What follows belongs to an exercise in optimizing a design on an open flow for small area and a short achievable clock period; a production flow would make more cautious choices. Where RTL was checked, it was by simulation tests only, not by an equivalence proof against the original. Some runs may be left out. An edit can pass the tests and still lose a function that they never use. Only the layout flow was run in runs 8 to 14; the RTL was not checked for function there. Power is estimated from default activity; no workload was simulated.

==> run_1/clock_wires.png <==
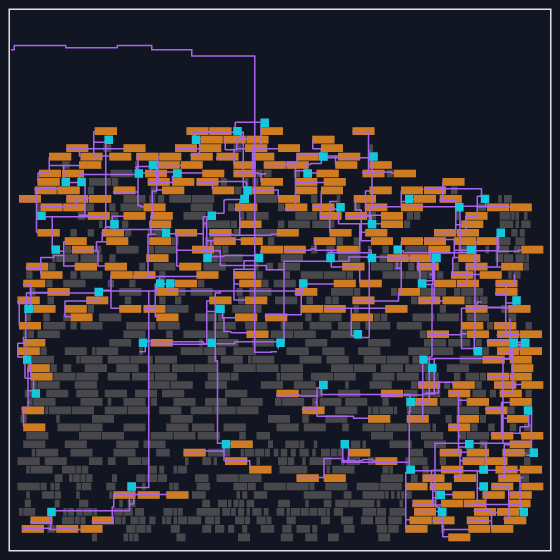
==> run_1/floorplan.png <==
Scale bar: 50 µm. Pins as bars on the die edge.
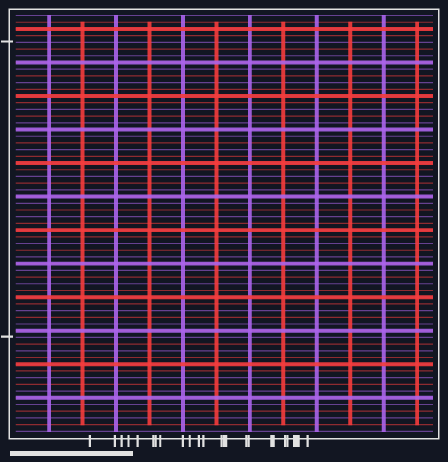
==> run_1/m1.png <==
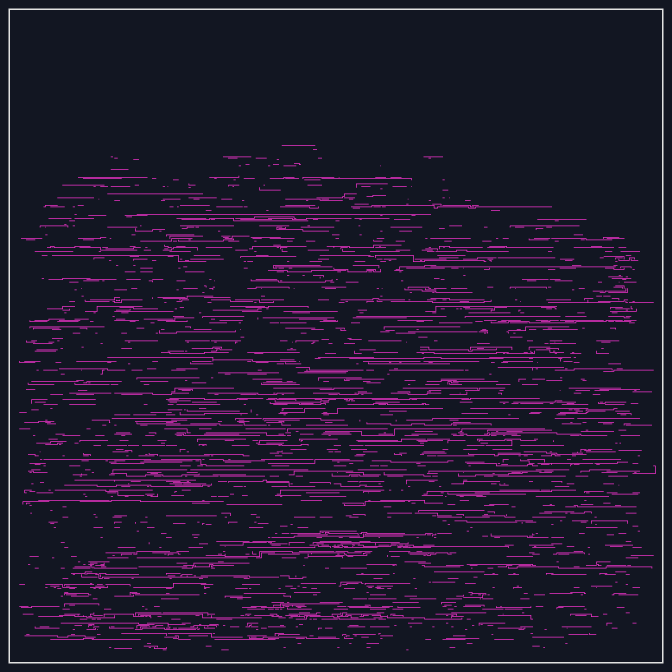
==> flow/design.v <==
`timescale 1ns / 1ps
module filter(
    clock,
    reset,
    Data_In,
    Data_Out
    );
    input clock,
          reset;
    input  [7:0] Data_In;
    output [16:0] Data_Out;
    reg  [7:0] x1;
    reg  [7:0] x2;
    reg  [7:0] x3;
    reg  [7:0] x4;
    reg  [7:0] x5;
    reg  [7:0] x6;
    reg  [7:0] x7;
    reg  [7:0] x8;
    reg  [7:0] x9;
    reg  [7:0] x10;
    reg  [7:0] x11;
    reg  [7:0] x12;
    reg  [7:0] x13;
    reg  [7:0] x14;
    reg  [7:0] x15;
    reg  [7:0] x16;
    reg  [7:0] x17;
    reg  [7:0] x18;
    reg  [7:0] x19;
    reg  [7:0] x20;
    reg  [7:0] x21;
    reg  [7:0] x22;
    reg  [7:0] x23;
    reg  [7:0] x24;
    reg  [7:0] x25;
    reg  [7:0] x26;
    reg  [7:0] x27;
    reg  [7:0] x28;
    reg  [7:0] x29;
    reg  [7:0] x30;
    reg  [4:0] age;      
    reg  [16:0] S;       
    always @(posedge clock) begin
        x1 <= reset ? 8'd0 : Data_In;
        x2 <= x1;
        x3 <= x2;
        x4 <= x3;
        x5 <= x4;
        x6 <= x5;
        x7 <= x6;
        x8 <= x7;
        x9 <= (reset || age < 5'd8) ? 8'd0 : x8;
        x10 <= reset ? 8'd0 : x9;
        x11 <= reset ? 8'd0 : x10;
        x12 <= reset ? 8'd0 : x11;
        x13 <= reset ? 8'd0 : x12;
        x14 <= reset ? 8'd0 : x13;
        x15 <= reset ? 8'd0 : x14;
        x16 <= reset ? 8'd0 : x15;
        x17 <= reset ? 8'd0 : x16;
        x18 <= reset ? 8'd0 : x17;
        x19 <= reset ? 8'd0 : x18;
        x20 <= reset ? 8'd0 : x19;
        x21 <= x20;
        x22 <= x21;
        x23 <= x22;
        x24 <= x23;
        x25 <= x24;
        x26 <= x25;
        x27 <= x26;
        x28 <= (reset || age < 5'd27) ? 8'd0 : x27;
        x29 <= reset ? 8'd0 : x28;
        x30 <= reset ? 8'd0 : x29;
        if (reset) age <= 5'd0;
        else if (age != 5'd31) age <= age + 5'd1;
    end
    wire s1;
    wire c2;
    wire s4;
    wire c5;
    wire s7;
    wire c8;
    wire s10;
    wire c11;
    wire s13;
    wire c14;
    wire s16;
    wire c17;
    wire s19;
    wire c20;
    wire s22;
    wire c23;
    wire s25;
    wire c26;
    wire s28;
    wire c29;
    wire s31;
    wire c32;
    wire s34;
    wire c35;
    wire s37;
    wire c38;
    wire s40;
    wire c41;
    wire s43;
    wire c44;
    wire s46;
    wire c47;
    wire s49;
    wire c50;
    wire s52;
    wire c53;
    wire s55;
    wire c56;
    wire s58;
    wire c59;
    wire s61;
    wire c62;
    wire s64;
    wire c65;
    wire s67;
    wire c68;
    wire s70;
    wire c71;
    wire n73;
    wire n74;
    wire n75;
    wire n76;
    wire n77;
    wire n78;
    wire n79;
    wire n80;
    wire n81;
    wire s82;
    wire c83;
    wire s85;
    wire c86;
    wire s88;
    wire c89;
    wire s91;
    wire c92;
    wire s94;
    wire c95;
    wire s97;
    wire c98;
    wire s100;
    wire c101;
    wire s103;
    wire c104;
    wire s106;
    wire c107;
    wire s109;
    wire c110;
    wire s112;
    wire c113;
    wire s115;
    wire c116;
    wire s118;
    wire c119;
    wire s121;
    wire c122;
    wire s124;
    wire c125;
    wire s127;
    wire c128;
    wire s130;
    wire c131;
    wire s133;
    wire c134;
    wire s136;
    wire c137;
    wire s139;
    wire c140;
    wire s142;
    wire c143;
    wire s145;
    wire c146;
    wire s148;
    wire c149;
    wire s151;
    wire c152;
    wire s154;
    wire c155;
    wire s157;
    wire c158;
    wire s160;
    wire c161;
    wire s163;
    wire c164;
    wire s166;
    wire c167;
    wire s169;
    wire c170;
    wire s172;
    wire c173;
    wire s175;
    wire c176;
    wire s178;
    wire c179;
    wire s181;
    wire c182;
    wire s184;
    wire c185;
    wire s187;
    wire c188;
    wire s190;
    wire c191;
    wire s193;
    wire c194;
    wire s196;
    wire c197;
    wire s199;
    wire c200;
    wire s202;
    wire c203;
    wire s205;
    wire c206;
    wire s208;
    wire c209;
    wire s211;
    wire c212;
    wire s214;
    wire c215;
    wire s217;
    wire c218;
    wire s220;
    wire c221;
    wire s223;
    wire c224;
    wire s226;
    wire c227;
    wire s229;
    wire c230;
    wire s232;
    wire c233;
    wire s235;
    wire c236;
    wire s238;
    wire c239;
    wire s241;
    wire c242;
    wire s244;
    wire c245;
    wire s247;
    wire c248;
    wire s250;
    wire c251;
    wire s253;
    wire c254;
    wire s256;
    wire c257;
    wire s259;
    wire c260;
    wire s262;
    wire c263;
    wire s265;
    wire c266;
    wire s268;
    wire c269;
    wire s271;
    wire c272;
    wire s274;
    wire c275;
    wire s277;
    wire c278;
    wire s280;
    wire c281;
    wire s283;
    wire c284;
    wire s286;
    wire c287;
    wire s289;
    wire c290;
    wire s292;
    wire c293;
    wire s295;
    wire c296;
    wire s298;
    wire c299;
    wire s301;
    wire c302;
    wire s304;
    wire c305;
    wire s307;
    wire c308;
    wire s310;
    wire c311;
    wire s313;
    wire c314;
    wire s316;
    wire c317;
    wire s319;
    wire c320;
    wire s322;
    wire c323;
    wire s325;
    wire c326;
    wire s328;
    wire c329;
    wire s331;
    wire c332;
    wire s334;
    wire c335;
    wire s337;
    wire c338;
    wire s340;
    wire c341;
    wire s343;
    wire c344;
    wire s346;
    wire c347;
    wire s349;
    wire c350;
    wire s352;
    wire c353;
    wire s355;
    wire c356;
    wire s358;
    wire c359;
    wire s361;
    wire c362;
    wire s364;
    wire c365;
    wire s367;
    wire c368;
    wire s370;
    wire c371;
    wire s373;
    wire c374;
    wire s376;
    wire c377;
    wire s379;
    wire c380;
    wire s382;
    wire c383;
    wire s385;
    wire c386;
    wire s388;
    wire c389;
    wire s391;
    wire c392;
    wire s394;
    wire c395;
    wire s397;
    wire c398;
    wire s400;
    wire c401;
    wire s403;
    wire c404;
    wire s406;
    wire c407;
    wire s409;
    wire c410;
    wire s412;
    wire c413;
    wire s415;
    wire c416;
    wire s418;
    wire c419;
    wire s421;
    wire c422;
    wire s424;
    wire c425;
    wire s427;
    wire c428;
    wire s430;
    wire c431;
    wire s433;
    wire c434;
    wire s436;
    wire c437;
    wire s439;
    wire c440;
    wire s442;
    wire c443;
    wire s445;
    wire c446;
    wire s448;
    wire c449;
    wire s451;
    wire c452;
    wire s454;
    wire c455;
    wire s457;
    wire c458;
    wire s460;
    wire c461;
    wire s463;
    wire c464;
    wire s466;
    wire c467;
    wire s469;
    wire c470;
    wire s472;
    wire c473;
    wire s475;
    wire c476;
    wire s478;
    wire c479;
    wire s481;
    wire c482;
    wire s484;
    wire c485;
    wire s487;
    wire c488;
    wire s490;
    wire c491;
    wire s493;
    wire c494;
    wire s496;
    wire c497;
    wire s499;
    wire c500;
    wire s502;
    wire c503;
    wire s505;
    wire c506;
    wire s508;
    wire c509;
    wire s511;
    wire c512;
    wire s514;
    wire c515;
    wire s517;
    wire c518;
    wire s520;
    wire c521;
    wire s523;
    wire c524;
    wire s526;
    wire c527;
    wire s529;
    wire c530;
    wire s532;
    wire c533;
    wire s535;
    wire c536;
    wire s538;
    wire c539;
    wire s541;
    wire c542;
    wire s544;
    wire c545;
    wire s547;
    wire c548;
    wire s550;
    wire c551;
    wire s553;
    wire c554;
    wire s556;
    wire c557;
    wire s559;
    wire c560;
    wire s562;
    wire c563;
    wire s565;
    wire c566;
    wire s568;
    wire c569;
    wire s571;
    wire c572;
    wire s574;
    wire c575;
    wire s577;
    wire c578;
    wire s580;
    wire c581;
    wire s583;
    wire c584;
    wire s586;
    wire c587;
    wire s589;
    wire c590;
    wire s592;
    wire c593;
    wire s595;
    wire c596;
    wire s598;
    wire c599;
    wire s601;
    wire c602;
    wire s604;
    wire c605;
    wire s607;
    wire c608;
    wire s610;
    wire c611;
    wire s613;
    wire c614;
    wire s616;
    wire c617;
    wire s619;
    wire c620;
    fir_ha u3 (.a(x10[0]), .b(x19[0]), .s(s1), .co(c2));
    fir_fa u6 (.a(x10[1]), .b(x19[1]), .c(c2), .s(s4), .co(c5));
    fir_fa u9 (.a(x10[2]), .b(x19[2]), .c(c5), .s(s7), .co(c8));
    fir_fa u12 (.a(x10[3]), .b(x19[3]), .c(c8), .s(s10), .co(c11));
    fir_fa u15 (.a(x10[4]), .b(x19[4]), .c(c11), .s(s13), .co(c14));
    fir_fa u18 (.a(x10[5]), .b(x19[5]), .c(c14), .s(s16), .co(c17));
    fir_fa u21 (.a(x10[6]), .b(x19[6]), .c(c17), .s(s19), .co(c20));
    fir_fa u24 (.a(x10[7]), .b(x19[7]), .c(c20), .s(s22), .co(c23));
    fir_ha u27 (.a(x11[0]), .b(x18[0]), .s(s25), .co(c26));
    fir_fa u30 (.a(x11[1]), .b(x18[1]), .c(c26), .s(s28), .co(c29));
    fir_fa u33 (.a(x11[2]), .b(x18[2]), .c(c29), .s(s31), .co(c32));
    fir_fa u36 (.a(x11[3]), .b(x18[3]), .c(c32), .s(s34), .co(c35));
    fir_fa u39 (.a(x11[4]), .b(x18[4]), .c(c35), .s(s37), .co(c38));
    fir_fa u42 (.a(x11[5]), .b(x18[5]), .c(c38), .s(s40), .co(c41));
    fir_fa u45 (.a(x11[6]), .b(x18[6]), .c(c41), .s(s43), .co(c44));
    fir_fa u48 (.a(x11[7]), .b(x18[7]), .c(c44), .s(s46), .co(c47));
    fir_ha u51 (.a(x12[0]), .b(x17[0]), .s(s49), .co(c50));
    fir_fa u54 (.a(x12[1]), .b(x17[1]), .c(c50), .s(s52), .co(c53));
    fir_fa u57 (.a(x12[2]), .b(x17[2]), .c(c53), .s(s55), .co(c56));
    fir_fa u60 (.a(x12[3]), .b(x17[3]), .c(c56), .s(s58), .co(c59));
    fir_fa u63 (.a(x12[4]), .b(x17[4]), .c(c59), .s(s61), .co(c62));
    fir_fa u66 (.a(x12[5]), .b(x17[5]), .c(c62), .s(s64), .co(c65));
    fir_fa u69 (.a(x12[6]), .b(x17[6]), .c(c65), .s(s67), .co(c68));
    fir_fa u72 (.a(x12[7]), .b(x17[7]), .c(c68), .s(s70), .co(c71));
    assign n73 = ~s49;
    assign n74 = ~s52;
    assign n75 = ~s55;
    assign n76 = ~s58;
    assign n77 = ~s61;
    assign n78 = ~s64;
    assign n79 = ~s67;
    assign n80 = ~s70;
    assign n81 = ~c71;
    fir_ha u84 (.a(x13[0]), .b(x16[0]), .s(s82), .co(c83));
    fir_fa u87 (.a(x13[1]), .b(x16[1]), .c(c83), .s(s85), .co(c86));
    fir_fa u90 (.a(x13[2]), .b(x16[2]), .c(c86), .s(s88), .co(c89));
    fir_fa u93 (.a(x13[3]), .b(x16[3]), .c(c89), .s(s91), .co(c92));
    fir_fa u96 (.a(x13[4]), .b(x16[4]), .c(c92), .s(s94), .co(c95));
    fir_fa u99 (.a(x13[5]), .b(x16[5]), .c(c95), .s(s97), .co(c98));
    fir_fa u102 (.a(x13[6]), .b(x16[6]), .c(c98), .s(s100), .co(c101));
    fir_fa u105 (.a(x13[7]), .b(x16[7]), .c(c101), .s(s103), .co(c104));
    fir_ha u108 (.a(x14[0]), .b(x15[0]), .s(s106), .co(c107));
    fir_fa u111 (.a(x14[1]), .b(x15[1]), .c(c107), .s(s109), .co(c110));
    fir_fa u114 (.a(x14[2]), .b(x15[2]), .c(c110), .s(s112), .co(c113));
    fir_fa u117 (.a(x14[3]), .b(x15[3]), .c(c113), .s(s115), .co(c116));
    fir_fa u120 (.a(x14[4]), .b(x15[4]), .c(c116), .s(s118), .co(c119));
    fir_fa u123 (.a(x14[5]), .b(x15[5]), .c(c119), .s(s121), .co(c122));
    fir_fa u126 (.a(x14[6]), .b(x15[6]), .c(c122), .s(s124), .co(c125));
    fir_fa u129 (.a(x14[7]), .b(x15[7]), .c(c125), .s(s127), .co(c128));
    fir_fa u132 (.a(x1[0]), .b(x28[0]), .c(x30[0]), .s(s130), .co(c131));
    fir_fa u135 (.a(s25), .b(s82), .c(s106), .s(s133), .co(c134));
    fir_fa u138 (.a(1'b1), .b(x1[1]), .c(x28[1]), .s(s136), .co(c137));
    fir_fa u141 (.a(x29[0]), .b(x30[1]), .c(x30[0]), .s(s139), .co(c140));
    fir_fa u144 (.a(n73), .b(c131), .c(s136), .s(s142), .co(c143));
    fir_fa u147 (.a(s139), .b(s28), .c(s85), .s(s145), .co(c146));
    fir_fa u150 (.a(s109), .b(c134), .c(s142), .s(s148), .co(c149));
    fir_fa u153 (.a(s145), .b(s148), .c(Data_In[0]), .s(s151), .co(c152));
    fir_fa u156 (.a(x1[2]), .b(x9[0]), .c(x20[0]), .s(s154), .co(c155));
    fir_fa u159 (.a(x28[2]), .b(x29[1]), .c(x30[2]), .s(s157), .co(c158));
    fir_fa u162 (.a(x30[1]), .b(s1), .c(s25), .s(s160), .co(c161));
    fir_fa u165 (.a(s82), .b(c137), .c(c140), .s(s163), .co(c164));
    fir_fa u168 (.a(s154), .b(s157), .c(s160), .s(s166), .co(c167));
    fir_fa u171 (.a(n74), .b(c143), .c(s163), .s(s169), .co(c170));
    fir_fa u174 (.a(c146), .b(s31), .c(s88), .s(s172), .co(c173));
    fir_fa u177 (.a(s112), .b(s166), .c(c149), .s(s175), .co(c176));
    fir_fa u180 (.a(s169), .b(s172), .c(s175), .s(s178), .co(c179));
    fir_fa u183 (.a(s178), .b(Data_In[1]), .c(c152), .s(s181), .co(c182));
    fir_fa u186 (.a(x1[3]), .b(x9[1]), .c(x20[1]), .s(s184), .co(c185));
    fir_fa u189 (.a(x28[3]), .b(x29[2]), .c(x30[3]), .s(s187), .co(c188));
    fir_fa u192 (.a(x30[2]), .b(s1), .c(s106), .s(s190), .co(c191));
    fir_fa u195 (.a(c155), .b(c158), .c(s184), .s(s193), .co(c194));
    fir_fa u198 (.a(s187), .b(s4), .c(s28), .s(s196), .co(c197));
    fir_fa u201 (.a(s85), .b(c161), .c(s190), .s(s199), .co(c200));
    fir_fa u204 (.a(c164), .b(s193), .c(s196), .s(s202), .co(c203));
    fir_fa u207 (.a(c167), .b(s199), .c(n75), .s(s205), .co(c206));
    fir_fa u210 (.a(c170), .b(s34), .c(s91), .s(s208), .co(c209));
    fir_fa u213 (.a(s115), .b(c173), .c(s202), .s(s211), .co(c212));
    fir_fa u216 (.a(s205), .b(c176), .c(s208), .s(s214), .co(c215));
    fir_fa u219 (.a(s211), .b(c179), .c(s214), .s(s217), .co(c218));
    fir_fa u222 (.a(Data_In[2]), .b(s217), .c(c182), .s(s220), .co(c221));
    fir_fa u225 (.a(x1[4]), .b(x9[2]), .c(x20[2]), .s(s223), .co(c224));
    fir_fa u228 (.a(x28[4]), .b(x29[3]), .c(x30[4]), .s(s226), .co(c227));
    fir_fa u231 (.a(x30[3]), .b(s25), .c(c185), .s(s229), .co(c230));
    fir_fa u234 (.a(c188), .b(s223), .c(s226), .s(s232), .co(c233));
    fir_fa u237 (.a(s4), .b(s109), .c(c191), .s(s235), .co(c236));
    fir_fa u240 (.a(c194), .b(s229), .c(s232), .s(s238), .co(c239));
    fir_fa u243 (.a(c197), .b(s7), .c(s31), .s(s241), .co(c242));
    fir_fa u246 (.a(s88), .b(s235), .c(c200), .s(s244), .co(c245));
    fir_fa u249 (.a(s238), .b(c203), .c(s241), .s(s247), .co(c248));
    fir_fa u252 (.a(n76), .b(c206), .c(s244), .s(s250), .co(c251));
    fir_fa u255 (.a(s37), .b(s94), .c(s118), .s(s253), .co(c254));
    fir_fa u258 (.a(c209), .b(c212), .c(s247), .s(s256), .co(c257));
    fir_fa u261 (.a(s250), .b(c215), .c(s253), .s(s259), .co(c260));
    fir_fa u264 (.a(Data_In[3]), .b(s256), .c(c218), .s(s262), .co(c263));
    fir_fa u267 (.a(s259), .b(s262), .c(c221), .s(s265), .co(c266));
    fir_fa u270 (.a(x1[5]), .b(x9[3]), .c(x20[3]), .s(s268), .co(c269));
    fir_fa u273 (.a(x28[5]), .b(x29[4]), .c(x30[5]), .s(s271), .co(c272));
    fir_fa u276 (.a(x30[4]), .b(s49), .c(s82), .s(s274), .co(c275));
    fir_fa u279 (.a(s106), .b(c224), .c(c227), .s(s277), .co(c278));
    fir_fa u282 (.a(s268), .b(s271), .c(s28), .s(s280), .co(c281));
    fir_fa u285 (.a(s274), .b(c230), .c(c233), .s(s283), .co(c284));
    fir_fa u288 (.a(s277), .b(c236), .c(s7), .s(s286), .co(c287));
    fir_fa u291 (.a(s112), .b(s280), .c(c239), .s(s289), .co(c290));
    fir_fa u294 (.a(s283), .b(s10), .c(s34), .s(s292), .co(c293));
    fir_fa u297 (.a(s91), .b(c242), .c(c245), .s(s295), .co(c296));
    fir_fa u300 (.a(s286), .b(s289), .c(c248), .s(s298), .co(c299));
    fir_fa u303 (.a(s292), .b(n77), .c(c251), .s(s301), .co(c302));
    fir_fa u306 (.a(s295), .b(s40), .c(s97), .s(s304), .co(c305));
    fir_fa u309 (.a(s121), .b(c254), .c(c257), .s(s307), .co(c308));
    fir_fa u312 (.a(s298), .b(Data_In[4]), .c(s301), .s(s310), .co(c311));
    fir_fa u315 (.a(c260), .b(s304), .c(s307), .s(s313), .co(c314));
    fir_fa u318 (.a(s310), .b(c263), .c(s313), .s(s316), .co(c317));
    fir_fa u321 (.a(x1[6]), .b(x9[4]), .c(x20[4]), .s(s319), .co(c320));
    fir_fa u324 (.a(x28[6]), .b(x29[5]), .c(x30[6]), .s(s322), .co(c323));
    fir_fa u327 (.a(x30[5]), .b(c269), .c(c272), .s(s325), .co(c326));
    fir_fa u330 (.a(s319), .b(s322), .c(s52), .s(s328), .co(c329));
    fir_fa u333 (.a(s85), .b(s109), .c(c275), .s(s331), .co(c332));
    fir_fa u336 (.a(c278), .b(s325), .c(c281), .s(s334), .co(c335));
    fir_fa u339 (.a(s31), .b(s328), .c(s331), .s(s337), .co(c338));
    fir_fa u342 (.a(c284), .b(s10), .c(s115), .s(s340), .co(c341));
    fir_fa u345 (.a(c287), .b(s334), .c(s337), .s(s343), .co(c344));
    fir_fa u348 (.a(c290), .b(s13), .c(s37), .s(s346), .co(c347));
    fir_fa u351 (.a(s94), .b(c293), .c(c296), .s(s349), .co(c350));
    fir_fa u354 (.a(s340), .b(s343), .c(c299), .s(s352), .co(c353));
    fir_fa u357 (.a(s346), .b(n78), .c(c302), .s(s355), .co(c356));
    fir_fa u360 (.a(s349), .b(Data_In[5]), .c(s43), .s(s358), .co(c359));
    fir_fa u363 (.a(s100), .b(s124), .c(c305), .s(s361), .co(c362));
    fir_fa u366 (.a(c308), .b(s352), .c(c311), .s(s364), .co(c365));
    fir_fa u369 (.a(s355), .b(s358), .c(s361), .s(s367), .co(c368));
    fir_fa u372 (.a(c314), .b(s364), .c(s367), .s(s370), .co(c371));
    fir_fa u375 (.a(x1[7]), .b(x9[5]), .c(x20[5]), .s(s373), .co(c374));
    fir_fa u378 (.a(x28[7]), .b(x29[6]), .c(x30[7]), .s(s376), .co(c377));
    fir_fa u381 (.a(x30[6]), .b(c320), .c(c323), .s(s379), .co(c380));
    fir_fa u384 (.a(s373), .b(s376), .c(c326), .s(s382), .co(c383));
    fir_fa u387 (.a(s379), .b(c329), .c(c332), .s(s385), .co(c386));
    fir_fa u390 (.a(s55), .b(s88), .c(s112), .s(s388), .co(c389));
    fir_fa u393 (.a(s382), .b(c335), .c(s34), .s(s391), .co(c392));
    fir_fa u396 (.a(s385), .b(c338), .c(s388), .s(s394), .co(c395));
    fir_fa u399 (.a(s13), .b(s118), .c(c341), .s(s397), .co(c398));
    fir_fa u402 (.a(s391), .b(c344), .c(s394), .s(s400), .co(c401));
    fir_fa u405 (.a(s16), .b(s40), .c(s97), .s(s403), .co(c404));
    fir_fa u408 (.a(c347), .b(c350), .c(s397), .s(s406), .co(c407));
    fir_fa u411 (.a(Data_In[6]), .b(s400), .c(c353), .s(s409), .co(c410));
    fir_fa u414 (.a(s403), .b(n79), .c(c356), .s(s412), .co(c413));
    fir_fa u417 (.a(s406), .b(s46), .c(s103), .s(s415), .co(c416));
    fir_fa u420 (.a(s127), .b(c359), .c(c362), .s(s418), .co(c419));
    fir_fa u423 (.a(s409), .b(c365), .c(s412), .s(s421), .co(c422));
    fir_fa u426 (.a(c368), .b(s415), .c(s418), .s(s424), .co(c425));
    fir_fa u429 (.a(s421), .b(c371), .c(s424), .s(s427), .co(c428));
    fir_fa u432 (.a(x9[6]), .b(x20[6]), .c(x29[7]), .s(s430), .co(c431));
    fir_fa u435 (.a(x30[7]), .b(c374), .c(c377), .s(s433), .co(c434));
    fir_fa u438 (.a(s430), .b(c380), .c(s433), .s(s436), .co(c437));
    fir_fa u441 (.a(c383), .b(s436), .c(c386), .s(s439), .co(c440));
    fir_fa u444 (.a(s58), .b(s91), .c(s115), .s(s442), .co(c443));
    fir_fa u447 (.a(c389), .b(s37), .c(c392), .s(s445), .co(c446));
    fir_fa u450 (.a(c395), .b(s439), .c(s442), .s(s448), .co(c449));
    fir_fa u453 (.a(s16), .b(s121), .c(c398), .s(s451), .co(c452));
    fir_fa u456 (.a(s445), .b(c401), .c(s448), .s(s454), .co(c455));
    fir_fa u459 (.a(Data_In[7]), .b(s19), .c(s43), .s(s457), .co(c458));
    fir_fa u462 (.a(s100), .b(c404), .c(c407), .s(s460), .co(c461));
    fir_fa u465 (.a(s451), .b(s454), .c(c47), .s(s463), .co(c464));
    fir_fa u468 (.a(c104), .b(c128), .c(c410), .s(s466), .co(c467));
    fir_fa u471 (.a(s457), .b(n80), .c(c413), .s(s469), .co(c470));
    fir_fa u474 (.a(s460), .b(c416), .c(c419), .s(s472), .co(c473));
    fir_fa u477 (.a(s463), .b(s466), .c(s469), .s(s475), .co(c476));
    fir_fa u480 (.a(c422), .b(s472), .c(c425), .s(s478), .co(c479));
    fir_fa u483 (.a(s475), .b(c428), .c(s478), .s(s481), .co(c482));
    fir_fa u486 (.a(x9[7]), .b(x20[7]), .c(c431), .s(s484), .co(c485));
    fir_fa u489 (.a(c434), .b(s484), .c(c437), .s(s487), .co(c488));
    fir_fa u492 (.a(s487), .b(c440), .c(s61), .s(s490), .co(c491));
    fir_fa u495 (.a(s94), .b(s118), .c(c443), .s(s493), .co(c494));
    fir_fa u498 (.a(s40), .b(c446), .c(c449), .s(s496), .co(c497));
    fir_fa u501 (.a(s490), .b(s493), .c(s19), .s(s499), .co(c500));
    fir_fa u504 (.a(s124), .b(c452), .c(c455), .s(s502), .co(c503));
    fir_fa u507 (.a(s496), .b(s22), .c(s46), .s(s505), .co(c506));
    fir_fa u510 (.a(s103), .b(c458), .c(n81), .s(s508), .co(c509));
    fir_fa u513 (.a(c461), .b(s499), .c(s502), .s(s511), .co(c512));
    fir_fa u516 (.a(c464), .b(c467), .c(s505), .s(s514), .co(c515));
    fir_fa u519 (.a(c470), .b(s508), .c(s511), .s(s517), .co(c518));
    fir_fa u522 (.a(c473), .b(s514), .c(c476), .s(s520), .co(c521));
    fir_fa u525 (.a(s517), .b(c479), .c(s520), .s(s523), .co(c524));
    fir_fa u528 (.a(1'b1), .b(c485), .c(c488), .s(s526), .co(c527));
    fir_fa u531 (.a(s526), .b(s64), .c(s97), .s(s529), .co(c530));
    fir_fa u534 (.a(s121), .b(c491), .c(c494), .s(s532), .co(c533));
    fir_fa u537 (.a(s43), .b(c497), .c(s529), .s(s535), .co(c536));
    fir_fa u540 (.a(s532), .b(c23), .c(c47), .s(s538), .co(c539));
    fir_fa u543 (.a(c104), .b(s22), .c(s127), .s(s541), .co(c542));
    fir_fa u546 (.a(c500), .b(c503), .c(s535), .s(s544), .co(c545));
    fir_fa u549 (.a(c506), .b(s538), .c(c509), .s(s547), .co(c548));
    fir_fa u552 (.a(s541), .b(c512), .c(s544), .s(s550), .co(c551));
    fir_fa u555 (.a(c515), .b(s547), .c(c518), .s(s553), .co(c554));
    fir_fa u558 (.a(s550), .b(c521), .c(s553), .s(s556), .co(c557));
    fir_fa u561 (.a(1'b1), .b(c527), .c(s67), .s(s559), .co(c560));
    fir_fa u564 (.a(s100), .b(s124), .c(c530), .s(s562), .co(c563));
    fir_fa u567 (.a(c533), .b(c23), .c(c128), .s(s565), .co(c566));
    fir_fa u570 (.a(s46), .b(c536), .c(s559), .s(s568), .co(c569));
    fir_fa u573 (.a(s562), .b(c539), .c(c542), .s(s571), .co(c572));
    fir_fa u576 (.a(s565), .b(s568), .c(c545), .s(s574), .co(c575));
    fir_fa u579 (.a(c548), .b(s571), .c(c551), .s(s577), .co(c578));
    fir_fa u582 (.a(s574), .b(c554), .c(s577), .s(s580), .co(c581));
    fir_fa u585 (.a(1'b1), .b(c47), .c(s70), .s(s583), .co(c584));
    fir_fa u588 (.a(s103), .b(s127), .c(c560), .s(s586), .co(c587));
    fir_fa u591 (.a(c563), .b(c566), .c(c569), .s(s589), .co(c590));
    fir_fa u594 (.a(s583), .b(s586), .c(c572), .s(s592), .co(c593));
    fir_fa u597 (.a(s589), .b(c575), .c(s592), .s(s595), .co(c596));
    fir_fa u600 (.a(c578), .b(s595), .c(c581), .s(s598), .co(c599));
    fir_fa u603 (.a(1'b1), .b(c71), .c(c104), .s(s601), .co(c602));
    fir_fa u606 (.a(c128), .b(c584), .c(c587), .s(s604), .co(c605));
    fir_fa u609 (.a(s601), .b(s604), .c(c590), .s(s607), .co(c608));
    fir_fa u612 (.a(c593), .b(s607), .c(c596), .s(s610), .co(c611));
    fir_fa u615 (.a(1'b1), .b(c602), .c(c605), .s(s613), .co(c614));
    fir_fa u618 (.a(s613), .b(c608), .c(c611), .s(s616), .co(c617));
    fir_fa u621 (.a(1'b1), .b(c614), .c(c617), .s(s619), .co(c620));
    wire [16:0] rowA = {1'b1, s619, s616, c599, s598, c557, c524, c482, s481, s427, c317, c266, s265, s220, s181, s151, s130};
    wire [16:0] rowB = {c620, 1'b0, 1'b0, s610, 1'b0, s580, s556, s523, 1'b0, 1'b0, s370, s316, 1'b0, 1'b0, 1'b0, 1'b0, s133};
    wire [16:0] S_next = rowA + rowB;
    always @(posedge clock) begin
        if (reset) S <= 17'd0;
        else       S <= S_next;
    end
    assign Data_Out = S + {Data_In, 1'b0} + Data_In;
endmodule
module fir_fa(input a, input b, input c, output s, output co);
    assign s = a ^ b ^ c;
    assign co = (a & b) | (a & c) | (b & c);
endmodule
module fir_ha(input a, input b, output s, output co);
    assign s = a ^ b;
    assign co = a & b;
endmodule
==> flow/run.sh <==
#!/bin/bash
# synth_recipe.tcl (not shown) runs the flow's synth.tcl, then flattens the netlist and writes it again
# the make line also repeats each setting of config.mk as NAME=value (left out here)
make -C /OpenROAD-flow-scripts/flow DESIGN_CONFIG=/design/flow/config.mk WORK_HOME=/design/flow/orfs CLKGATE_MAP_FILE= SYNTH_SCRIPT=/design/flow/synth_recipe.tcl finish
==> flow/config.mk <==
export PLATFORM = sky130hd
export DESIGN_NAME = filter
export DESIGN_NICKNAME = filter
export VERILOG_FILES = /design/flow/design.v
export SDC_FILE = /design/flow/constraint.sdc
export NUM_CORES = 4
export LEC_CHECK = 0
export ABC_CLOCK_PERIOD_IN_PS = 3000
export CAP_MARGIN = 20
export CORE_MARGIN = 2
export CORE_UTILIZATION = 40
export CTS_BUF_LIST = sky130_fd_sc_hd__clkbuf_4
export SETUP_SLACK_MARGIN = 5
export SLEW_MARGIN = 20
export SYNTH_HIERARCHICAL = 1
==> flow/constraint.sdc <==
create_clock -name core_clock -period 12.5 [get_ports {clock}]
set_input_delay 2.5000 -clock core_clock [delete_from_list [all_inputs] [get_ports {clock}]]
set_output_delay 2.5000 -clock core_clock [all_outputs]
set_load 0.01 [all_outputs]
==> summary.txt, run 1 <==
outcome=timing/DRC/antenna clean; RD Place Congestion=0.8006; #FFs+latches synth=262; comb pwr=0.293 mW; f_max=between 0.1 and 0.15 GHz; Hold Slack=0.3088 ns; max reg flops=17; first-pass GRT wire length=34,280 µm; hold path start=x2[0]; RSZ-0062 raised after global routing=false; Max Slew Vio Count=0; worst setup margin=5.133 ns; Tcrit/Tclk final=0.5893; Seq area share=0.3998; routed vias=5,779; Syn. warnings=7; Routed WL=around 20,000 µm; Buf+Inv Stages, Crit Path=4; Clk pin slew, worst setup/hold paths=0.06 ns; synthesized area per cell=14.47 µm²; Post-CTS Setup Inserts=3; Worst-Margin Slew=between 0.8 and 0.9 ns; Starting Density=0.4031; crit start category=input port; clock buffer count from CTS=66; Reg2Reg Depth=18; WL met1=9293 µm; Reg area=5245 µm²; min-delay worst type=reg2reg; post-route cell area=13,120 µm²; clock-cell share of area=0.06200; Worst path max stage delay=0.49 ns; Largest area class, layout=multi-input combinational cells; crit-path cells=clkdlybuf4s15_2 > inv_2 > fa_1 > inv_1 > ha_2 > fa_2 > a21o_1 > a31o_1 > a21oi_1 > xnor2_1 > dlygate4sd2_1; met1 Usage GRT=0.2069; most common cell after layout, fill and taps aside=dfxtp_1; clock share of power=0.374; Tap Cells=384; P_sw=0.4926 mW; post-route minimum period=7.367 ns; TNS Setup=0 ns; most frequent cells in the layout=262 x dfxtp_1, 203 x fa_1, 116 x nor2b_1; maxcap violations=0; layout buffering overhead excluding clock cells=0.02203; DRC=0; Main power group=sequential cells; VDD IR max=77.41 µV; via-per-instance ratio=4.378; Tot Pwr=1.855 mW; # rows=62; FF-to-FF setup slack=between 5 and 6 ns; family with the most delay on the worst path=adder cells; Pint=1.363 mW; IO Pins=27; fin util=0.4595; post-synthesis adder-cell area fraction=0.3884; Post-synth EDFFs=0; area grow syn2layout=14.01%; WHS Path Cells=0; uppermost layer routed=met4; share of cell area taken by multi-input logic gates=0.4740; CP Max Fanout=3; multi-input logic area=around 6200 µm²; Non-clk invs=18; worst endpoint required time=10.00 ns; worst reg2reg endpoint=S[15]; Synth Instances=795; XOR/XNOR share of the synthesized area=0.02131; FILL cells=2,642; met2 routed WL=9397 µm; Root Driver=clkbuf_4; layout cell share with drive strength beyond 1=0.1510; kind of critical path=in2out; synthesized area=around 12,000 µm²; met3 wire len=832 µm; count of final setup violators=0; Yosys top cell area share=0.4559; drt pass-1 iters=4; CP Depth=11; global router's overall resource usage=0.1476; # clk buffers=between 90 and 100; sequential share of the synthesized area=0.4559; slowest stage cell on the critical path=fa_1; Clk. pwr=0.694 mW
Back to the opening pictures, clock_wires.png:
- cyan: clock-net drivers (count 66)
- orange: flip-flops (count 262)
- purple: clock wires (length 3,510 µm)
- routed clock nets: 67

Back to the opening pictures, floorplan.png:
- purple: VSS
- red: VDD
- signal pins: 27
- rows: 62
- met1 rails: 63
- met4 straps: 12
- met5 straps: 12

Back to the opening pictures, m1.png:
- nets with wire on the layer: 1,074
- share of all routed wire: 47%
- longest straight run: 78.2 µm
- main direction: horizontal

==> run_1/routed.png <==
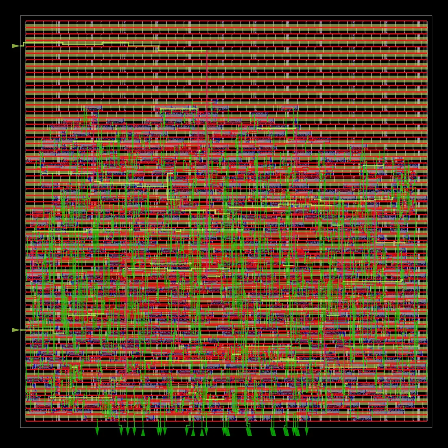

==> run 2, diff against run 1 <==
==> flow/config.mk (replaced) <==
export PLATFORM = sky130hd
export DESIGN_NAME = filter
export DESIGN_NICKNAME = filter
export VERILOG_FILES = /design/flow/design.v
export SDC_FILE = /design/flow/constraint.sdc
export NUM_CORES = 4
export LEC_CHECK = 0
export CAP_MARGIN = 20
export CORE_MARGIN = 2
export CORE_UTILIZATION = 40
export SLEW_MARGIN = 20
export SYNTH_HIERARCHICAL = 1
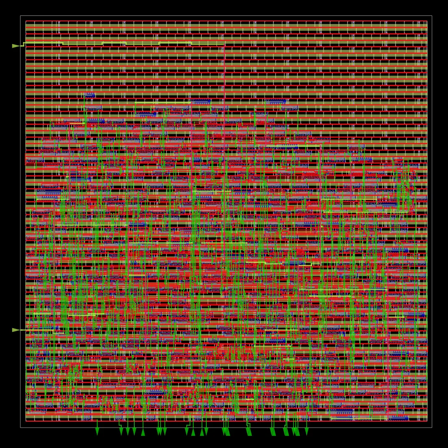
(run_2/routed.png)
WL per Instance: 15.52 µm
met2 routed WL: 8930 µm
global router's overall resource usage: 0.1408
uppermost layer routed: met4

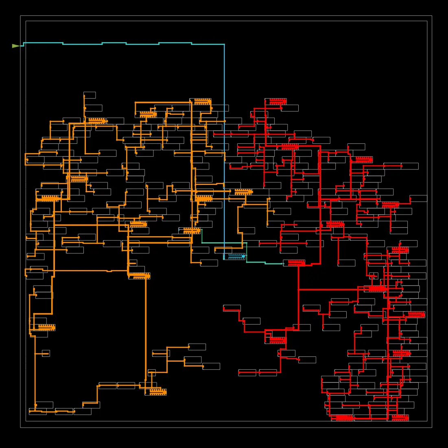
(run_2/cts.png)
Root Driver: clkbuf_16
clock buffer count from CTS: 26
CTS H-tree lvls: 1

==> run 2 against run 1 <==
- sequential share of layout area shrank 0.11 points
- still clean on timing, DRC and antenna
- design area grew 0.29%
- clock-buffer cell count shrank 57
- clock power grew about 20%
- critical path type unchanged
- register-to-register slack lost 0.02 ns
- largest cell class unchanged
- cell count shrank 5.7%
==> summary.txt, run 2 <==
multi-input logic area=slightly above 6000 µm²; IO Pins=27; FILL cells=approximately 2,600; layout cell share with drive strength beyond 1=0.05807; met3 wire len=511 µm; Max Slew Vio Count=0; worst setup margin=4.254 ns; WHS Path Cells=0; Clk. pwr=between 0.8 and 0.9 mW; Reg2Reg Depth=18; Post-synth EDFFs=0; RSZ-0062 raised after global routing=false; #FFs+latches synth=262; routed vias=roughly 5,500; kind of critical path=in2out; Tcrit/Tclk final=0.6597; Worst-Margin Slew=about 0.8 ns; clock-cell share of area=0.07095; post-route cell area=13,160 µm²; comb pwr=around 0.28 mW; crit start category=input port; CP Depth=12; Starting Density=0.4031; # clk buffers=35; fin util=0.4608; Pint=1.509 mW; Reg area=about 5200 µm²; XOR/XNOR share of the synthesized area=0.02131; maxcap violations=0; area grow syn2layout=14.33%; post-synthesis adder-cell area fraction=0.3884; slowest stage cell on the critical path=clkdlybuf4s50_1; Syn. warnings=7; outcome=timing/DRC/antenna clean; Yosys top cell area share=0.4559; Post-CTS Setup Inserts=0; Seq area share=0.3987; min-delay worst type=reg2reg; Clk pin slew, worst setup/hold paths=0.06 ns; sequential share of the synthesized area=0.4559; Main power group=sequential cells; Synth Instances=795; hold path start=x2[1]; count of final setup violators=0; Tap Cells=between 300 and 400; layout buffering overhead excluding clock cells=0.02130; drt pass-1 iters=7; WL met1=about 9400 µm; most common cell after layout, fill and taps aside=dfxtp_1; clock share of power=0.419
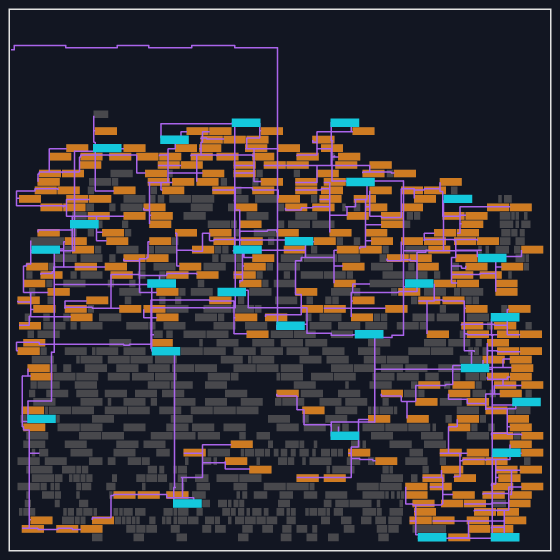
(run_2/clock_wires.png)
- cyan: clock-net drivers (count 26)
- purple: clock wires (length 3,100 µm)
- orange: flip-flops (count 262)
- routed clock nets: 27

==> run_2/m1.png <==
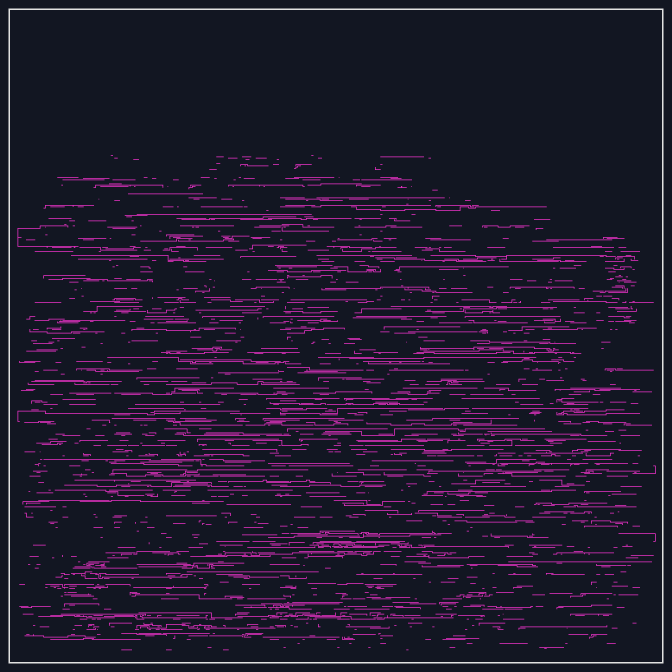

==> run 3, diff against run 2 <==
--- a/flow/config.mk
+++ b/flow/config.mk
@@ -9,4 +9,5 @@
 export CORE_MARGIN = 2
 export CORE_UTILIZATION = 40
+export SETUP_SLACK_MARGIN = 5
 export SLEW_MARGIN = 20
 export SYNTH_HIERARCHICAL = 1
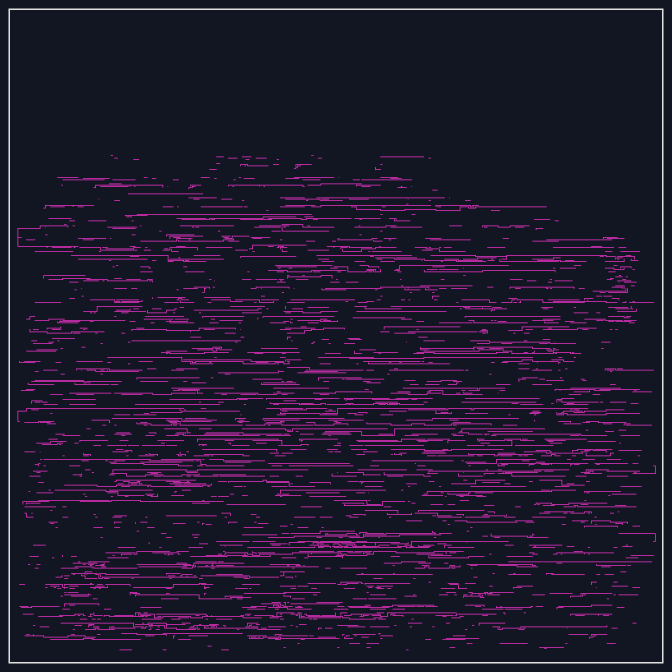
(run_3/m1.png)
- share of all routed wire: 49%
- wire length on this layer: 9,520 µm
- longest straight run: 46.5 µm
- main direction: horizontal
- nets with wire on the layer: 1,037

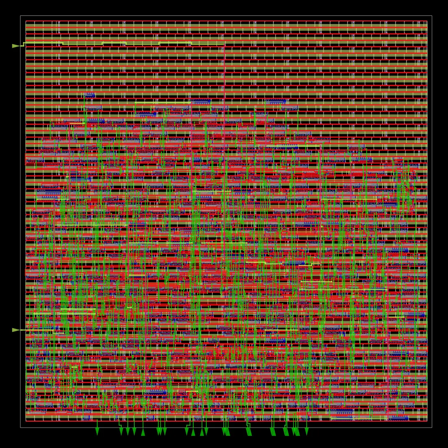
(run_3/routed.png)
WL per Instance: 15.68 µm
met2 routed WL: 9193 µm
met3 wire len: 469 µm

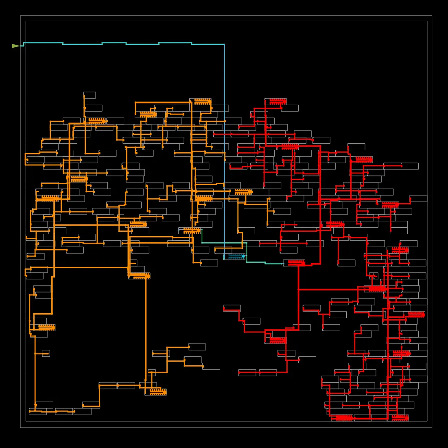
(run_3/cts.png)
Clock Sinks: 262
seq_cells: 262

==> run 3 against run 2 <==
- critical path depth shrank 1
- clock power about the same
- cell count rose by 0.56%
- global-route usage increased by 0.096 points
- highest routed layer unchanged
- register-to-register slack gained 0.05 ns
- clock skew up 0.00089 ns
==> summary.txt, run 3 <==
Max Slew Vio Count=0; clock buffer count from CTS=26; clock-cell share of area=0.07026; global router's overall resource usage=0.1418; post-synthesis adder-cell area fraction=0.3884; Root Driver=clkbuf_16; routed vias=between 5,000 and 6,000; worst endpoint required time=10.00 ns; FF-to-FF setup slack=5.30 ns; post-route cell area=between 10,000 and 15,000 µm²; Pint=1.516 mW; count of final setup violators=0; outcome=timing/DRC/antenna clean; crit start category=input port; area grow syn2layout=15.45%; XOR/XNOR share of the synthesized area=0.02131; Main power group=sequential cells; Tap Cells=384; most common cell after layout, fill and taps aside=dfxtp_1; clock share of power=0.416; RD Place Congestion=0.8006; Starting Density=0.4031; DRC=0; Hold Slack=~0.32 ns; WL met1=roughly 9500 µm; Worst-Margin Slew=about 0.8 ns; sequential share of the synthesized area=0.4559; met1 Usage GRT=0.2101; family with the most delay on the worst path=buffers and inverters; WHS Path Cells=0; multi-input logic area=6248 µm²; P_sw=between 0.4 and 0.5 mW; first-pass GRT wire length=roughly 33,000 µm; Reg area=5245 µm²; layout buffering overhead excluding clock cells=0.02326; post-route minimum period=7.425 ns; via-per-instance ratio=4.391; uppermost layer routed=met4; TNS Setup=0 ns; Tot Pwr=2.003 mW; Buf+Inv Stages, Crit Path=4; VDD IR max=181.2 µV; Worst path max stage delay=0.58 ns; CP Max Fanout=4; #FFs+latches synth=262; Synth Instances=795; synthesized area per cell=~14 µm²
==> run_3/clock_wires.png <==
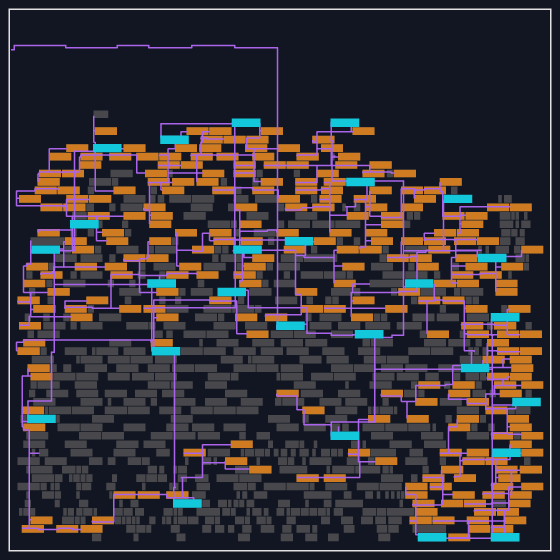

==> run 4, diff against run 3 <==
--- a/flow/config.mk
+++ b/flow/config.mk
@@ -9,5 +9,5 @@
 export CORE_MARGIN = 2
 export CORE_UTILIZATION = 40
-export SETUP_SLACK_MARGIN = 5
+export CTS_BUF_LIST = sky130_fd_sc_hd__clkbuf_4
 export SLEW_MARGIN = 20
 export SYNTH_HIERARCHICAL = 1
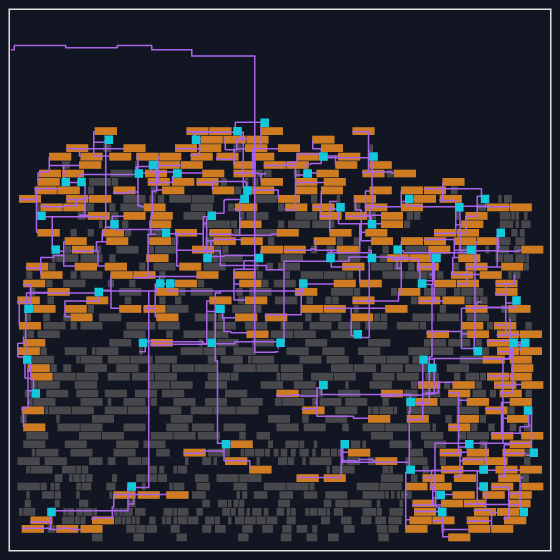
(run_4/clock_wires.png)
- cyan: clock-net drivers (count 66)
- purple: clock wires (length 3,510 µm)
- orange: flip-flops (count 262)
- routed clock nets: 67

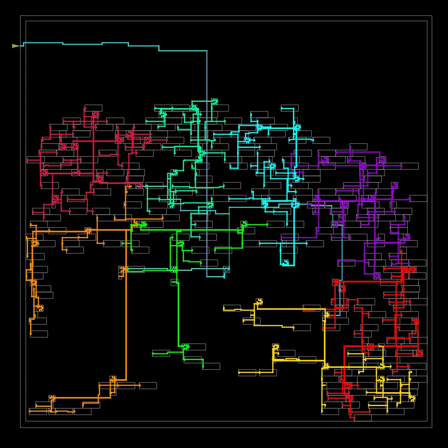
(run_4/cts.png)
clock buffer count from CTS: 66
Root Driver: clkbuf_4
CTS H-tree lvls: 3

==> run 4 against run 3 <==
- register-to-register slack worse by 0.08 ns
- flip-flop and latch count unchanged
- clock-buffer cell count up 57
- sequential share of layout area up 0.74 points
- first-iteration DRC count down 17%
- design area down 1.8%
- combinational power down 6%
- via count up 4.5%
- still clean
- global-route usage up 0.46 points
- critical path depth up 1
==> summary.txt, run 4 <==
outcome=timing/DRC/antenna clean; min-delay worst type=reg2reg; synthesized area per cell=14.47 µm²; # clk buffers=92; routed vias=5,743; comb pwr=0.283 mW; Tap Cells=384; DRC=0; fin util=0.4568; met1 Usage GRT=0.2053; Syn. warnings=7; CP Depth=12; maxcap violations=0; Starting Density=0.4031; Yosys top cell area share=0.4559; clock share of power=0.376; worst endpoint required time=roughly 10 ns; Clk pin slew, worst setup/hold paths=0.06 ns; kind of critical path=in2out; met3 wire len=757 µm; uppermost layer routed=met4; layout cell share with drive strength beyond 1=0.1152; slowest stage cell on the critical path=clkdlybuf4s50_1; most common cell after layout, fill and taps aside=dfxtp_1; FF-to-FF setup slack=around 5.2 ns; Post-synth EDFFs=0; hold path start=x2[0]; # rows=62; WL met1=9307 µm; CP Max Fanout=3; WHS Path Cells=0; clock-cell share of area=0.06237; VDD IR max=77.41 µV; met2 routed WL=about 9300 µm; post-route cell area=13,040 µm²; multi-input logic area=6148 µm²; drt pass-1 iters=5; worst reg2reg endpoint=S[15]; Post-CTS Setup Inserts=0; max reg flops=17; Main power group=sequential cells; Clock Sinks=262; Reg2Reg Depth=18; XOR/XNOR share of the synthesized area=0.02131; post-synthesis adder-cell area fraction=0.3884; synthesized area=11,510 µm²; WL per Instance=15.03 µm; via-per-instance ratio=between 4 and 5; crit start category=input port; Buf+Inv Stages, Crit Path=4; Largest area class, layout=multi-input combinational cells; global router's overall resource usage=0.1464; sequential share of the synthesized area=0.4559; Seq area share=0.4022; Pint=1.363 mW; Reg area=5245 µm²; RSZ-0062 raised after global routing=false; Worst-Margin Slew=0.8445 ns; Tcrit/Tclk final=0.6597; TNS Setup=0 ns; worst setup margin=4.254 ns; layout buffering overhead excluding clock cells=0.02149; Synth Instances=795; Routed WL=about 20,000 µm; Clk. pwr=0.694 mW; #FFs+latches synth=262
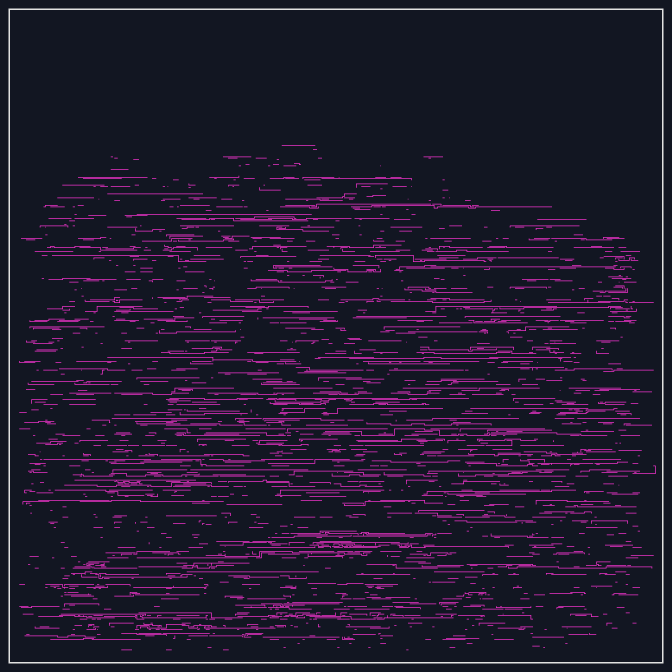
(run_4/m1.png)
- wire length on this layer: 9,310 µm
- longest straight run: 49.2 µm

==> run_4/routed.png <==
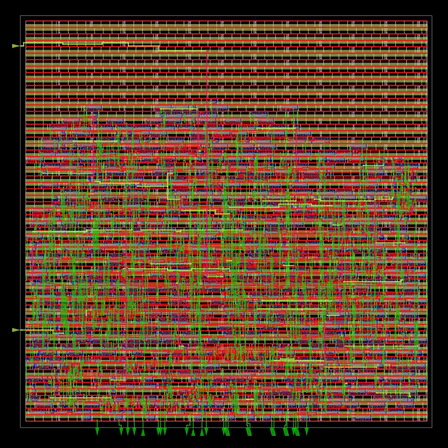

==> run 5, diff against run 4 <==
==> flow/flow/run.sh (new file) <==
#!/bin/bash
set -euo pipefail
export SETUP_SLACK_MARGIN=6.5
bash standard.sh > standard.log 2>&1
==> flow/standard.sh (new file) <==
#!/bin/bash
# synth_recipe.tcl (not shown) runs the flow's synth.tcl, then flattens the netlist and writes it again
# the make line also repeats each setting of config.mk as NAME=value (left out here)
make -C /OpenROAD-flow-scripts/flow DESIGN_CONFIG=/design/flow/config.mk WORK_HOME=/design/flow/orfs CLKGATE_MAP_FILE= SYNTH_SCRIPT=/design/flow/synth_recipe.tcl "${@:-finish}"
removed: flow/run.sh
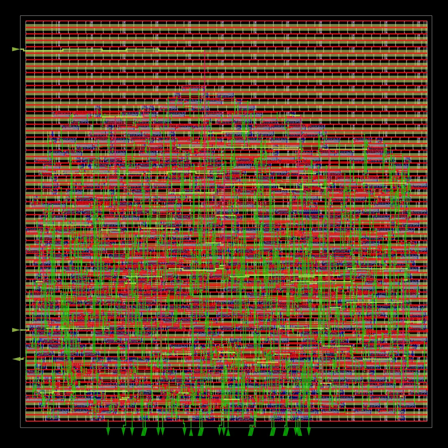
(run_5/routed.png)
global router's overall resource usage: 0.1517
met3 wire len: 802 µm
met2 routed WL: 10,160 µm
routed vias: 5,941

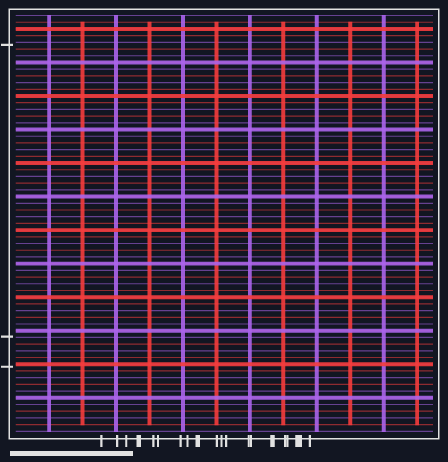
(run_5/floorplan.png)
Scale bar: 50 µm. Pins as bars on the die edge.
- red: VDD
- purple: VSS
- met5 straps: 12
- rows: 62
- met1 rails: 63
- met4 straps: 12
- signal pins: 27

==> run 5 against run 4 <==
- die area unchanged
- highest routed layer unchanged
- worst setup slack improved by 1.0 ns
- register-to-register slack improved by 0.41 ns
- fmax increased by 14%
- still clean on timing, DRC and antenna
- sequential share of layout area decreased by 2.7 points
- via count increased by 3.4%
- power increased by 4.7%
- design area increased by 7.4%
- hold slack about the same
- largest cell class unchanged
- non-clock buffer count increased by 48
- sequential power about the same
==> summary.txt, run 5 <==
WL met1=9709 µm; sequential share of the synthesized area=0.4559; P_sw=0.5321 mW; worst endpoint required time=10.00 ns; worst setup margin=~5.3 ns; first-pass GRT wire length=35,110 µm; share of cell area taken by multi-input logic gates=0.4832; Tot Pwr=1.932 mW; post-route minimum period=7.244 ns; Post-CTS Setup Inserts=38; Buf+Inv Stages, Crit Path=4; maxcap violations=0; Iteration-0 DRC Markers=236; synthesized area per cell=14.47 µm²; Main power group=sequential cells; Largest area class, layout=multi-input combinational cells; Clock Sinks=262; DRC=0; clock buffer count from CTS=66; pin count of the biggest net entering global routing=82; hold path start=x5[4]; Max Slew Vio Count=0; top cells by count, synth=262 x dfxtp_1, 207 x fa_1, 116 x nor2b_1; Power Density=approximately 140 nW/µm²; Yosys top cell area share=0.4559; # rows=between 60 and 70; FF-to-FF setup slack=5.63 ns; Reg area=5260 µm²; multi-input logic area=6765 µm²; Hold Slack=0.3092 ns; RSZ-0062 raised after global routing=true; clock-cell share of area=0.05559; met1 Usage GRT=0.2114; post-synthesis adder-cell area fraction=0.3884; seq_cells=262; crit start category=input port; Die Height=173.6 µm; Clk pin slew, worst setup/hold paths=0.06 ns; slowest stage cell on the critical path=fa_1; layout cell share with drive strength beyond 1=0.3378; Synth Instances=about 800; worst reg2reg endpoint=S[16]; top cells by area, synth=dfxtp_1 46%, fa_1 36%, nor2b_1 6.3%, ha_1 2.8%, xnor2_1 1.1%; Reg2Reg Depth=18; clock share of power=0.354; Post-synth EDFFs=0; Worst path max stage delay=0.52 ns; f_max=~0.14 GHz; fin util=0.4904; kind of critical path=in2out; Worst-Margin Slew=0.8031 ns; count of final setup violators=0; Syn. warnings=7; Root Driver=clkbuf_4; most frequent cells in the layout=250 x dfxtp_1, 116 x nor2b_1, 115 x fa_1; family with the most delay on the worst path=adder cells; outcome=timing/DRC/antenna clean; # clk buffers=89; comb pwr=~0.38 mW; CTS H-tree lvls=3; Largest Register=S; Tap Cells=between 300 and 400; most common cell after layout, fill and taps aside=dfxtp_1; crit-path cells=buf_8 > inv_4 > fa_1 > inv_2 > ha_4 > fa_2 > a21o_1 > a31o_1 > a31o_4 > nand2_2 > xnor2_2 > buf_2; #FFs+latches synth=between 200 and 300; TNS Setup=0 ns; Seq area share=0.3757; area grow syn2layout=21.68%; Non-clk invs=18; layer with the highest usage=met2; drt pass-1 iters=4; via-per-instance ratio=4.381; Multi-In Gates=505; VDD IR max=73.58 µV; CP Depth=12; layout buffering overhead excluding clock cells=0.04549; XOR/XNOR share of the synthesized area=0.02131; Starting Density=0.4031; CP Max Fanout=3; Clk. pwr=0.684 mW; min-delay worst type=reg2reg; post-route cell area=14,000 µm²; max reg flops=17; Pint=1.400 mW; WL per Instance=15.57 µm; synthesized area=about 12,000 µm²; RD Place Congestion=around 0.82; IO Pins=27; Routed WL=21,120 µm
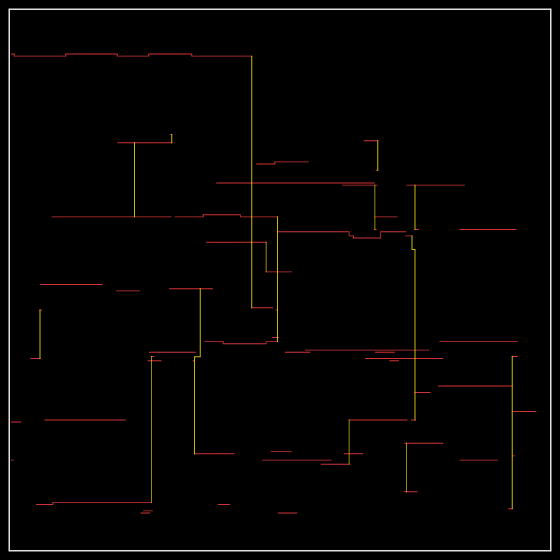
(run_5/layers.png)
Two of the layers only.
- yellow: M4 (wire length 452 µm)
- red: M3 (wire length 802 µm)

==> run_5/m1.png <==
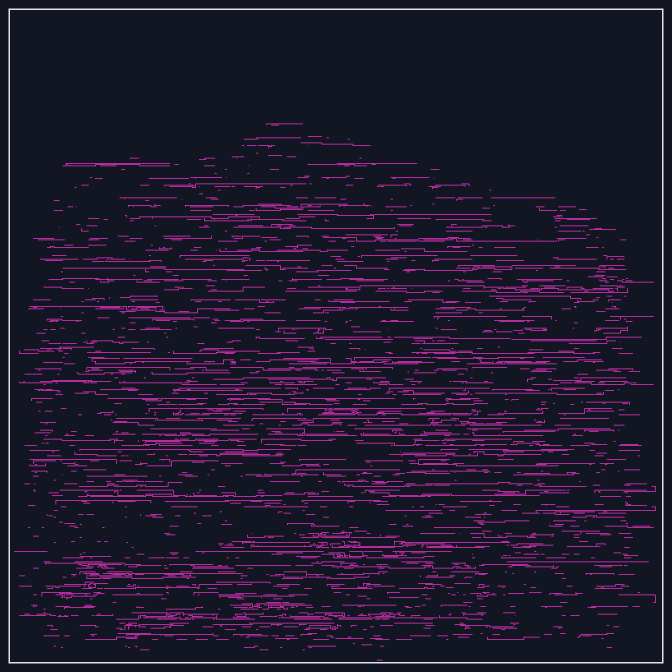

==> run 6, diff against run 5 <==
==> flow/run.sh (new file) <==
#!/bin/bash
# synth_recipe.tcl (not shown) runs the flow's synth.tcl, then flattens the netlist and writes it again
# the make line also repeats each setting of config.mk as NAME=value (left out here)
make -C /OpenROAD-flow-scripts/flow DESIGN_CONFIG=/design/flow/config.mk WORK_HOME=/design/flow/orfs CLKGATE_MAP_FILE= SYNTH_SCRIPT=/design/flow/synth_recipe.tcl finish
--- a/flow/config.mk
+++ b/flow/config.mk
@@ -6,8 +6,12 @@
 export NUM_CORES = 4
 export LEC_CHECK = 0
+export ABC_CLOCK_PERIOD_IN_PS = 3000
 export CAP_MARGIN = 20
 export CORE_MARGIN = 2
 export CORE_UTILIZATION = 40
-export CTS_BUF_LIST = sky130_fd_sc_hd__clkbuf_4
+export CTS_BUF_LIST = sky130_fd_sc_hd__clkbuf_16
+export CTS_CLUSTER_DIAMETER = 100
+export CTS_CLUSTER_SIZE = 25
+export SETUP_SLACK_MARGIN = 5
 export SLEW_MARGIN = 20
 export SYNTH_HIERARCHICAL = 1
removed: flow/flow/run.sh
removed: flow/standard.sh
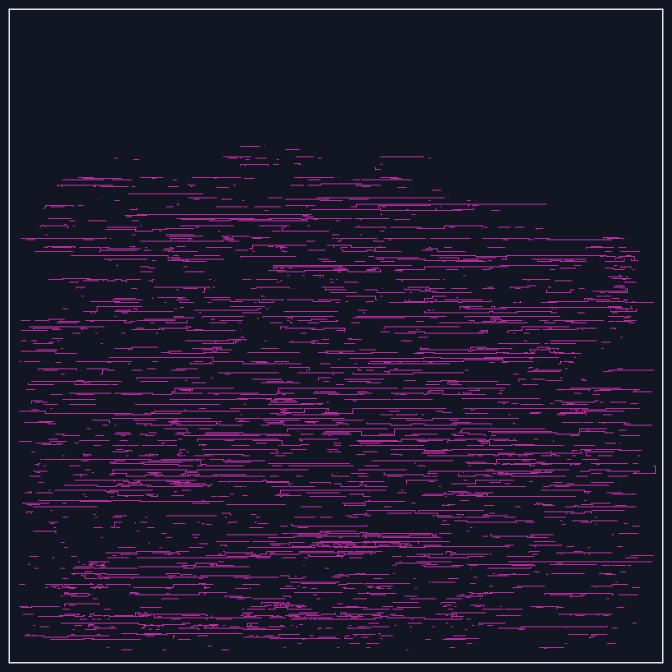
(run_6/m1.png)
- nets with wire on the layer: 1,021
- share of all routed wire: 49%

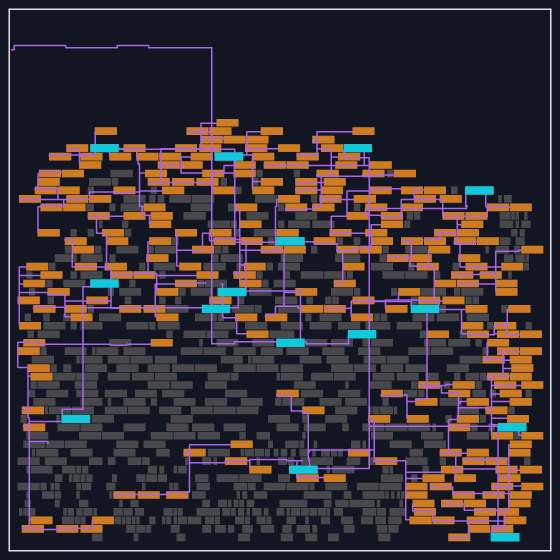
(run_6/clock_wires.png)
- cyan: clock-net drivers (count 15)
- purple: clock wires (length 2,860 µm)
- orange: flip-flops (count 262)
- routed clock nets: 16

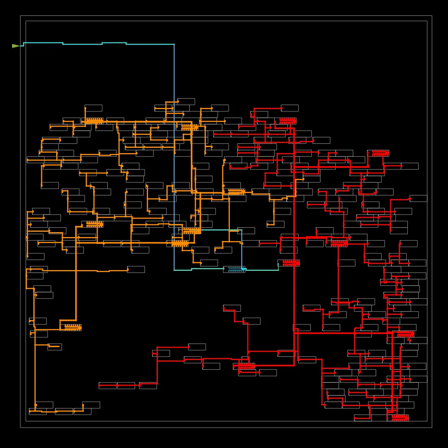
(run_6/cts.png)
Root Driver: clkbuf_16
clock buffer count from CTS: 15
CTS H-tree lvls: 1

==> run 6 against run 5 <==
- still clean on timing, DRC and antenna
- combinational power decreased by 22%
- cell count decreased by 9.9%
- via count decreased by 9.4%
- first-iteration DRC count increased by 3.8%
- fmax decreased by 2.6%
- synthesized area unchanged
- hold slack improved by 0.010 ns
- synthesized cell count unchanged
- critical path depth decreased by 1
- largest cell class unchanged
- largest power group unchanged
==> summary.txt, run 6 <==
min-delay worst type=reg2reg; WHS Path Cells=0; via-per-instance ratio=roughly 4.4; FF-to-FF setup slack=5.26 ns; Tot Pwr=1.658 mW; Synth Instances=795; top cells by count, synth=262 x dfxtp_1, 207 x fa_1, 116 x nor2b_1; worst reg2reg endpoint=S[16]; Post-synth EDFFs=0; XOR/XNOR share of the synthesized area=0.02131; global router's overall resource usage=0.1403; comb pwr=0.296 mW; slowest stage cell on the critical path=fa_1; P_sw=approximately 0.43 mW; count of final setup violators=0; pin count of the biggest net entering global routing=about 50; Syn. warnings=7; post-route cell area=12,740 µm²; Die Height=173.6 µm; Clock Sinks=262; post-route minimum period=7.434 ns; Buf+Inv Stages, Crit Path=4; fin util=0.4463; Pint=1.226 mW; family with the most delay on the worst path=adder cells; outcome=timing/DRC/antenna clean; #FFs+latches synth=262; CP Depth=11; Final Skew=between 0.02 and 0.03 ns; Reg area=roughly 5200 µm²; VDD IR max=73.83 µV; layout cell share with drive strength beyond 1=0.06802; worst setup margin=between 5 and 6 ns; synthesized area per cell=roughly 14 µm²; ys async rst share=0; synthesized area=around 12,000 µm²; Tap Cells=roughly 380; Iteration-0 DRC Markers=245; Post-CTS Setup Inserts=3; Routed WL=around 19,000 µm; Worst path max stage delay=0.54 ns; uppermost layer routed=met4; crit start category=input port; count of cell types in the netlist=38; Power Density=between 100 and 150 nW/µm²; crit-path cells=clkdlybuf4s15_2 > fa_1 > ha_4 > nand3_1 > o211ai_1 > buf_4 > buf_4 > nor4_1 > nor3_1 > xor2_1 > clkdlybuf4s15_1; Clk. pwr=around 0.49 mW; routed vias=5,382; Largest Register=S; maxcap violations=0; RSZ-0062 raised after global routing=true; clock-cell share of area=0.03300; WL per Instance=15.72 µm; drt pass-1 iters=4; Seq area share=0.4117; clock share of power=0.298; Worst-Margin Slew=between 0.8 and 0.9 ns; first-pass GRT wire length=approximately 33,000 µm; post-synthesis adder-cell area fraction=0.3884; area grow syn2layout=10.73%; worst endpoint required time=10.00 ns; sequential share of the synthesized area=0.4559; f_max=0.1345 GHz; TNS Setup=0 ns; seq_cells=between 200 and 300; hold path start=x6[5]; layer with the highest usage=met2; Max Slew Vio Count=0; share of cell area taken by multi-input logic gates=0.4882; Tcrit/Tclk final=0.5947; multi-input logic area=6220 µm²; met2 routed WL=roughly 9000 µm; top cells by area, synth=dfxtp_1 46%, fa_1 36%, nor2b_1 6.3%, ha_1 2.8%, xnor2_1 1.1%; # rows=62; DRC=0; Main power group=sequential cells; # clk buffers=15; Starting Density=0.4031; CP Max Fanout=6; Yosys top cell area share=0.4559
==> run_6/routed.png <==
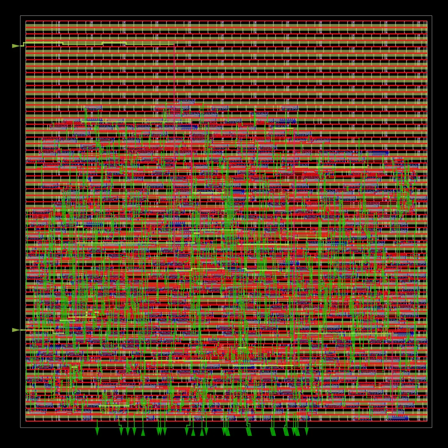

==> run 7, diff against run 6 <==
--- a/flow/config.mk
+++ b/flow/config.mk
@@ -10,7 +10,7 @@
 export CORE_MARGIN = 2
 export CORE_UTILIZATION = 40
-export CTS_BUF_LIST = sky130_fd_sc_hd__clkbuf_16
-export CTS_CLUSTER_DIAMETER = 100
-export CTS_CLUSTER_SIZE = 25
+export CTS_BUF_LIST = sky130_fd_sc_hd__clkbuf_8
+export CTS_CLUSTER_DIAMETER = 60
+export CTS_CLUSTER_SIZE = 14
 export SETUP_SLACK_MARGIN = 5
 export SLEW_MARGIN = 20
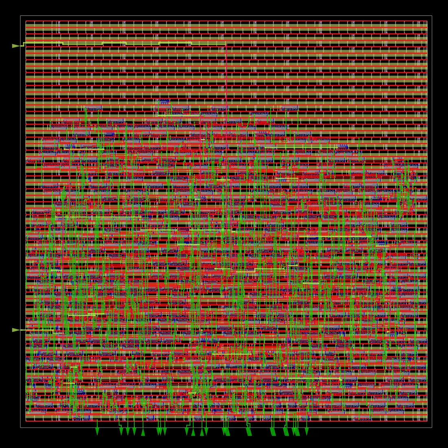
(run_7/routed.png)
Routed WL: 19,400 µm
WL per Instance: 15.72 µm

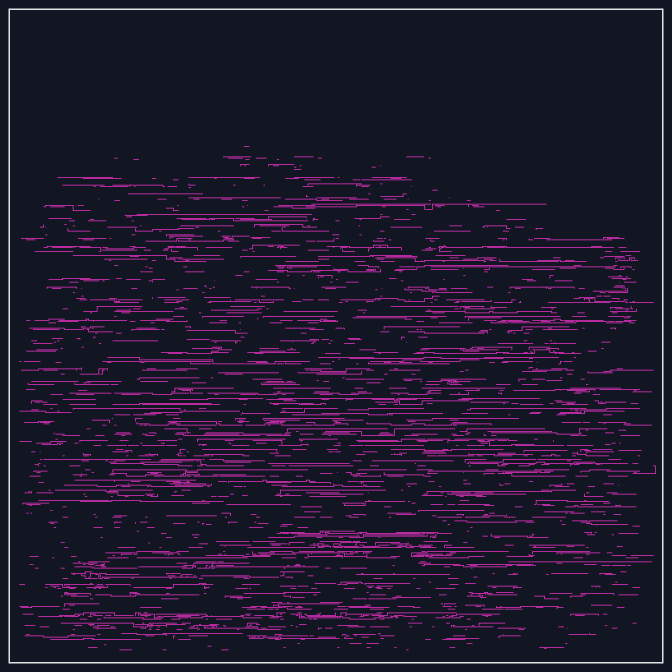
(run_7/m1.png)
- nets with wire on the layer: 1,028
- wire length on this layer: 9,340 µm

==> run 7 against run 6 <==
- die area stayed put
- global-route usage is 0.081 points higher
- largest cell class unchanged
- sequential power hardly changed
- still clean
- largest power group unchanged
- hold slack better by 0.0051 ns
- non-clock buffer count stayed put
==> summary.txt, run 7 <==
outcome=timing/DRC/antenna clean; VDD IR max=around 85 µV; Main power group=sequential cells; met3 wire len=425 µm; layout cell share with drive strength beyond 1=0.08353; FF-to-FF setup slack=5.29 ns; Largest area class, layout=multi-input combinational cells; comb pwr=between 0.3 and 0.4 mW; worst reg2reg endpoint=S[16]; met1 Usage GRT=0.2077; most common cell after layout, fill and taps aside=dfxtp_1; kind of critical path=in2out; Multi-In Gates=505; Clk. pwr=0.453 mW; Tot Pwr=1.623 mW; top cells by count, synth=262 x dfxtp_1, 207 x fa_1, 116 x nor2b_1; CP Max Fanout=5; clock buffer count from CTS=24; CP startpoint=Data_In[3]; Starting Density=0.4031; hold path start=x23[5]; Post-CTS Setup Inserts=3; family with the most delay on the worst path=adder cells; synthesized area=11,510 µm²; Clock Sinks=262; Worst-Margin Slew=0.8528 ns; Post-synth EDFFs=0; Hold Slack=0.3247 ns; clock share of power=0.279; layout buffering overhead excluding clock cells=0.02370; Yosys top cell area share=0.4559; Syn. warnings=7; # rows=62; Synth Instances=795; Pint=1.190 mW; most frequent cells in the layout=262 x dfxtp_1, 202 x fa_1, 116 x nor2b_1; RD Place Congestion=0.8006; worst setup margin=5.075 ns; TNS Setup=0 ns; via-per-instance ratio=4.433; seq_cells=roughly 260; met2 routed WL=9218 µm; # clk buffers=25; Max Slew Vio Count=0; ys async rst share=0; Reg area=5245 µm²; post-synthesis adder-cell area fraction=0.3884; fin util=0.4457; crit-path cells=clkdlybuf4s15_2 > fa_1 > ha_4 > nand3_1 > o211ai_1 > nand2_2 > nand2_1 > xor2_1 > clkdlybuf4s50_1; max reg flops=17; share of cell area taken by multi-input logic gates=0.4909; first-pass GRT wire length=33,270 µm; #FFs+latches synth=approximately 260; Power Density=127.5 nW/µm²; Tap Cells=384; count of final setup violators=0; routed vias=5,470; Buf+Inv Stages, Crit Path=2; Non-clk invs=18; Clk pin slew, worst setup/hold paths=0.09 ns; P_sw=0.4322 mW; crit start category=input port; synthesized area per cell=between 10 and 15 µm²; top cells by area, synth=dfxtp_1 46%, fa_1 36%, nor2b_1 6.3%, ha_1 2.8%, xnor2_1 1.1%; DRC=0; CP Depth=9; Iteration-0 DRC Markers=roughly 250; Root Driver=clkbuf_8; f_max=0.1347 GHz; drt pass-1 iters=4; layer with the highest usage=met2; pin count of the biggest net entering global routing=49; CTS H-tree lvls=1; maxcap violations=0; area grow syn2layout=10.58%; XOR/XNOR share of the synthesized area=0.02131; post-route minimum period=7.425 ns; Seq area share=0.4122; multi-input logic area=6246 µm²; clock-cell share of area=0.03009; WHS Path Cells=0; FILL cells=around 2,600; min-delay worst type=reg2reg; Die Height=approximately 170 µm
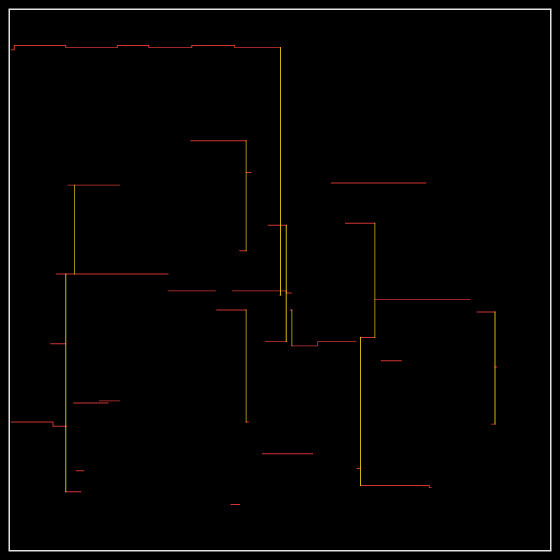
(run_7/layers.png)
Two of the layers only.
- red: M3 (wire length 425 µm)
- yellow: M4 (wire length 419 µm)

==> run_7/cts.png <==
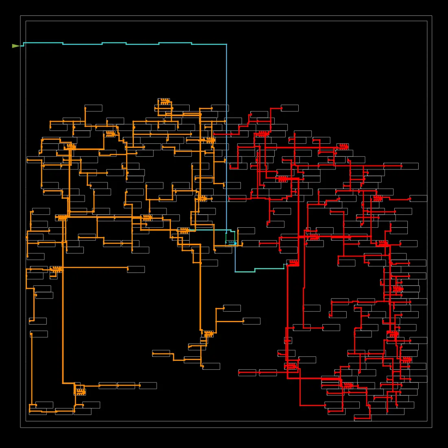

==> run 8, diff against run 7 <==
--- a/flow/design.v
+++ b/flow/design.v
@@ -713,5 +713,59 @@
         else       S <= S_next;
     end
-    assign Data_Out = S + {Data_In, 1'b0} + Data_In;
+    wire [9:0] oa, ob;
+    assign oa[0] = S[0] ^ Data_In[0];
+    assign ob[0] = 1'b0;
+    assign ob[1] = S[0] & Data_In[0];
+    genvar gi;
+    generate for (gi = 1; gi < 8; gi = gi + 1) begin : csa
+        assign oa[gi] = S[gi] ^ Data_In[gi] ^ Data_In[gi-1];
+        assign ob[gi+1] = (S[gi] & Data_In[gi]) | (S[gi] & Data_In[gi-1]) | (Data_In[gi] & Data_In[gi-1]);
+    end endgenerate
+    assign oa[8] = S[8] ^ Data_In[7];
+    assign oa[9] = S[9];
+    assign ob[9] = S[8] & Data_In[7];
+    wire [9:0] g = oa & ob;
+    wire [9:0] p = oa ^ ob;
+    wire G0_2 = g[2] | (p[2] & g[1]);
+    wire P0_2 = p[2] & p[1];
+    wire G0_4 = g[4] | (p[4] & g[3]);
+    wire P0_4 = p[4] & p[3];
+    wire G0_6 = g[6] | (p[6] & g[5]);
+    wire P0_6 = p[6] & p[5];
+    wire G0_8 = g[8] | (p[8] & g[7]);
+    wire P0_8 = p[8] & p[7];
+    wire G1_3 = g[3] | (p[3] & G0_2);
+    wire P1_3 = p[3] & P0_2;
+    wire G1_4 = G0_4 | (P0_4 & G0_2);
+    wire P1_4 = P0_4 & P0_2;
+    wire G1_7 = g[7] | (p[7] & G0_6);
+    wire P1_7 = p[7] & P0_6;
+    wire G1_8 = G0_8 | (P0_8 & G0_6);
+    wire P1_8 = P0_8 & P0_6;
+    wire G2_5 = g[5] | (p[5] & G1_4);
+    wire P2_5 = p[5] & P1_4;
+    wire G2_6 = G0_6 | (P0_6 & G1_4);
+    wire P2_6 = P0_6 & P1_4;
+    wire G2_7 = G1_7 | (P1_7 & G1_4);
+    wire P2_7 = P1_7 & P1_4;
+    wire G2_8 = G1_8 | (P1_8 & G1_4);
+    wire P2_8 = P1_8 & P1_4;
+    wire G3_9 = g[9] | (p[9] & G2_8);
+    wire P3_9 = p[9] & P2_8;
+    wire [10:0] cy;   
+    assign cy[1:0] = 2'b00;
+    assign cy[2] = g[1];
+    assign cy[3] = G0_2;
+    assign cy[4] = G1_3;
+    assign cy[5] = G1_4;
+    assign cy[6] = G2_5;
+    assign cy[7] = G2_6;
+    assign cy[8] = G2_7;
+    assign cy[9] = G2_8;
+    assign cy[10] = G3_9;
+    assign Data_Out[0] = oa[0];
+    assign Data_Out[9:1] = p[9:1] ^ cy[9:1];
+    wire [6:0] hi_inc = S[16:10] + 7'd1;
+    assign Data_Out[16:10] = cy[10] ? hi_inc : S[16:10];
 endmodule
 module fir_fa(input a, input b, input c, output s, output co);
==> flow/config.mk (replaced) <==
export PLATFORM = sky130hd
export DESIGN_NAME = filter
export DESIGN_NICKNAME = filter
export VERILOG_FILES = /design/flow/design.v
export SDC_FILE = /design/flow/constraint.sdc
export NUM_CORES = 4
export LEC_CHECK = 0
export CAP_MARGIN = 20
export CORE_MARGIN = 2
export CORE_UTILIZATION = 40
export CTS_BUF_LIST = sky130_fd_sc_hd__clkbuf_4
export SETUP_SLACK_MARGIN = 5
export SLEW_MARGIN = 20
export SYNTH_HIERARCHICAL = 1
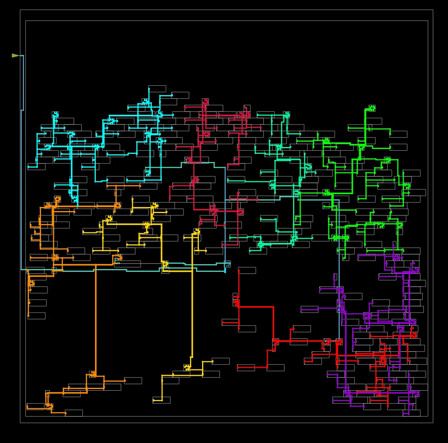
(run_8/cts.png)
CTS H-tree lvls: 3
Root Driver: clkbuf_4
clock buffer count from CTS: 67

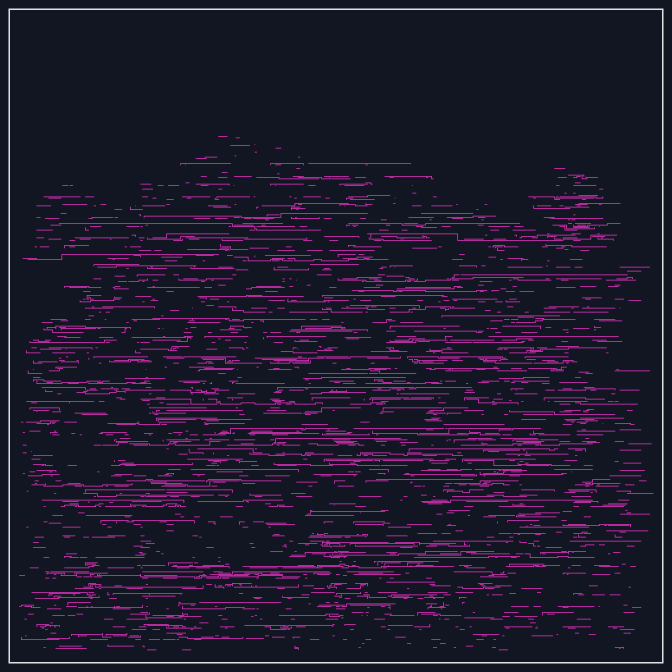
(run_8/m1.png)
- nets with wire on the layer: 1,051
- share of all routed wire: 47%
- main direction: horizontal

==> run 8 against run 7 <==
- critical endpoint is now Data_Out[16]
- fmax down 6.1%
- highest routed layer unchanged
- clock skew up 0.028 ns
- synthesized area down 0.42%
- still clean
- sequential power about the same
- wire length down 0.28%
==> summary.txt, run 8 <==
RSZ-0062 raised after global routing=true; min-delay worst type=reg2reg; Starting Density=0.4090; layout buffering overhead excluding clock cells=0.02009; IO Pins=27; Routed WL=roughly 19,000 µm; hold path start=x21[2]; pin count of the biggest net entering global routing=91; Multi-In Gates=between 400 and 500; count of cell types in the netlist=41; Largest Register=S; Post-CTS Setup Inserts=3; Largest area class, layout=multi-input combinational cells; Non-clk invs=21; maxcap violations=0; Pint=1.366 mW; ys async rst share=0; Power Density=140.6 nW/µm²; count of final setup violators=0; FILL cells=2,559; P_sw=around 0.46 mW; post-route minimum period=7.909 ns; CP Depth=14; global router's overall resource usage=0.1423; clock-cell share of area=0.06449; WL per Instance=15.01 µm; layout cell share with drive strength beyond 1=0.1571; crit-path cells=buf_8 > fa_1 > ha_2 > fa_2 > a21o_1 > a22o_1 > o31a_1 > o21ai_1 > nand2b_1 > fa_2 > nand4_1 > nor2_2 > xor2_1 > buf_2; kind of critical path=in2out; f_max=0.1264 GHz; Hold Slack=0.2924 ns; most frequent cells in the layout=262 x dfxtp_1, 205 x fa_1, 116 x nor2b_1; max reg flops=17; Tcrit/Tclk final=0.6327; via-per-instance ratio=4.315; worst endpoint required time=10.00 ns; layer with the highest usage=met2; worst setup margin=4.591 ns; Clock Sinks=262; Reg2Reg Depth=17; multi-input logic area=a little over 6000 µm²; top cells by area, synth=dfxtp_1 46%, fa_1 37%, nor2b_1 6.3%, ha_1 2.7%, xor2_1 0.99%; slowest stage cell on the critical path=fa_1; Yosys top cell area share=0.4578; die width=173.2 µm; CP Max Fanout=5; Buf+Inv Stages, Crit Path=2; switching part of the total=0.2540; WHS Path Cells=0; # rows=61; outcome=timing/DRC/antenna clean; routed vias=~5,600; Worst-Margin Slew=0.9168 ns; seq_cells=262; XOR/XNOR share of the synthesized area=0.01758; post-synthesis adder-cell area fraction=0.3942; Max Slew Vio Count=0; Reg area=5245 µm²; drt pass-1 iters=4; synthesized area per cell=14.80 µm²; Tot Pwr=1.831 mW; uppermost layer routed=met4; VDD IR max=between 90 and 100 µV; combinational power share=0.136; Clk. pwr=0.713 mW; Main power group=sequential cells; top cells by count, synth=262 x dfxtp_1, 210 x fa_1, 116 x nor2b_1; Post-synth EDFFs=0; crit start category=input port; # clk buffers=92; Final Hold Viols=0; RD Place Congestion=around 0.8; Worst path max stage delay=0.47 ns; FF-to-FF setup slack=between 5 and 6 ns; clock share of power=0.389; met1 Usage GRT=0.1933; Clk pin slew, worst setup/hold paths=0.06 ns; TNS Setup=0 ns; most common cell after layout, fill and taps aside=dfxtp_1; WL met1=9075 µm; share of cell area taken by multi-input logic gates=0.4699; synthesized area=approximately 11,000 µm²; Tap Cells=378; area grow syn2layout=13.62%; first-pass GRT wire length=~33,000 µm; Syn. warnings=7; worst reg2reg endpoint=S[16]; family with the most delay on the worst path=adder cells; comb pwr=~0.25 mW; Iteration-0 DRC Markers=170; Die Height=~170 µm
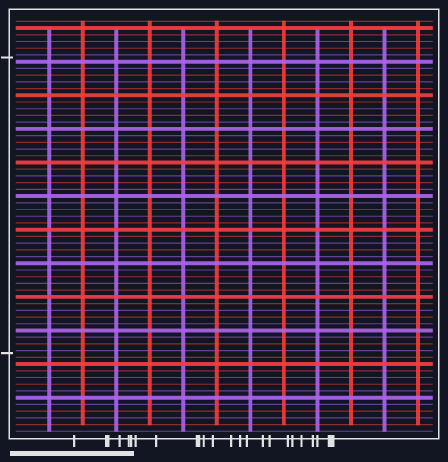
(run_8/floorplan.png)
Scale bar: 50 µm. Pins as bars on the die edge.
- purple: VSS
- red: VDD
- met5 straps: 12
- signal pins: 27
- met4 straps: 12
- rows: 61
- met1 rails: 62

==> run_8/routed.png <==
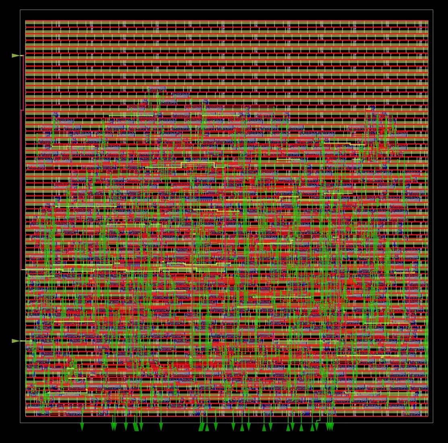

## Run 9: files that changed since run 8, shown whole
==> flow/design.v <==
`timescale 1ns / 1ps
module filter(
    clock,
    reset,
    Data_In,
    Data_Out
    );
    parameter taps        = 32;
    parameter num_bits    = 8;
    parameter input_size  = 8;
    parameter output_size = (2*num_bits) + 1;
    input clock,
          reset;
    input  [input_size - 1:0] Data_In;
    output [output_size - 1:0] Data_Out;
    parameter h0  = 8'b0000_0011;
    parameter h1  = 8'b0000_0010;
    parameter h2  = 8'b0000_0001;
    parameter h3  = 8'b0000_0000;
    parameter h4  = 8'b0000_0000;
    parameter h5  = 8'b0000_0000;
    parameter h6  = 8'b0000_0000;
    parameter h7  = 8'b0000_0000;
    parameter h8  = 8'b0000_0000;
    parameter h9  = 8'b0000_0000;
    parameter h10 = 8'b0000_0100;
    parameter h11 = 8'b0000_1100;
    parameter h12 = 8'b0001_0101;
    parameter h13 = 8'b0001_1110;
    parameter h14 = 8'b0010_0101;
    parameter h15 = 8'b0010_1001;
    parameter h16 = 8'b00101001;
    parameter h17 = 8'b0010_0101;
    parameter h18 = 8'b0001_1110;
    parameter h19 = 8'b0001_0101;
    parameter h20 = 8'b0000_1100;
    parameter h21 = 8'b0000_0100;
    parameter h22 = 8'b0000_0000;
    parameter h23 = 8'b0000_0000;
    parameter h24 = 8'b0000_0000;
    parameter h25 = 8'b0000_0000;
    parameter h26 = 8'b0000_0000;
    parameter h27 = 8'b0000_0000;
    parameter h28 = 8'b0000_0000;
    parameter h29 = 8'b0000_0001;
    parameter h30 = 8'b0000_0010;
    parameter h31 = 8'b0000_0011;
    reg [output_size - 1:0] FIR [1:taps-1];
    assign Data_Out = h0  * Data_In +
                      h1  * FIR[1]  +
                      h2  * FIR[2]  +
                      h3  * FIR[3]  +
                      h4  * FIR[4]  +
                      h5  * FIR[5]  +
                      h6  * FIR[6]  +
                      h7  * FIR[7]  +
                      h8  * FIR[8]  +
                      h9  * FIR[9]  +
                      h10 * FIR[10] +
                      h11 * FIR[11] +
                      h12 * FIR[12] +
                      h13 * FIR[13] +
                      h14 * FIR[14] +
                      h15 * FIR[15] +
                      h16 * FIR[16] +
                      h17 * FIR[17] +
                      h18 * FIR[18] +
                      h19 * FIR[19] +
                      h20 * FIR[20] +
                      h21 * FIR[21] +
                      h22 * FIR[22] +
                      h23 * FIR[23] +
                      h24 * FIR[24] +
                      h25 * FIR[25] +
                      h26 * FIR[26] +
                      h27 * FIR[27] +
                      h28 * FIR[28] +
                      h29 * FIR[29] +
                      h30 * FIR[30] +
                      h31 * FIR[31];
    integer i;
    always @ (posedge clock) begin
        if (reset) begin  
            for (i = 0; i <= taps; i = i + 1) FIR[i] <= 0; 
        end
        else begin
            FIR[1] <= Data_In;
            for (i = 2; i <= taps; i = i + 1) FIR [i] <= FIR[i - 1];
        end
    end                
endmodule
==> flow/config.mk <==
export PLATFORM = sky130hd
export DESIGN_NAME = filter
export DESIGN_NICKNAME = filter
export VERILOG_FILES = /design/flow/design.v
export SDC_FILE = /design/flow/constraint.sdc
export NUM_CORES = 4
export LEC_CHECK = 0
export CAP_MARGIN = 20
export CORE_MARGIN = 2
export CORE_UTILIZATION = 40
export SLEW_MARGIN = 20
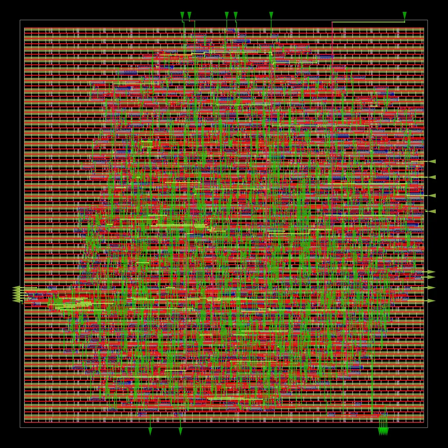
(run_9/routed.png)
WL per Instance: 15.92 µm
met2 routed WL: 16,930 µm
routed vias: 9,741
Routed WL: 34,820 µm

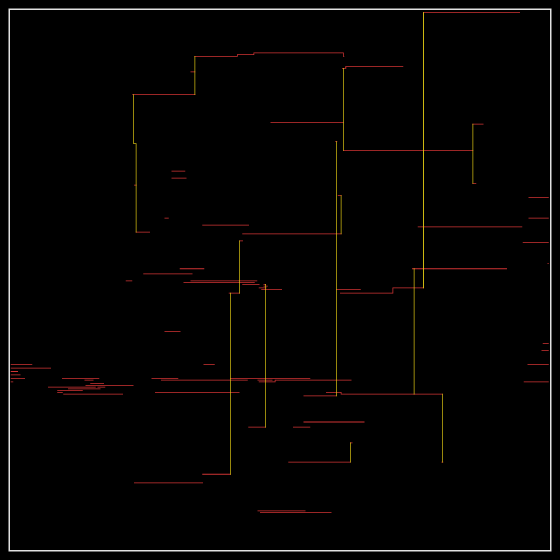
(run_9/layers.png)
Two of the layers only.
- yellow: M4 (wire length 576 µm)
- red: M3 (wire length 1,090 µm)

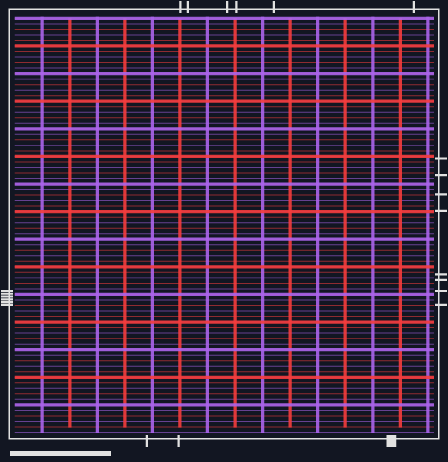
(run_9/floorplan.png)
Scale bar: 50 µm. Pins as bars on the die edge.
- red: VDD
- purple: VSS
- met4 straps: 15
- met1 rails: 76
- met5 straps: 15

==> run 9 against run 8 <==
- clock skew is 0.041 ns lower
- design area is 47% higher
- fmax is 34% lower
- global-route usage is 2.6 points higher
- power is 7.9% higher
- first-iteration DRC count is 120% higher
- die area is 48% higher
- critical path depth is 13 higher
- cell count is 70% higher
- flip-flop and latch count is 14 lower
- via count is 75% higher
- sequential power is 8.3% lower
==> summary.txt, run 9 <==
outcome=timing/DRC/antenna clean; global router's overall resource usage=0.1678; Worst path max stage delay=0.60 ns; Post-synth EDFFs=0; DRC=0; CP Max Fanout=5; clock-cell share of area=0.05255; TNS Setup=0 ns; # rows=75; Hold Slack=0.4280 ns; Clock Sinks=248; VDD IR max=a little over 100 µV; f_max=between 0.08 and 0.09 GHz; FILL cells=about 4,000; Final Skew=roughly 0.0085 ns; via-per-instance ratio=4.454; Max Slew Vio Count=0; Post-CTS Setup Inserts=2; layout buffering overhead excluding clock cells=0.01702; Multi-In Gates=about 900; placed cell area=between 15,000 and 20,000 µm²; Clk pin slew, worst setup/hold paths=0.07 ns; Synth Instances=between 1,500 and 2,000; met1 Usage GRT=0.2351; Iteration-0 DRC Markers=378; synthesized area=around 17,000 µm²; placed cells=between 2,000 and 2,500; # clk buffers=35; share of cell area taken by multi-input logic gates=0.5543; clock buffer count from CTS=28; switching part of the total=0.2589; Tcrit/Tclk final=0.9649; comb pwr=0.280 mW; Die Height=approximately 210 µm; count of final setup violators=0; dpl ws=0.009231 ns; worst reg2reg endpoint=FIR[14][6]; sequential share of the synthesized area=0.2901; met3 wire len=1091 µm; count of cell types in the netlist=42; first-pass GRT wire length=about 58,000 µm; CP Depth=27; Starting Density=0.4062; RSZ-0062 raised after global routing=false; hold path start=FIR[7][3]; Largest area class, layout=multi-input combinational cells; worst setup margin=0.4387 ns; WL met1=16,230 µm; Synth Area in Simple Gates=0.09906; drt pass-1 iters=5; CP startpoint=FIR[13][0]; maxcap violations=0; Buf+Inv Stages, Crit Path=5; kind of critical path=reg2out; most frequent cells in the layout=408 x inv_1, 269 x fa_1, 243 x dfxtp_1; ys async rst share=0; post-route minimum period=about 12 ns; layout cell share with drive strength beyond 1=0.04976; post-synthesis adder-cell area fraction=0.4587; Non-clk invs=between 400 and 500; Power Density=103.3 nW/µm²; Seq area share=0.2600; family with the most delay on the worst path=adder cells; uppermost layer routed=met4; multi-input logic area=~11,000 µm²; Hold Crit Endpoint=FIR[8][3]; Yosys top cell area share=0.3146; WHS Path Cells=1; RD Place Congestion=0.9180; area grow syn2layout=11.70%; Root Driver=clkbuf_16; Largest Register=FIR; Tot Pwr=~2.0 mW; max reg flops=about 250; die width=210.9 µm; synthesized area per cell=around 11 µm²; top cells by count, synth=412 x inv_1, 269 x fa_1, 248 x dfxtp_1; Tap Cells=539; worst endpoint required time=around 10 ns; Reg area=4971 µm²; FF-to-FF setup slack=11.56 ns; Syn. warnings=2; Worst-Margin Slew=0.9418 ns; pin count of the biggest net entering global routing=141; cell taking the most area after synthesis=fa_1; seq_cells=248; slowest stage cell on the critical path=fa_1; fin util=0.4537; P_sw=0.5116 mW; layer with the highest usage=met2; min-delay worst type=reg2reg; Main power group=clock; combinational power share=0.142; XOR/XNOR share of the synthesized area=0.01791; Pint=approximately 1.5 mW; IO Pins=27; Clk. pwr=around 0.90 mW; #FFs+latches synth=approximately 250; CTS H-tree lvls=1; clock share of power=0.456; crit start category=register; Reg2Reg Depth=2; most frequent cell after synthesis=inv_1; most common cell after layout, fill and taps aside=inv_1
==> run_9/m1.png <==
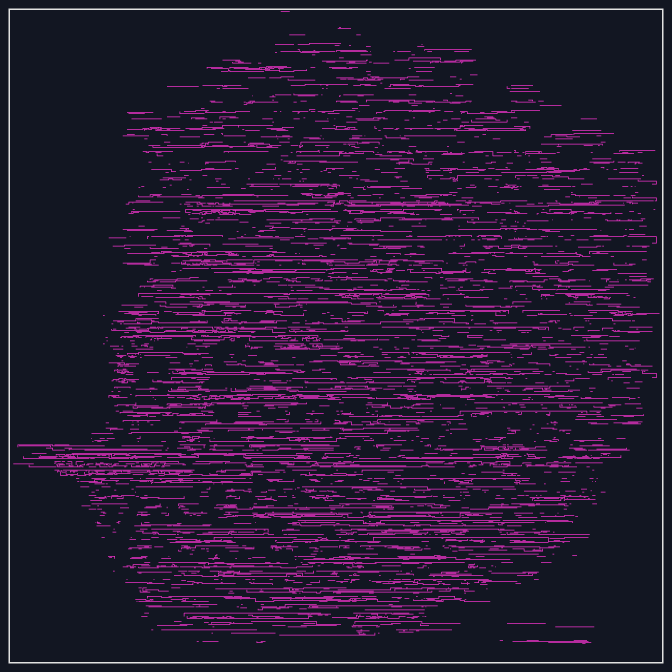

==> run 10: too many edits to list; what changed since run 9 <==
flow/design.v: 91 -> 740 lines; modules unchanged: 0
  filter: edited, 90 -> 731 lines
  fir_fa: new, 4 lines
  fir_ha: new, 4 lines
==> module fir_fa as of run 10 <==
module fir_fa(input a, input b, input c, output s, output co);
    assign s = a ^ b ^ c;
    assign co = (a & b) | (a & c) | (b & c);
endmodule
==> module fir_ha as of run 10 <==
module fir_ha(input a, input b, output s, output co);
    assign s = a ^ b;
    assign co = a & b;
endmodule
--- a/flow/config.mk
+++ b/flow/config.mk
@@ -10,2 +10,3 @@
 export CORE_UTILIZATION = 40
 export SLEW_MARGIN = 20
+export SYNTH_HIERARCHICAL = 1
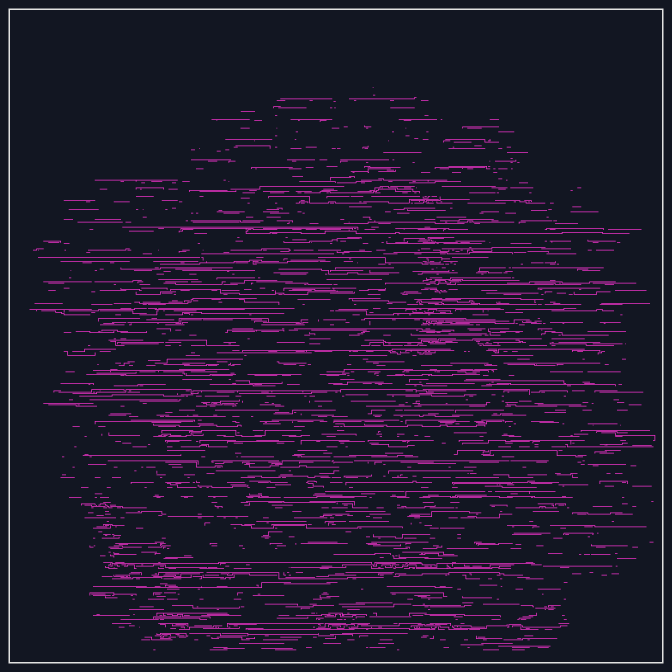
(run_10/m1.png)
- main direction: horizontal
- wire length on this layer: 10,200 µm
- longest straight run: 63.0 µm
- share of all routed wire: 47%
- nets with wire on the layer: 1,032

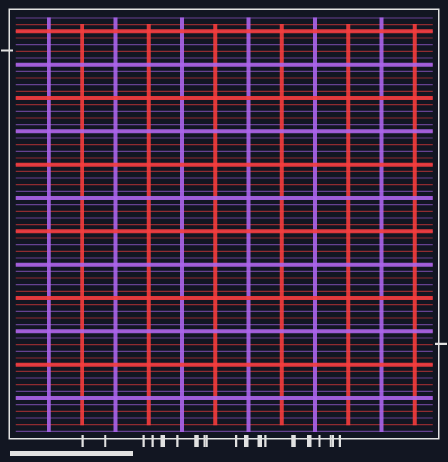
(run_10/floorplan.png)
Scale bar: 50 µm. Pins as bars on the die edge.
- red: VDD
- purple: VSS
- met1 rails: 63
- met5 straps: 12
- met4 straps: 12
- signal pins: 27
- rows: 62

==> run 10 against run 9 <==
- fmax up 32%
- still clean on timing, DRC and antenna
- clock power down 13%
- design area down 31%
- critical endpoint is now S[16]
- hold slack worse by 0.11 ns
- worst setup slack better by 2.9 ns
- flip-flop and latch count up 14
- sequential power up 16%
- wire length down 38%
- power up 6.7%
- core utilization up 0.75 points
- die area down 31%
==> summary.txt, run 10 <==
Starting Density=0.4057; Iteration-0 DRC Markers=273; via-per-instance ratio=4.507; Tcrit/Tclk final=0.7320; Routed WL=about 22,000 µm; worst endpoint required time=12.91 ns; TNS Setup=0 ns; outcome=timing/DRC/antenna clean; crit-path cells=inv_1 > ha_1 > nor2_1 > nand2_1 > a31oi_2 > nor2b_1 > ha_1 > fa_1 > fa_1 > fa_1 > fa_1 > fa_1 > fa_1 > fa_1 > fa_1 > fa_1 > fa_1 > fa_1 > fa_1 > fa_1 > fa_1 > nand4_1 > o21ai_1 > mux2_1; count of cell types in the netlist=41; most common cell after layout, fill and taps aside=dfxtp_1; combinational power share=0.194; Tot Pwr=2.109 mW; # rows=62; Pint=around 1.6 mW; VDD IR max=101.0 µV; CP startpoint=age[1]; Synth Instances=roughly 800; count of final setup violators=0; RSZ-0062 raised after global routing=false; placed cell area=12,370 µm²; Post-CTS Setup Inserts=0; top cells by area, synth=dfxtp_1 45%, fa_1 36%, ha_1 3.1%, and2_1 3.0%, nor2b_1 3.0%; clock-cell share of area=0.06587; Final Skew=~0.015 ns; post-synthesis adder-cell area fraction=0.3870; FILL cells=2,553; pin count of the biggest net entering global routing=29; Main power group=sequential cells; most frequent cells in the layout=262 x dfxtp_1, 207 x fa_1, 56 x and2_1; fin util=0.4613; Root Driver=clkbuf_16; Hold Crit Endpoint=x25[7]; #FFs+latches synth=roughly 260; uppermost layer routed=met4; area grow syn2layout=13.70%; hold path start=x24[7]; layout buffering overhead excluding clock cells=0.01966; post-CTS sizing=0; ys async rst share=0; family with the most delay on the worst path=adder cells; endpoint class of the critical path=register; Syn. warnings=7; f_max=0.1093 GHz; Reg area=5245 µm²; Largest Register=S; synthesized area per cell=14.27 µm²; Clk pin slew, worst setup/hold paths=around 0.060 ns; # clk buffers=34; met3 wire len=812 µm; routed vias=5,720; Non-clk invs=19; first-pass GRT wire length=roughly 36,000 µm; die width=174.6 µm; met2 routed WL=10,180 µm; global router's overall resource usage=0.1527; seq_cells=262; Synth Area in Simple Gates=0.1070; Max Slew Vio Count=0; multi-input logic area=6311 µm²; kind of critical path=reg2reg; Largest area class, layout=multi-input combinational cells; CP Max Fanout=18; post-route minimum period=9.150 ns; most frequent cell after synthesis=dfxtp_1; met1 Usage GRT=0.2238; maxcap violations=0; Reg2Reg Depth=24; max reg flops=17; cell taking the most area after synthesis=dfxtp_1; Worst path max stage delay=0.68 ns; Buf+Inv Stages, Crit Path=1; crit start category=register; Worst-Margin Slew=roughly 1.0 ns; RD Place Congestion=0.8352; WHS Path Cells=0; XOR/XNOR share of the synthesized area=0.02031; sequential share of the synthesized area=0.4504; clock share of power=0.370; Multi-In Gates=~530; drt pass-1 iters=4; Power Density=159.3 nW/µm²; FF-to-FF setup slack=3.35 ns; WL met1=slightly above 10,000 µm; worst setup margin=3.350 ns; post-route cell area=between 10,000 and 15,000 µm²; Hold Slack=0.3188 ns; CTS H-tree lvls=1; CP dominant cell by count=fa_1; Clk. pwr=0.780 mW; CP Depth=24; top cells by count, synth=262 x dfxtp_1, 207 x fa_1, 56 x and2_1; placed cells=1,222; clock buffer count from CTS=27; Longest Clk Path Bufs=3; Die Height=174.6 µm; P_sw=between 0.5 and 0.6 mW; Yosys top cell area share=0.4504; synthesized area=11,640 µm²; dpl ws=3.337 ns; comb pwr=slightly above 0.4 mW; Rel. slew slack=0.3086; Final Hold Viols=0; slowest stage cell on the critical path=dfxtp_1; Tap Cells=384; WL per Instance=17.08 µm; IO Pins=27; layer with the highest usage=met2
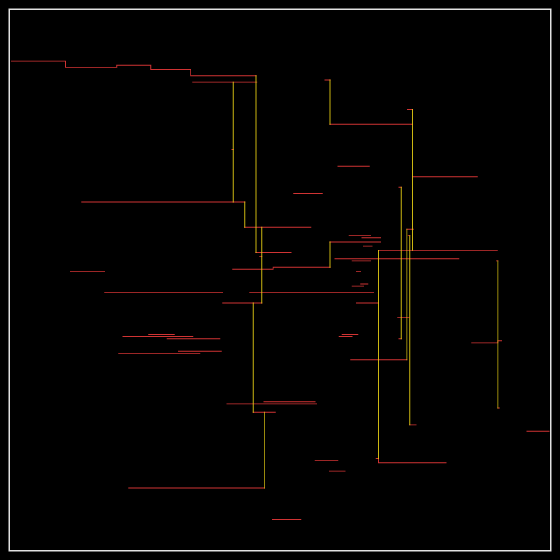
(run_10/layers.png)
Two of the layers only.
- red: M3 (wire length 812 µm)
- yellow: M4 (wire length 524 µm)

==> run_10/clock_wires.png <==
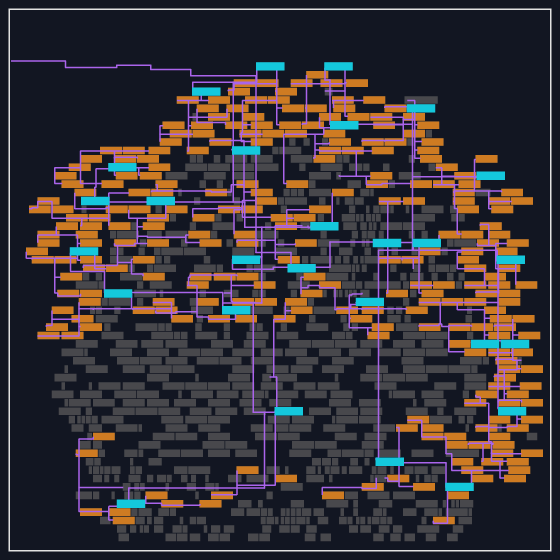

==> run 11: too many edits to list; what changed since run 10 <==
flow/design.v: 740 -> 774 lines; modules unchanged: 2
  filter: edited, 731 -> 765 lines
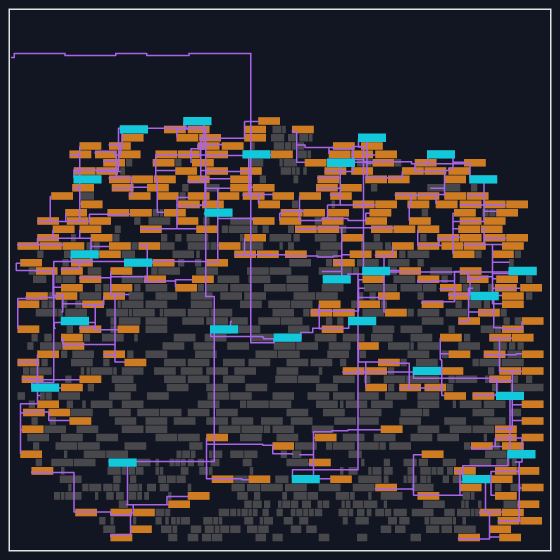
(run_11/clock_wires.png)
- orange: flip-flops (count 262)
- cyan: clock-net drivers (count 26)
- purple: clock wires (length 3,060 µm)
- routed clock nets: 27

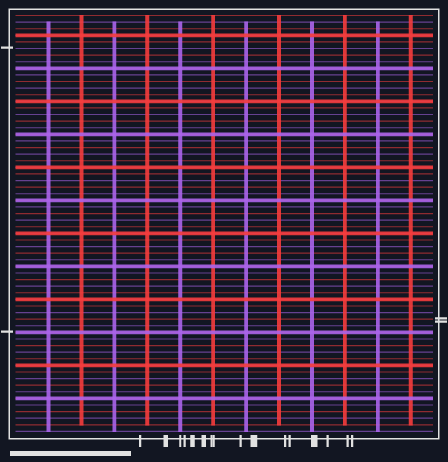
(run_11/floorplan.png)
Scale bar: 50 µm. Pins as bars on the die edge.
- red: VDD
- purple: VSS
- met4 straps: 12
- met5 straps: 12
- rows: 63
- met1 rails: 64
- signal pins: 27

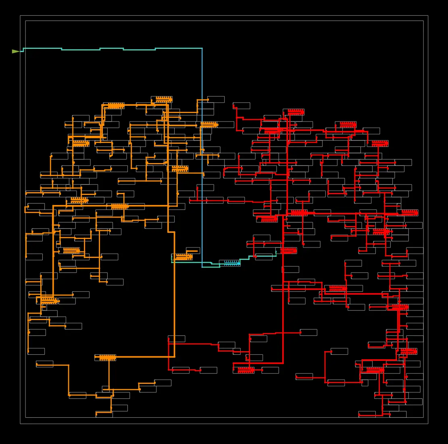
(run_11/cts.png)
Root Driver: clkbuf_16
CTS H-tree lvls: 1
clock buffer count from CTS: 26

==> run 11 against run 10 <==
- register-to-register slack improved by 2.7 ns
- core utilization shrank 0.097 points
- combinational power down 6.8%
- fmax increased by 7.6%
- synthesized cell count up 0.49%
- critical endpoint is now Data_Out[15]
- highest routed layer unchanged
==> summary.txt, run 11 <==
Multi-In Gates=536; most frequent cell after synthesis=dfxtp_1; post-route cell area=around 14,000 µm²; CP Max Fanout=4; Iteration-0 DRC Markers=between 150 and 200; worst setup margin=3.996 ns; outcome=timing/DRC/antenna clean; endpoint class of the critical path=primary output; Non-clk invs=17; Detail Route Antenna Nets=0; count of final setup violators=0; Seq area share=0.3865; share of cell area taken by multi-input logic gates=0.4830; Reg2Reg Depth=17; fin util=0.4603; Largest Register=S; met3 wire len=648 µm; Syn. warnings=7; ys flop type=dfxtp_1; Die Height=176.4 µm; Tot Pwr=approximately 2.1 mW; comb pwr=roughly 0.38 mW; CP startpoint=Data_In[0]; Post-synth EDFFs=0; # rows=63; # clk buffers=32; Worst-Margin Slew=approximately 0.9 ns; Hold Slack=0.3237 ns; #FFs+latches synth=262; sequential share of the synthesized area=0.4414; Buf+Inv Stages, Crit Path=4; Hold Crit Endpoint=x27[6]; synthesized area=~12,000 µm²; count of cell types in the netlist=40; worst reg2reg endpoint=S[15]; hold path start=x26[6]; Tap Cells=390; placed cell area=12,620 µm²; switching part of the total=0.2534; crit start category=input port; placed cells=1,232; Pint=between 1.5 and 2 mW; most frequent cells in the layout=262 x dfxtp_1, 218 x fa_1, 118 x nor2b_1; global router's overall resource usage=0.1416; Post-CTS Setup Inserts=0; XOR/XNOR share of the synthesized area=0.01990; Synth Area in Simple Gates=0.09466; Synth Area in Compound Gates=0.02780; VDD IR max=105.5 µV; first-pass GRT wire length=33,810 µm; most common cell after layout, fill and taps aside=dfxtp_1; met3 Resource Use GR=0.02304; post-synthesis adder-cell area fraction=0.4010; top cells by area, synth=dfxtp_1 44%, fa_1 37%, nor2b_1 6.2%, ha_1 3.4%, xnor2_1 1.0%; kind of critical path=in2out; Synth Instances=820; Clock Sinks=262; Yosys top cell area share=0.4414; Clk. pwr=0.841 mW; Longest Clk Path Bufs=3; slowest stage cell on the critical path=clkdlybuf4s50_1; routed vias=5,716; f_max=0.1176 GHz; layer with the highest usage=met2; Reg area=5245 µm²; WL per Instance=15.77 µm; RSZ-0062 raised after global routing=false; RD Place Congestion=0.7993; min-delay worst type=reg2reg; max reg flops=17; clock-cell share of area=0.07026; uppermost layer routed=met4; pin count of the biggest net entering global routing=79; die width=176.4 µm; post-CTS sizing=0; via-per-instance ratio=4.466; seq_cells=262; multi-input logic area=6555 µm²; Routed WL=20,190 µm; maxcap violations=0; IO Pins=27; CP Depth=12; top cells by count, synth=262 x dfxtp_1, 218 x fa_1, 118 x nor2b_1; ys async rst share=0; Final Hold Viols=0; combinational power share=0.182; Final Skew=~0.012 ns; met1 Usage GRT=0.2121; layout buffering overhead excluding clock cells=0.01955; Main power group=sequential cells; met2 routed WL=9272 µm; clock share of power=0.401; Starting Density=0.4031; crit-path cells=clkdlybuf4s50_1 > inv_1 > fa_1 > inv_1 > ha_1 > fa_1 > a211oi_2 > nor3_1 > o31a_1 > o21ai_0 > xnor2_1 > clkdlybuf4s50_1; drt pass-1 iters=4; dpl ws=3.999 ns; Max Slew Vio Count=0; P_sw=0.5319 mW; Worst path max stage delay=0.56 ns; family with the most delay on the worst path=buffers and inverters; area grow syn2layout=14.20%; WHS Path Cells=0; WL met1=9886 µm; TNS Setup=0 ns; Clk pin slew, worst setup/hold paths=0.06 ns
==> run_11/routed.png <==
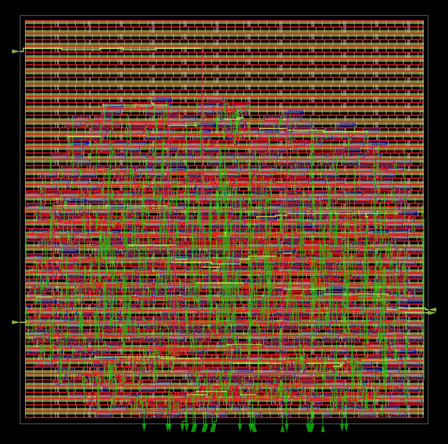

==> run 12, diff against run 11 <==
==> flow/flow/run.sh (new file) <==
#!/bin/bash
# The standard layout (standard.sh), except that the port buffers are
# sky130_fd_sc_hd__buf_2 cells instead of the flow's default choice of buffer.
# standard.sh's output goes to standard.log; ORFS's own logs are under orfs/logs.
set -euo pipefail
export BUFFER_PORTS_ARGS="-buffer_cell sky130_fd_sc_hd__buf_2"
bash standard.sh > standard.log 2>&1
==> flow/standard.sh (new file) <==
#!/bin/bash
# synth_recipe.tcl (not shown) runs the flow's synth.tcl, then flattens the netlist and writes it again
# the make line also repeats each setting of config.mk as NAME=value (left out here)
make -C /OpenROAD-flow-scripts/flow DESIGN_CONFIG=/design/flow/config.mk WORK_HOME=/design/flow/orfs CLKGATE_MAP_FILE= SYNTH_SCRIPT=/design/flow/synth_recipe.tcl "${@:-finish}"
--- a/flow/config.mk
+++ b/flow/config.mk
@@ -6,7 +6,12 @@
 export NUM_CORES = 4
 export LEC_CHECK = 0
+export ABC_CLOCK_PERIOD_IN_PS = 3000
 export CAP_MARGIN = 20
 export CORE_MARGIN = 2
 export CORE_UTILIZATION = 40
+export CTS_BUF_LIST = sky130_fd_sc_hd__clkbuf_8
+export CTS_CLUSTER_DIAMETER = 60
+export CTS_CLUSTER_SIZE = 14
+export SETUP_SLACK_MARGIN = 5
 export SLEW_MARGIN = 20
 export SYNTH_HIERARCHICAL = 1
removed: flow/run.sh
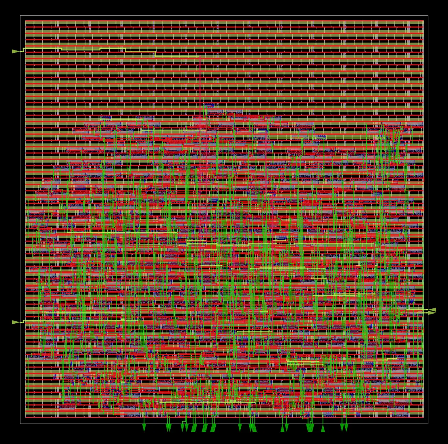
(run_12/routed.png)
met3 wire len: 647 µm
Routed WL: 20,240 µm
WL met1: 9887 µm

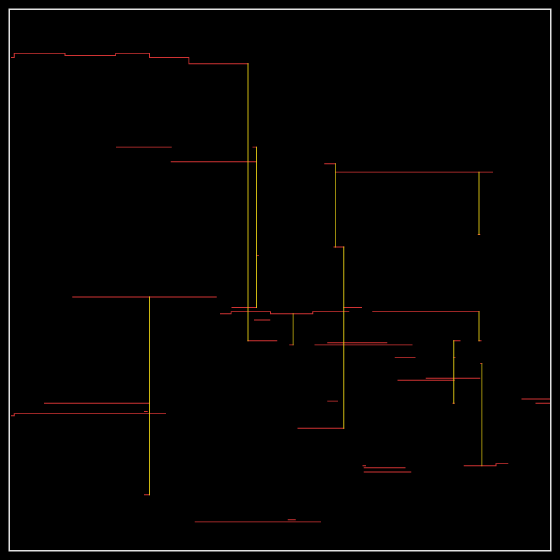
(run_12/layers.png)
Two of the layers only.
- red: M3 (wire length 648 µm)
- yellow: M4 (wire length 388 µm)

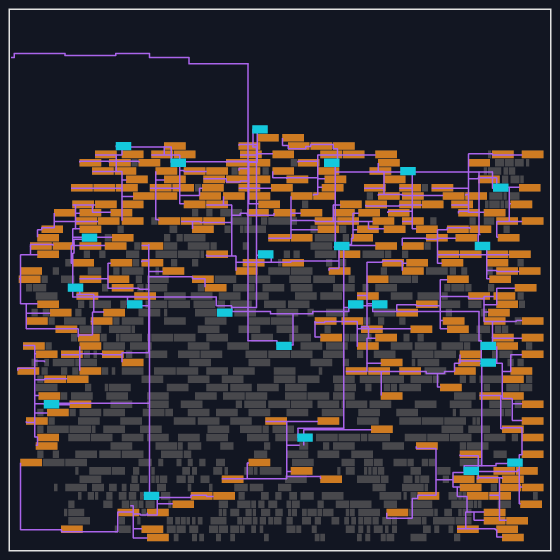
(run_12/clock_wires.png)
- purple: clock wires (length 2,960 µm)
- orange: flip-flops (count 262)
- cyan: clock-net drivers (count 23)
- routed clock nets: 24

==> run 12 against run 11 <==
- die area stayed put
- first-iteration DRC count grew 12%
- combinational power shrank 6.8%
- critical endpoint is now Data_Out[13]
- register-to-register slack worse by 0.02 ns
- flip-flop and latch count is the same
- clock-buffer cell count shrank 9
- cell count fell by 1.1%
- power down 21%
- clock skew grew 0.0032 ns
- still clean
- synthesized area stayed put
- worst setup slack improved by 1.1 ns
- wire length is 0.24% higher
==> summary.txt, run 12 <==
ys flop type=dfxtp_1; Synth Instances=slightly above 800; Syn. warnings=7; met2 routed WL=9315 µm; worst setup margin=~5.1 ns; routed vias=~5,700; Buf+Inv Stages, Crit Path=4; crit start category=input port; # rows=63; count of cell types in the netlist=40; Rel. slew slack=0.5060; f_max=between 0.1 and 0.15 GHz; Tcrit/Tclk final=0.5946; global router's overall resource usage=0.1414; synthesized area=roughly 12,000 µm²; Reg area=5245 µm²; layer with the highest usage=met2; post-route cell area=12,940 µm²; first-pass GRT wire length=33,710 µm; combinational power share=0.213; CP Depth=12; Starting Density=0.4031; synthesized area per cell=14.49 µm²; most common cell after layout, fill and taps aside=dfxtp_1; post-route minimum period=~7.4 ns; post-synthesis adder-cell area fraction=0.4010; pin count of the biggest net entering global routing=74; Root Driver=clkbuf_8; Detail Route Antenna Nets=0; FILL cells=2,719; outcome=timing/DRC/antenna clean; Hold Crit Endpoint=x22[4]; P_sw=0.4732 mW; crit-path cells=buf_8 > inv_4 > fa_1 > inv_1 > ha_2 > fa_2 > a211oi_4 > nor3_2 > o31a_1 > o2111ai_2 > xnor2_1 > buf_2; count of final setup violators=0; Post-synth EDFFs=0; endpoint class of the critical path=primary output; TNS Setup=0 ns; via-per-instance ratio=4.508; CP Max Fanout=4; post-CTS sizing=5; met3 Resource Use GR=0.02283; Longest Clk Path Bufs=3; hold path start=x21[4]; Synth Area in Compound Gates=0.02780; Synth Area in Simple Gates=0.09466; met1 Usage GRT=0.2117; CP startpoint=Data_In[1]; Clock Sinks=between 200 and 300; Tap Cells=390; worst reg2reg endpoint=S[16]; cell taking the most area after synthesis=dfxtp_1; Largest area class, layout=multi-input combinational cells; WL per Instance=15.99 µm; Yosys top cell area share=0.4414; Tot Pwr=1.663 mW; #FFs+latches synth=~260; ys async rst share=0; most frequent cell after synthesis=dfxtp_1; drt pass-1 iters=4; WHS Path Cells=0; comb pwr=0.355 mW; Pint=1.190 mW; Worst path max stage delay=0.50 ns; Die Height=176.4 µm; Iteration-0 DRC Markers=213; clock-cell share of area=0.02707; seq_cells=262; Final Hold Viols=0; layout buffering overhead excluding clock cells=0.01556
==> run_12/cts.png <==
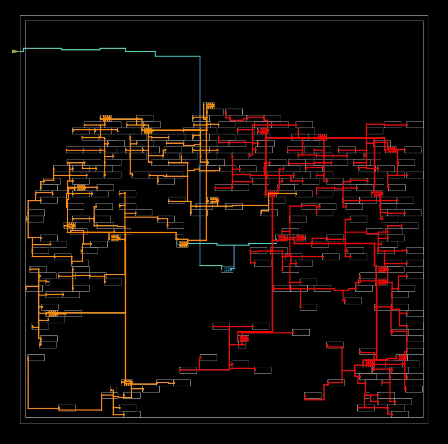

==> run 13, diff against run 12 <==
==> flow/flow/run.sh (replaced) <==
#!/bin/bash
# The standard layout (standard.sh), except that the port buffers are
# sky130_fd_sc_hd__buf_2 cells instead of the flow's default choice of buffer,
# and timing repair aims for more setup slack than config.mk may ask for.
# standard.sh's output goes to standard.log; ORFS's own logs are under orfs/logs.
set -euo pipefail
export SETUP_SLACK_MARGIN=6.0
export BUFFER_PORTS_ARGS="-buffer_cell sky130_fd_sc_hd__buf_2"
bash standard.sh > standard.log 2>&1
--- a/flow/config.mk
+++ b/flow/config.mk
@@ -13,5 +13,4 @@
 export CTS_CLUSTER_DIAMETER = 60
 export CTS_CLUSTER_SIZE = 14
-export SETUP_SLACK_MARGIN = 5
 export SLEW_MARGIN = 20
 export SYNTH_HIERARCHICAL = 1
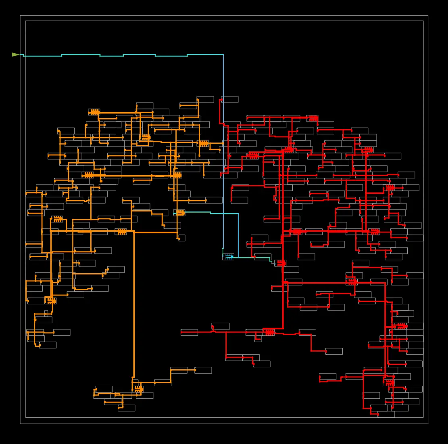
(run_13/cts.png)
Root Driver: clkbuf_8
clock buffer count from CTS: 23

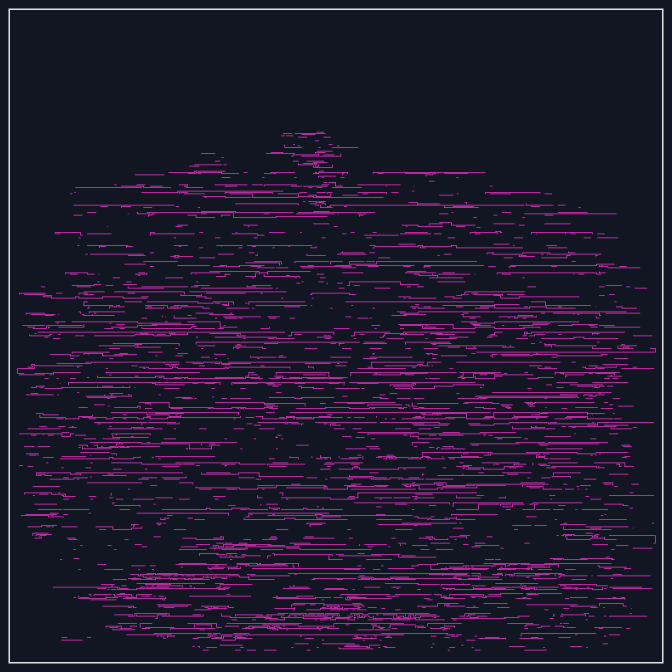
(run_13/m1.png)
- share of all routed wire: 49%
- wire length on this layer: 10,200 µm
- nets with wire on the layer: 1,070
- longest straight run: 66.7 µm

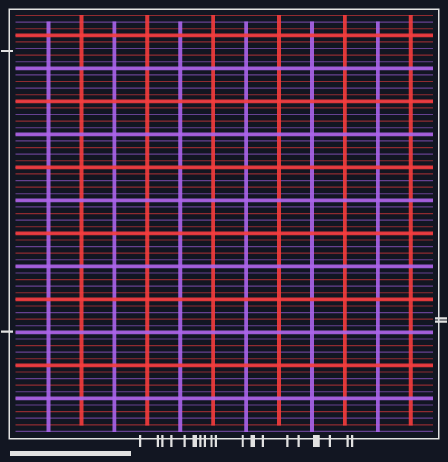
(run_13/floorplan.png)
Scale bar: 50 µm. Pins as bars on the die edge.
- purple: VSS
- red: VDD
- met4 straps: 12
- signal pins: 27
- rows: 63

==> run 13 against run 12 <==
- worst setup slack improved by 0.024 ns
- via count is 0.84% higher
- cell count rose by 0.95%
- non-clock buffer count up 11
- largest power group unchanged
==> summary.txt, run 13 <==
CP startpoint=Data_In[0]; worst reg2reg endpoint=S[14]; Yosys top cell area share=0.4414; Clk. pwr=0.459 mW; maxcap violations=0; endpoint class of the critical path=primary output; dpl ws=4.937 ns; combinational power share=0.250; Syn. warnings=7; WL per Instance=16.23 µm; Multi-In Gates=between 500 and 600; #FFs+latches synth=262; Longest Clk Path Bufs=3; Non-clk invs=17; cell taking the most area after synthesis=dfxtp_1; WL met1=between 10,000 and 15,000 µm; # clk buffers=24; Tap Cells=390; layout cell share with drive strength beyond 1=0.1475; Pint=1.272 mW; Tcrit/Tclk final=0.5927; Hold Slack=0.3217 ns; max reg flops=17; CTS H-tree lvls=1; FILL cells=~2,700; post-route cell area=13,350 µm²; kind of critical path=in2out; RD Place Congestion=0.8184; outcome=timing/DRC/antenna clean; most frequent cells in the layout=261 x dfxtp_1, 209 x fa_1, 117 x nor2b_1; worst endpoint required time=10.00 ns; most frequent cell after synthesis=dfxtp_1; count of final setup violators=0; post-route minimum period=7.408 ns; Iteration-0 DRC Markers=235; ys async rst share=0; Worst path max stage delay=slightly above 0.5 ns; Die Height=176.4 µm; crit start category=input port; met3 Resource Use GR=0.02132; Tot Pwr=1.781 mW; share of cell area taken by multi-input logic gates=0.5123; met1 Usage GRT=0.2133; FF-to-FF setup slack=6.22 ns; met3 wire len=563 µm; Power Density=133.4 nW/µm²; # rows=63; f_max=0.1350 GHz; Worst-Margin Slew=0.9368 ns; switching part of the total=0.2858; hold path start=x23[4]; synthesized area per cell=around 14 µm²; Largest Register=S; min-delay worst type=reg2reg; clock share of power=0.258; Final Skew=0.01381 ns; sequential share of the synthesized area=0.4414; DRC=0; placed cells=1,232; RSZ-0062 raised after global routing=true; multi-input logic area=6839 µm²; slowest stage cell on the critical path=fa_1; comb pwr=0.446 mW; Synth Instances=820; VDD IR max=79.31 µV; top cells by area, synth=dfxtp_1 44%, fa_1 37%, nor2b_1 6.2%, ha_1 3.4%, xnor2_1 1.0%; Detail Route Antenna Nets=0; P_sw=about 0.51 mW; Post-CTS Setup Inserts=11; layout buffering overhead excluding clock cells=0.02362; crit-path cells=buf_8 > inv_4 > fa_1 > inv_2 > ha_4 > fa_2 > a211oi_4 > nor3_2 > o31a_1 > o2111ai_2 > xnor2_2 > buf_2; Synth Area in Compound Gates=0.02780; family with the most delay on the worst path=adder cells; Max Slew Vio Count=0; count of cell types in the netlist=40; Starting Density=0.4031; Reg area=5246 µm²; CP Max Fanout=4; first-pass GRT wire length=around 35,000 µm; Synth Area in Simple Gates=0.09466; CP Depth=12; most common cell after layout, fill and taps aside=dfxtp_1; Rel. slew slack=0.3707
==> run_13/clock_wires.png <==
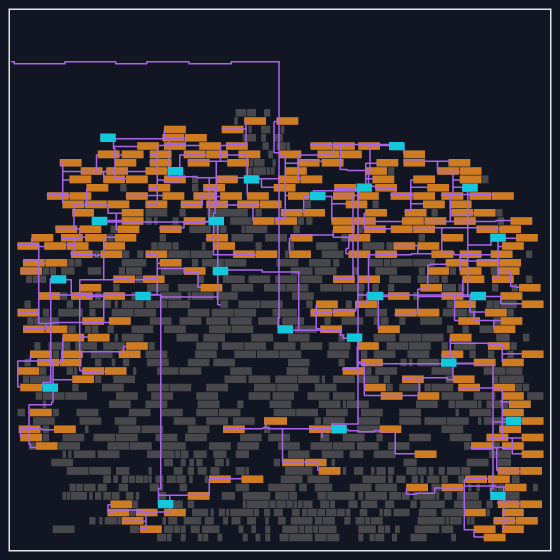

==> run 14, diff against run 13 <==
--- a/flow/design.v
+++ b/flow/design.v
@@ -763,5 +763,8 @@
         else       S <= S_next;
     end
-    assign Data_Out = S + {Data_In, 1'b0} + Data_In;
+    fir_out u_out (.s(S), .d(Data_In), .y(Data_Out));
+endmodule
+module fir_out(input [16:0] s, input [7:0] d, output [16:0] y);
+    assign y = s + {d, 1'b0} + d;
 endmodule
 module fir_fa(input a, input b, input c, output s, output co);
==> flow/flow/run.sh (replaced) <==
#!/bin/bash
# The standard layout (standard.sh) with two changes: synthesis runs
# flow/synth.tcl (synth_recipe.tcl, but no adder-cell extraction in the output
# adder module), and the port buffers are sky130_fd_sc_hd__buf_2 cells.
# Logs: standard.log here; ORFS's own logs under orfs/logs.
set -euo pipefail
export BUFFER_PORTS_ARGS="-buffer_cell sky130_fd_sc_hd__buf_2"
sed "s#SYNTH_SCRIPT=[^ ]*#SYNTH_SCRIPT=$PWD/flow/synth.tcl#" standard.sh > own_standard.sh
grep -q "SYNTH_SCRIPT=$PWD/flow/synth.tcl" own_standard.sh
bash own_standard.sh > standard.log 2>&1
==> flow/flow/synth.tcl (new file) <==
# synth_recipe.tcl (the standard synthesis), except that full and half adders
# are not extracted from the output adder module fir_out, which is left to ABC.
proc synth {args} { yosys synth -nofsm -noshare {*}$args }
proc extract_fa {args} { yosys extract_fa {*}$args filter fir_fa fir_ha }
source $::env(SCRIPTS_DIR)/synth.tcl
# left out here: clear keep_hierarchy, flatten, clean up, hide names made inside functions, write 1_2_yosys.v
--- a/flow/config.mk
+++ b/flow/config.mk
@@ -13,4 +13,5 @@
 export CTS_CLUSTER_DIAMETER = 60
 export CTS_CLUSTER_SIZE = 14
+export SETUP_SLACK_MARGIN = 5
 export SLEW_MARGIN = 20
 export SYNTH_HIERARCHICAL = 1
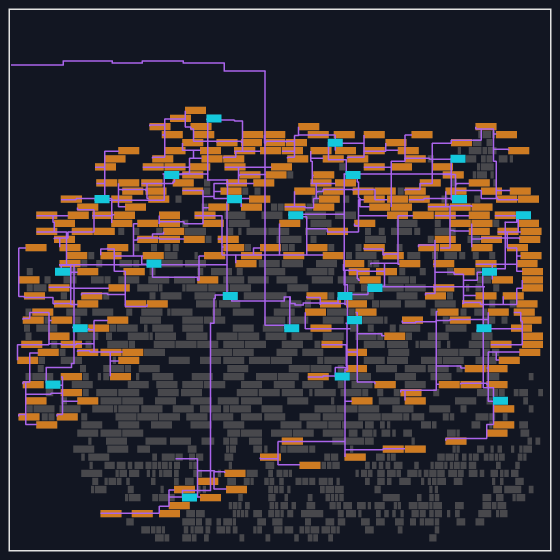
(run_14/clock_wires.png)
- cyan: clock-net drivers (count 24)
- purple: clock wires (length 3,000 µm)
- orange: flip-flops (count 262)
- routed clock nets: 25

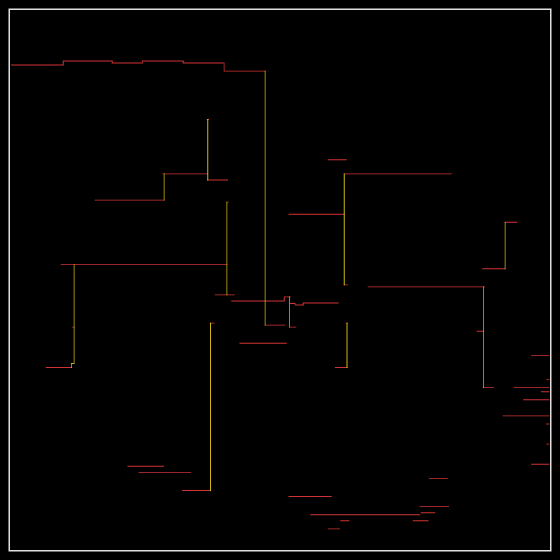
(run_14/layers.png)
Two of the layers only.
- red: M3 (wire length 567 µm)
- yellow: M4 (wire length 350 µm)

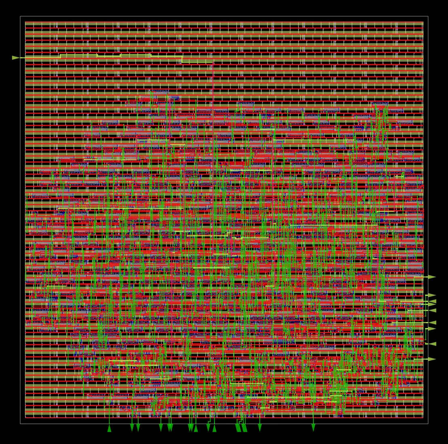
(run_14/routed.png)
met2 routed WL: 10,090 µm
WL per Instance: 15.51 µm

==> run 14 against run 13 <==
- largest power group unchanged
- hold slack worse by 0.0034 ns
- non-clock buffer count decreased by 17
- global-route usage is 0.42 points lower
- critical path type unchanged
- wire length grew 5.5%
- clock-buffer cell count rose by 1
- design area is 2.0% higher
- still clean
- via count grew 16%
- first-iteration DRC count rose by 44%
- flip-flop and latch count is the same
- cell count rose by 10%
- largest cell class unchanged
==> summary.txt, run 14 <==
Post-CTS Setup Inserts=0; count of cell types in the netlist=slightly above 70; layout buffering overhead excluding clock cells=0.01029; TNS Setup=0 ns; Clk pin slew, worst setup/hold paths=0.09 ns; FF-to-FF setup slack=6.09 ns; global router's overall resource usage=0.1402; crit-path cells=buf_2 > o21ai_0 > o21ai_0 > a211o_1 > nor4_2 > o31ai_4 > nand3_1 > xnor2_1 > buf_2; Clk. pwr=about 0.48 mW; f_max=0.1368 GHz; placed cells=1,380; slowest stage cell on the critical path=nor4_2; post-route cell area=13,620 µm²; Post-synth EDFFs=0; CP Max Fanout=19; Synth Area in Compound Gates=0.05444; most common cell after layout, fill and taps aside=dfxtp_1; sequential share of the synthesized area=0.4134; clock share of power=0.272; Starting Density=0.4041; clock-cell share of area=0.03077; met3 wire len=567 µm; Reg2Reg Depth=17; endpoint class of the critical path=primary output; P_sw=0.5273 mW; seq_cells=between 200 and 300; multi-input logic area=between 7000 and 8000 µm²; Synth Area in Simple Gates=0.1194; hold path start=x26[2]; Routed WL=between 20,000 and 25,000 µm; Seq area share=0.3850; family with the most delay on the worst path=compound AO/OA/AOI/OAI gates; Yosys top cell area share=0.4134; Tcrit/Tclk final=0.5849; ys flop type=dfxtp_1; routed vias=6,694; CTS H-tree lvls=1; fin util=0.4340; die width=about 180 µm; Multi-In Gates=between 600 and 700; most frequent cell after synthesis=dfxtp_1; crit start category=input port; placed cell area=13,200 µm²; worst setup margin=5.189 ns; Buf+Inv Stages, Crit Path=2; post-synthesis adder-cell area fraction=0.3521; count of final setup violators=0; top cells by count, synth=262 x dfxtp_1, 210 x fa_1, 121 x nor2b_1; Clock Sinks=262; non-filler cells, final=about 1,400; max reg flops=17; pin count of the biggest net entering global routing=75; Rel. slew slack=0.3405; Largest Register=S; WL met1=~11,000 µm; # rows=65; FILL cells=2,927; layout cell share with drive strength beyond 1=0.07525; Hold Slack=0.3183 ns; top cells by area, synth=dfxtp_1 41%, fa_1 33%, nor2b_1 6.0%, ha_1 2.1%, xnor2_1 2.0%; Final Hold Viols=0; Longest Clk Path Bufs=3; area grow syn2layout=7.377%; post-route minimum period=7.311 ns; layer with the highest usage=met2; Root Driver=clkbuf_8; Syn. warnings=7; Largest area class, layout=multi-input combinational cells; via-per-instance ratio=4.741; kind of critical path=in2out; Tot Pwr=1.764 mW; worst reg2reg endpoint=S[16]; Worst path max stage delay=approximately 0.54 ns; Die Height=around 180 µm; #FFs+latches synth=262; n_diodes=0; RD Place Congestion=between 0.7 and 0.8; min-delay worst type=reg2reg; XOR/XNOR share of the synthesized area=0.03294; IO Pins=27; first-pass GRT wire length=between 30,000 and 40,000 µm; drt pass-1 iters=4; combinational power share=0.219; ys async rst share=0; Hold Crit Endpoint=x27[2]; maxcap violations=0; Final Skew=0.01454 ns; most frequent cells in the layout=262 x dfxtp_1, 210 x fa_1, 121 x nor2b_1; uppermost layer routed=met4; dpl ws=5.198 ns; Tap Cells=~400; outcome=timing/DRC/antenna clean; non-clock buffer count=27; Iteration-0 DRC Markers=339; Power Density=roughly 130 nW/µm²; synthesized area per cell=roughly 13 µm²; CP startpoint=Data_In[2]; Detail Route Antenna Nets=0; DRC=0; share of cell area taken by multi-input logic gates=0.5315; clock buffer count from CTS=24; Max Slew Vio Count=0; Synth Instances=976; Pint=1.236 mW; switching part of the total=0.2990; Die ar.=between 30,000 and 40,000 µm²; post-CTS sizing=0; met3 Resource Use GR=0.01916; Main power group=sequential cells; CP Depth=9

Setup slack of run 14, layout unchanged: 5.189 ns with ideal ports, 5.164 ns with driving cells assumed (clock clkbuf_16, inputs buf_2), 5.164 ns with port delays also shifted by the 0.588 ns mid clock arrival.
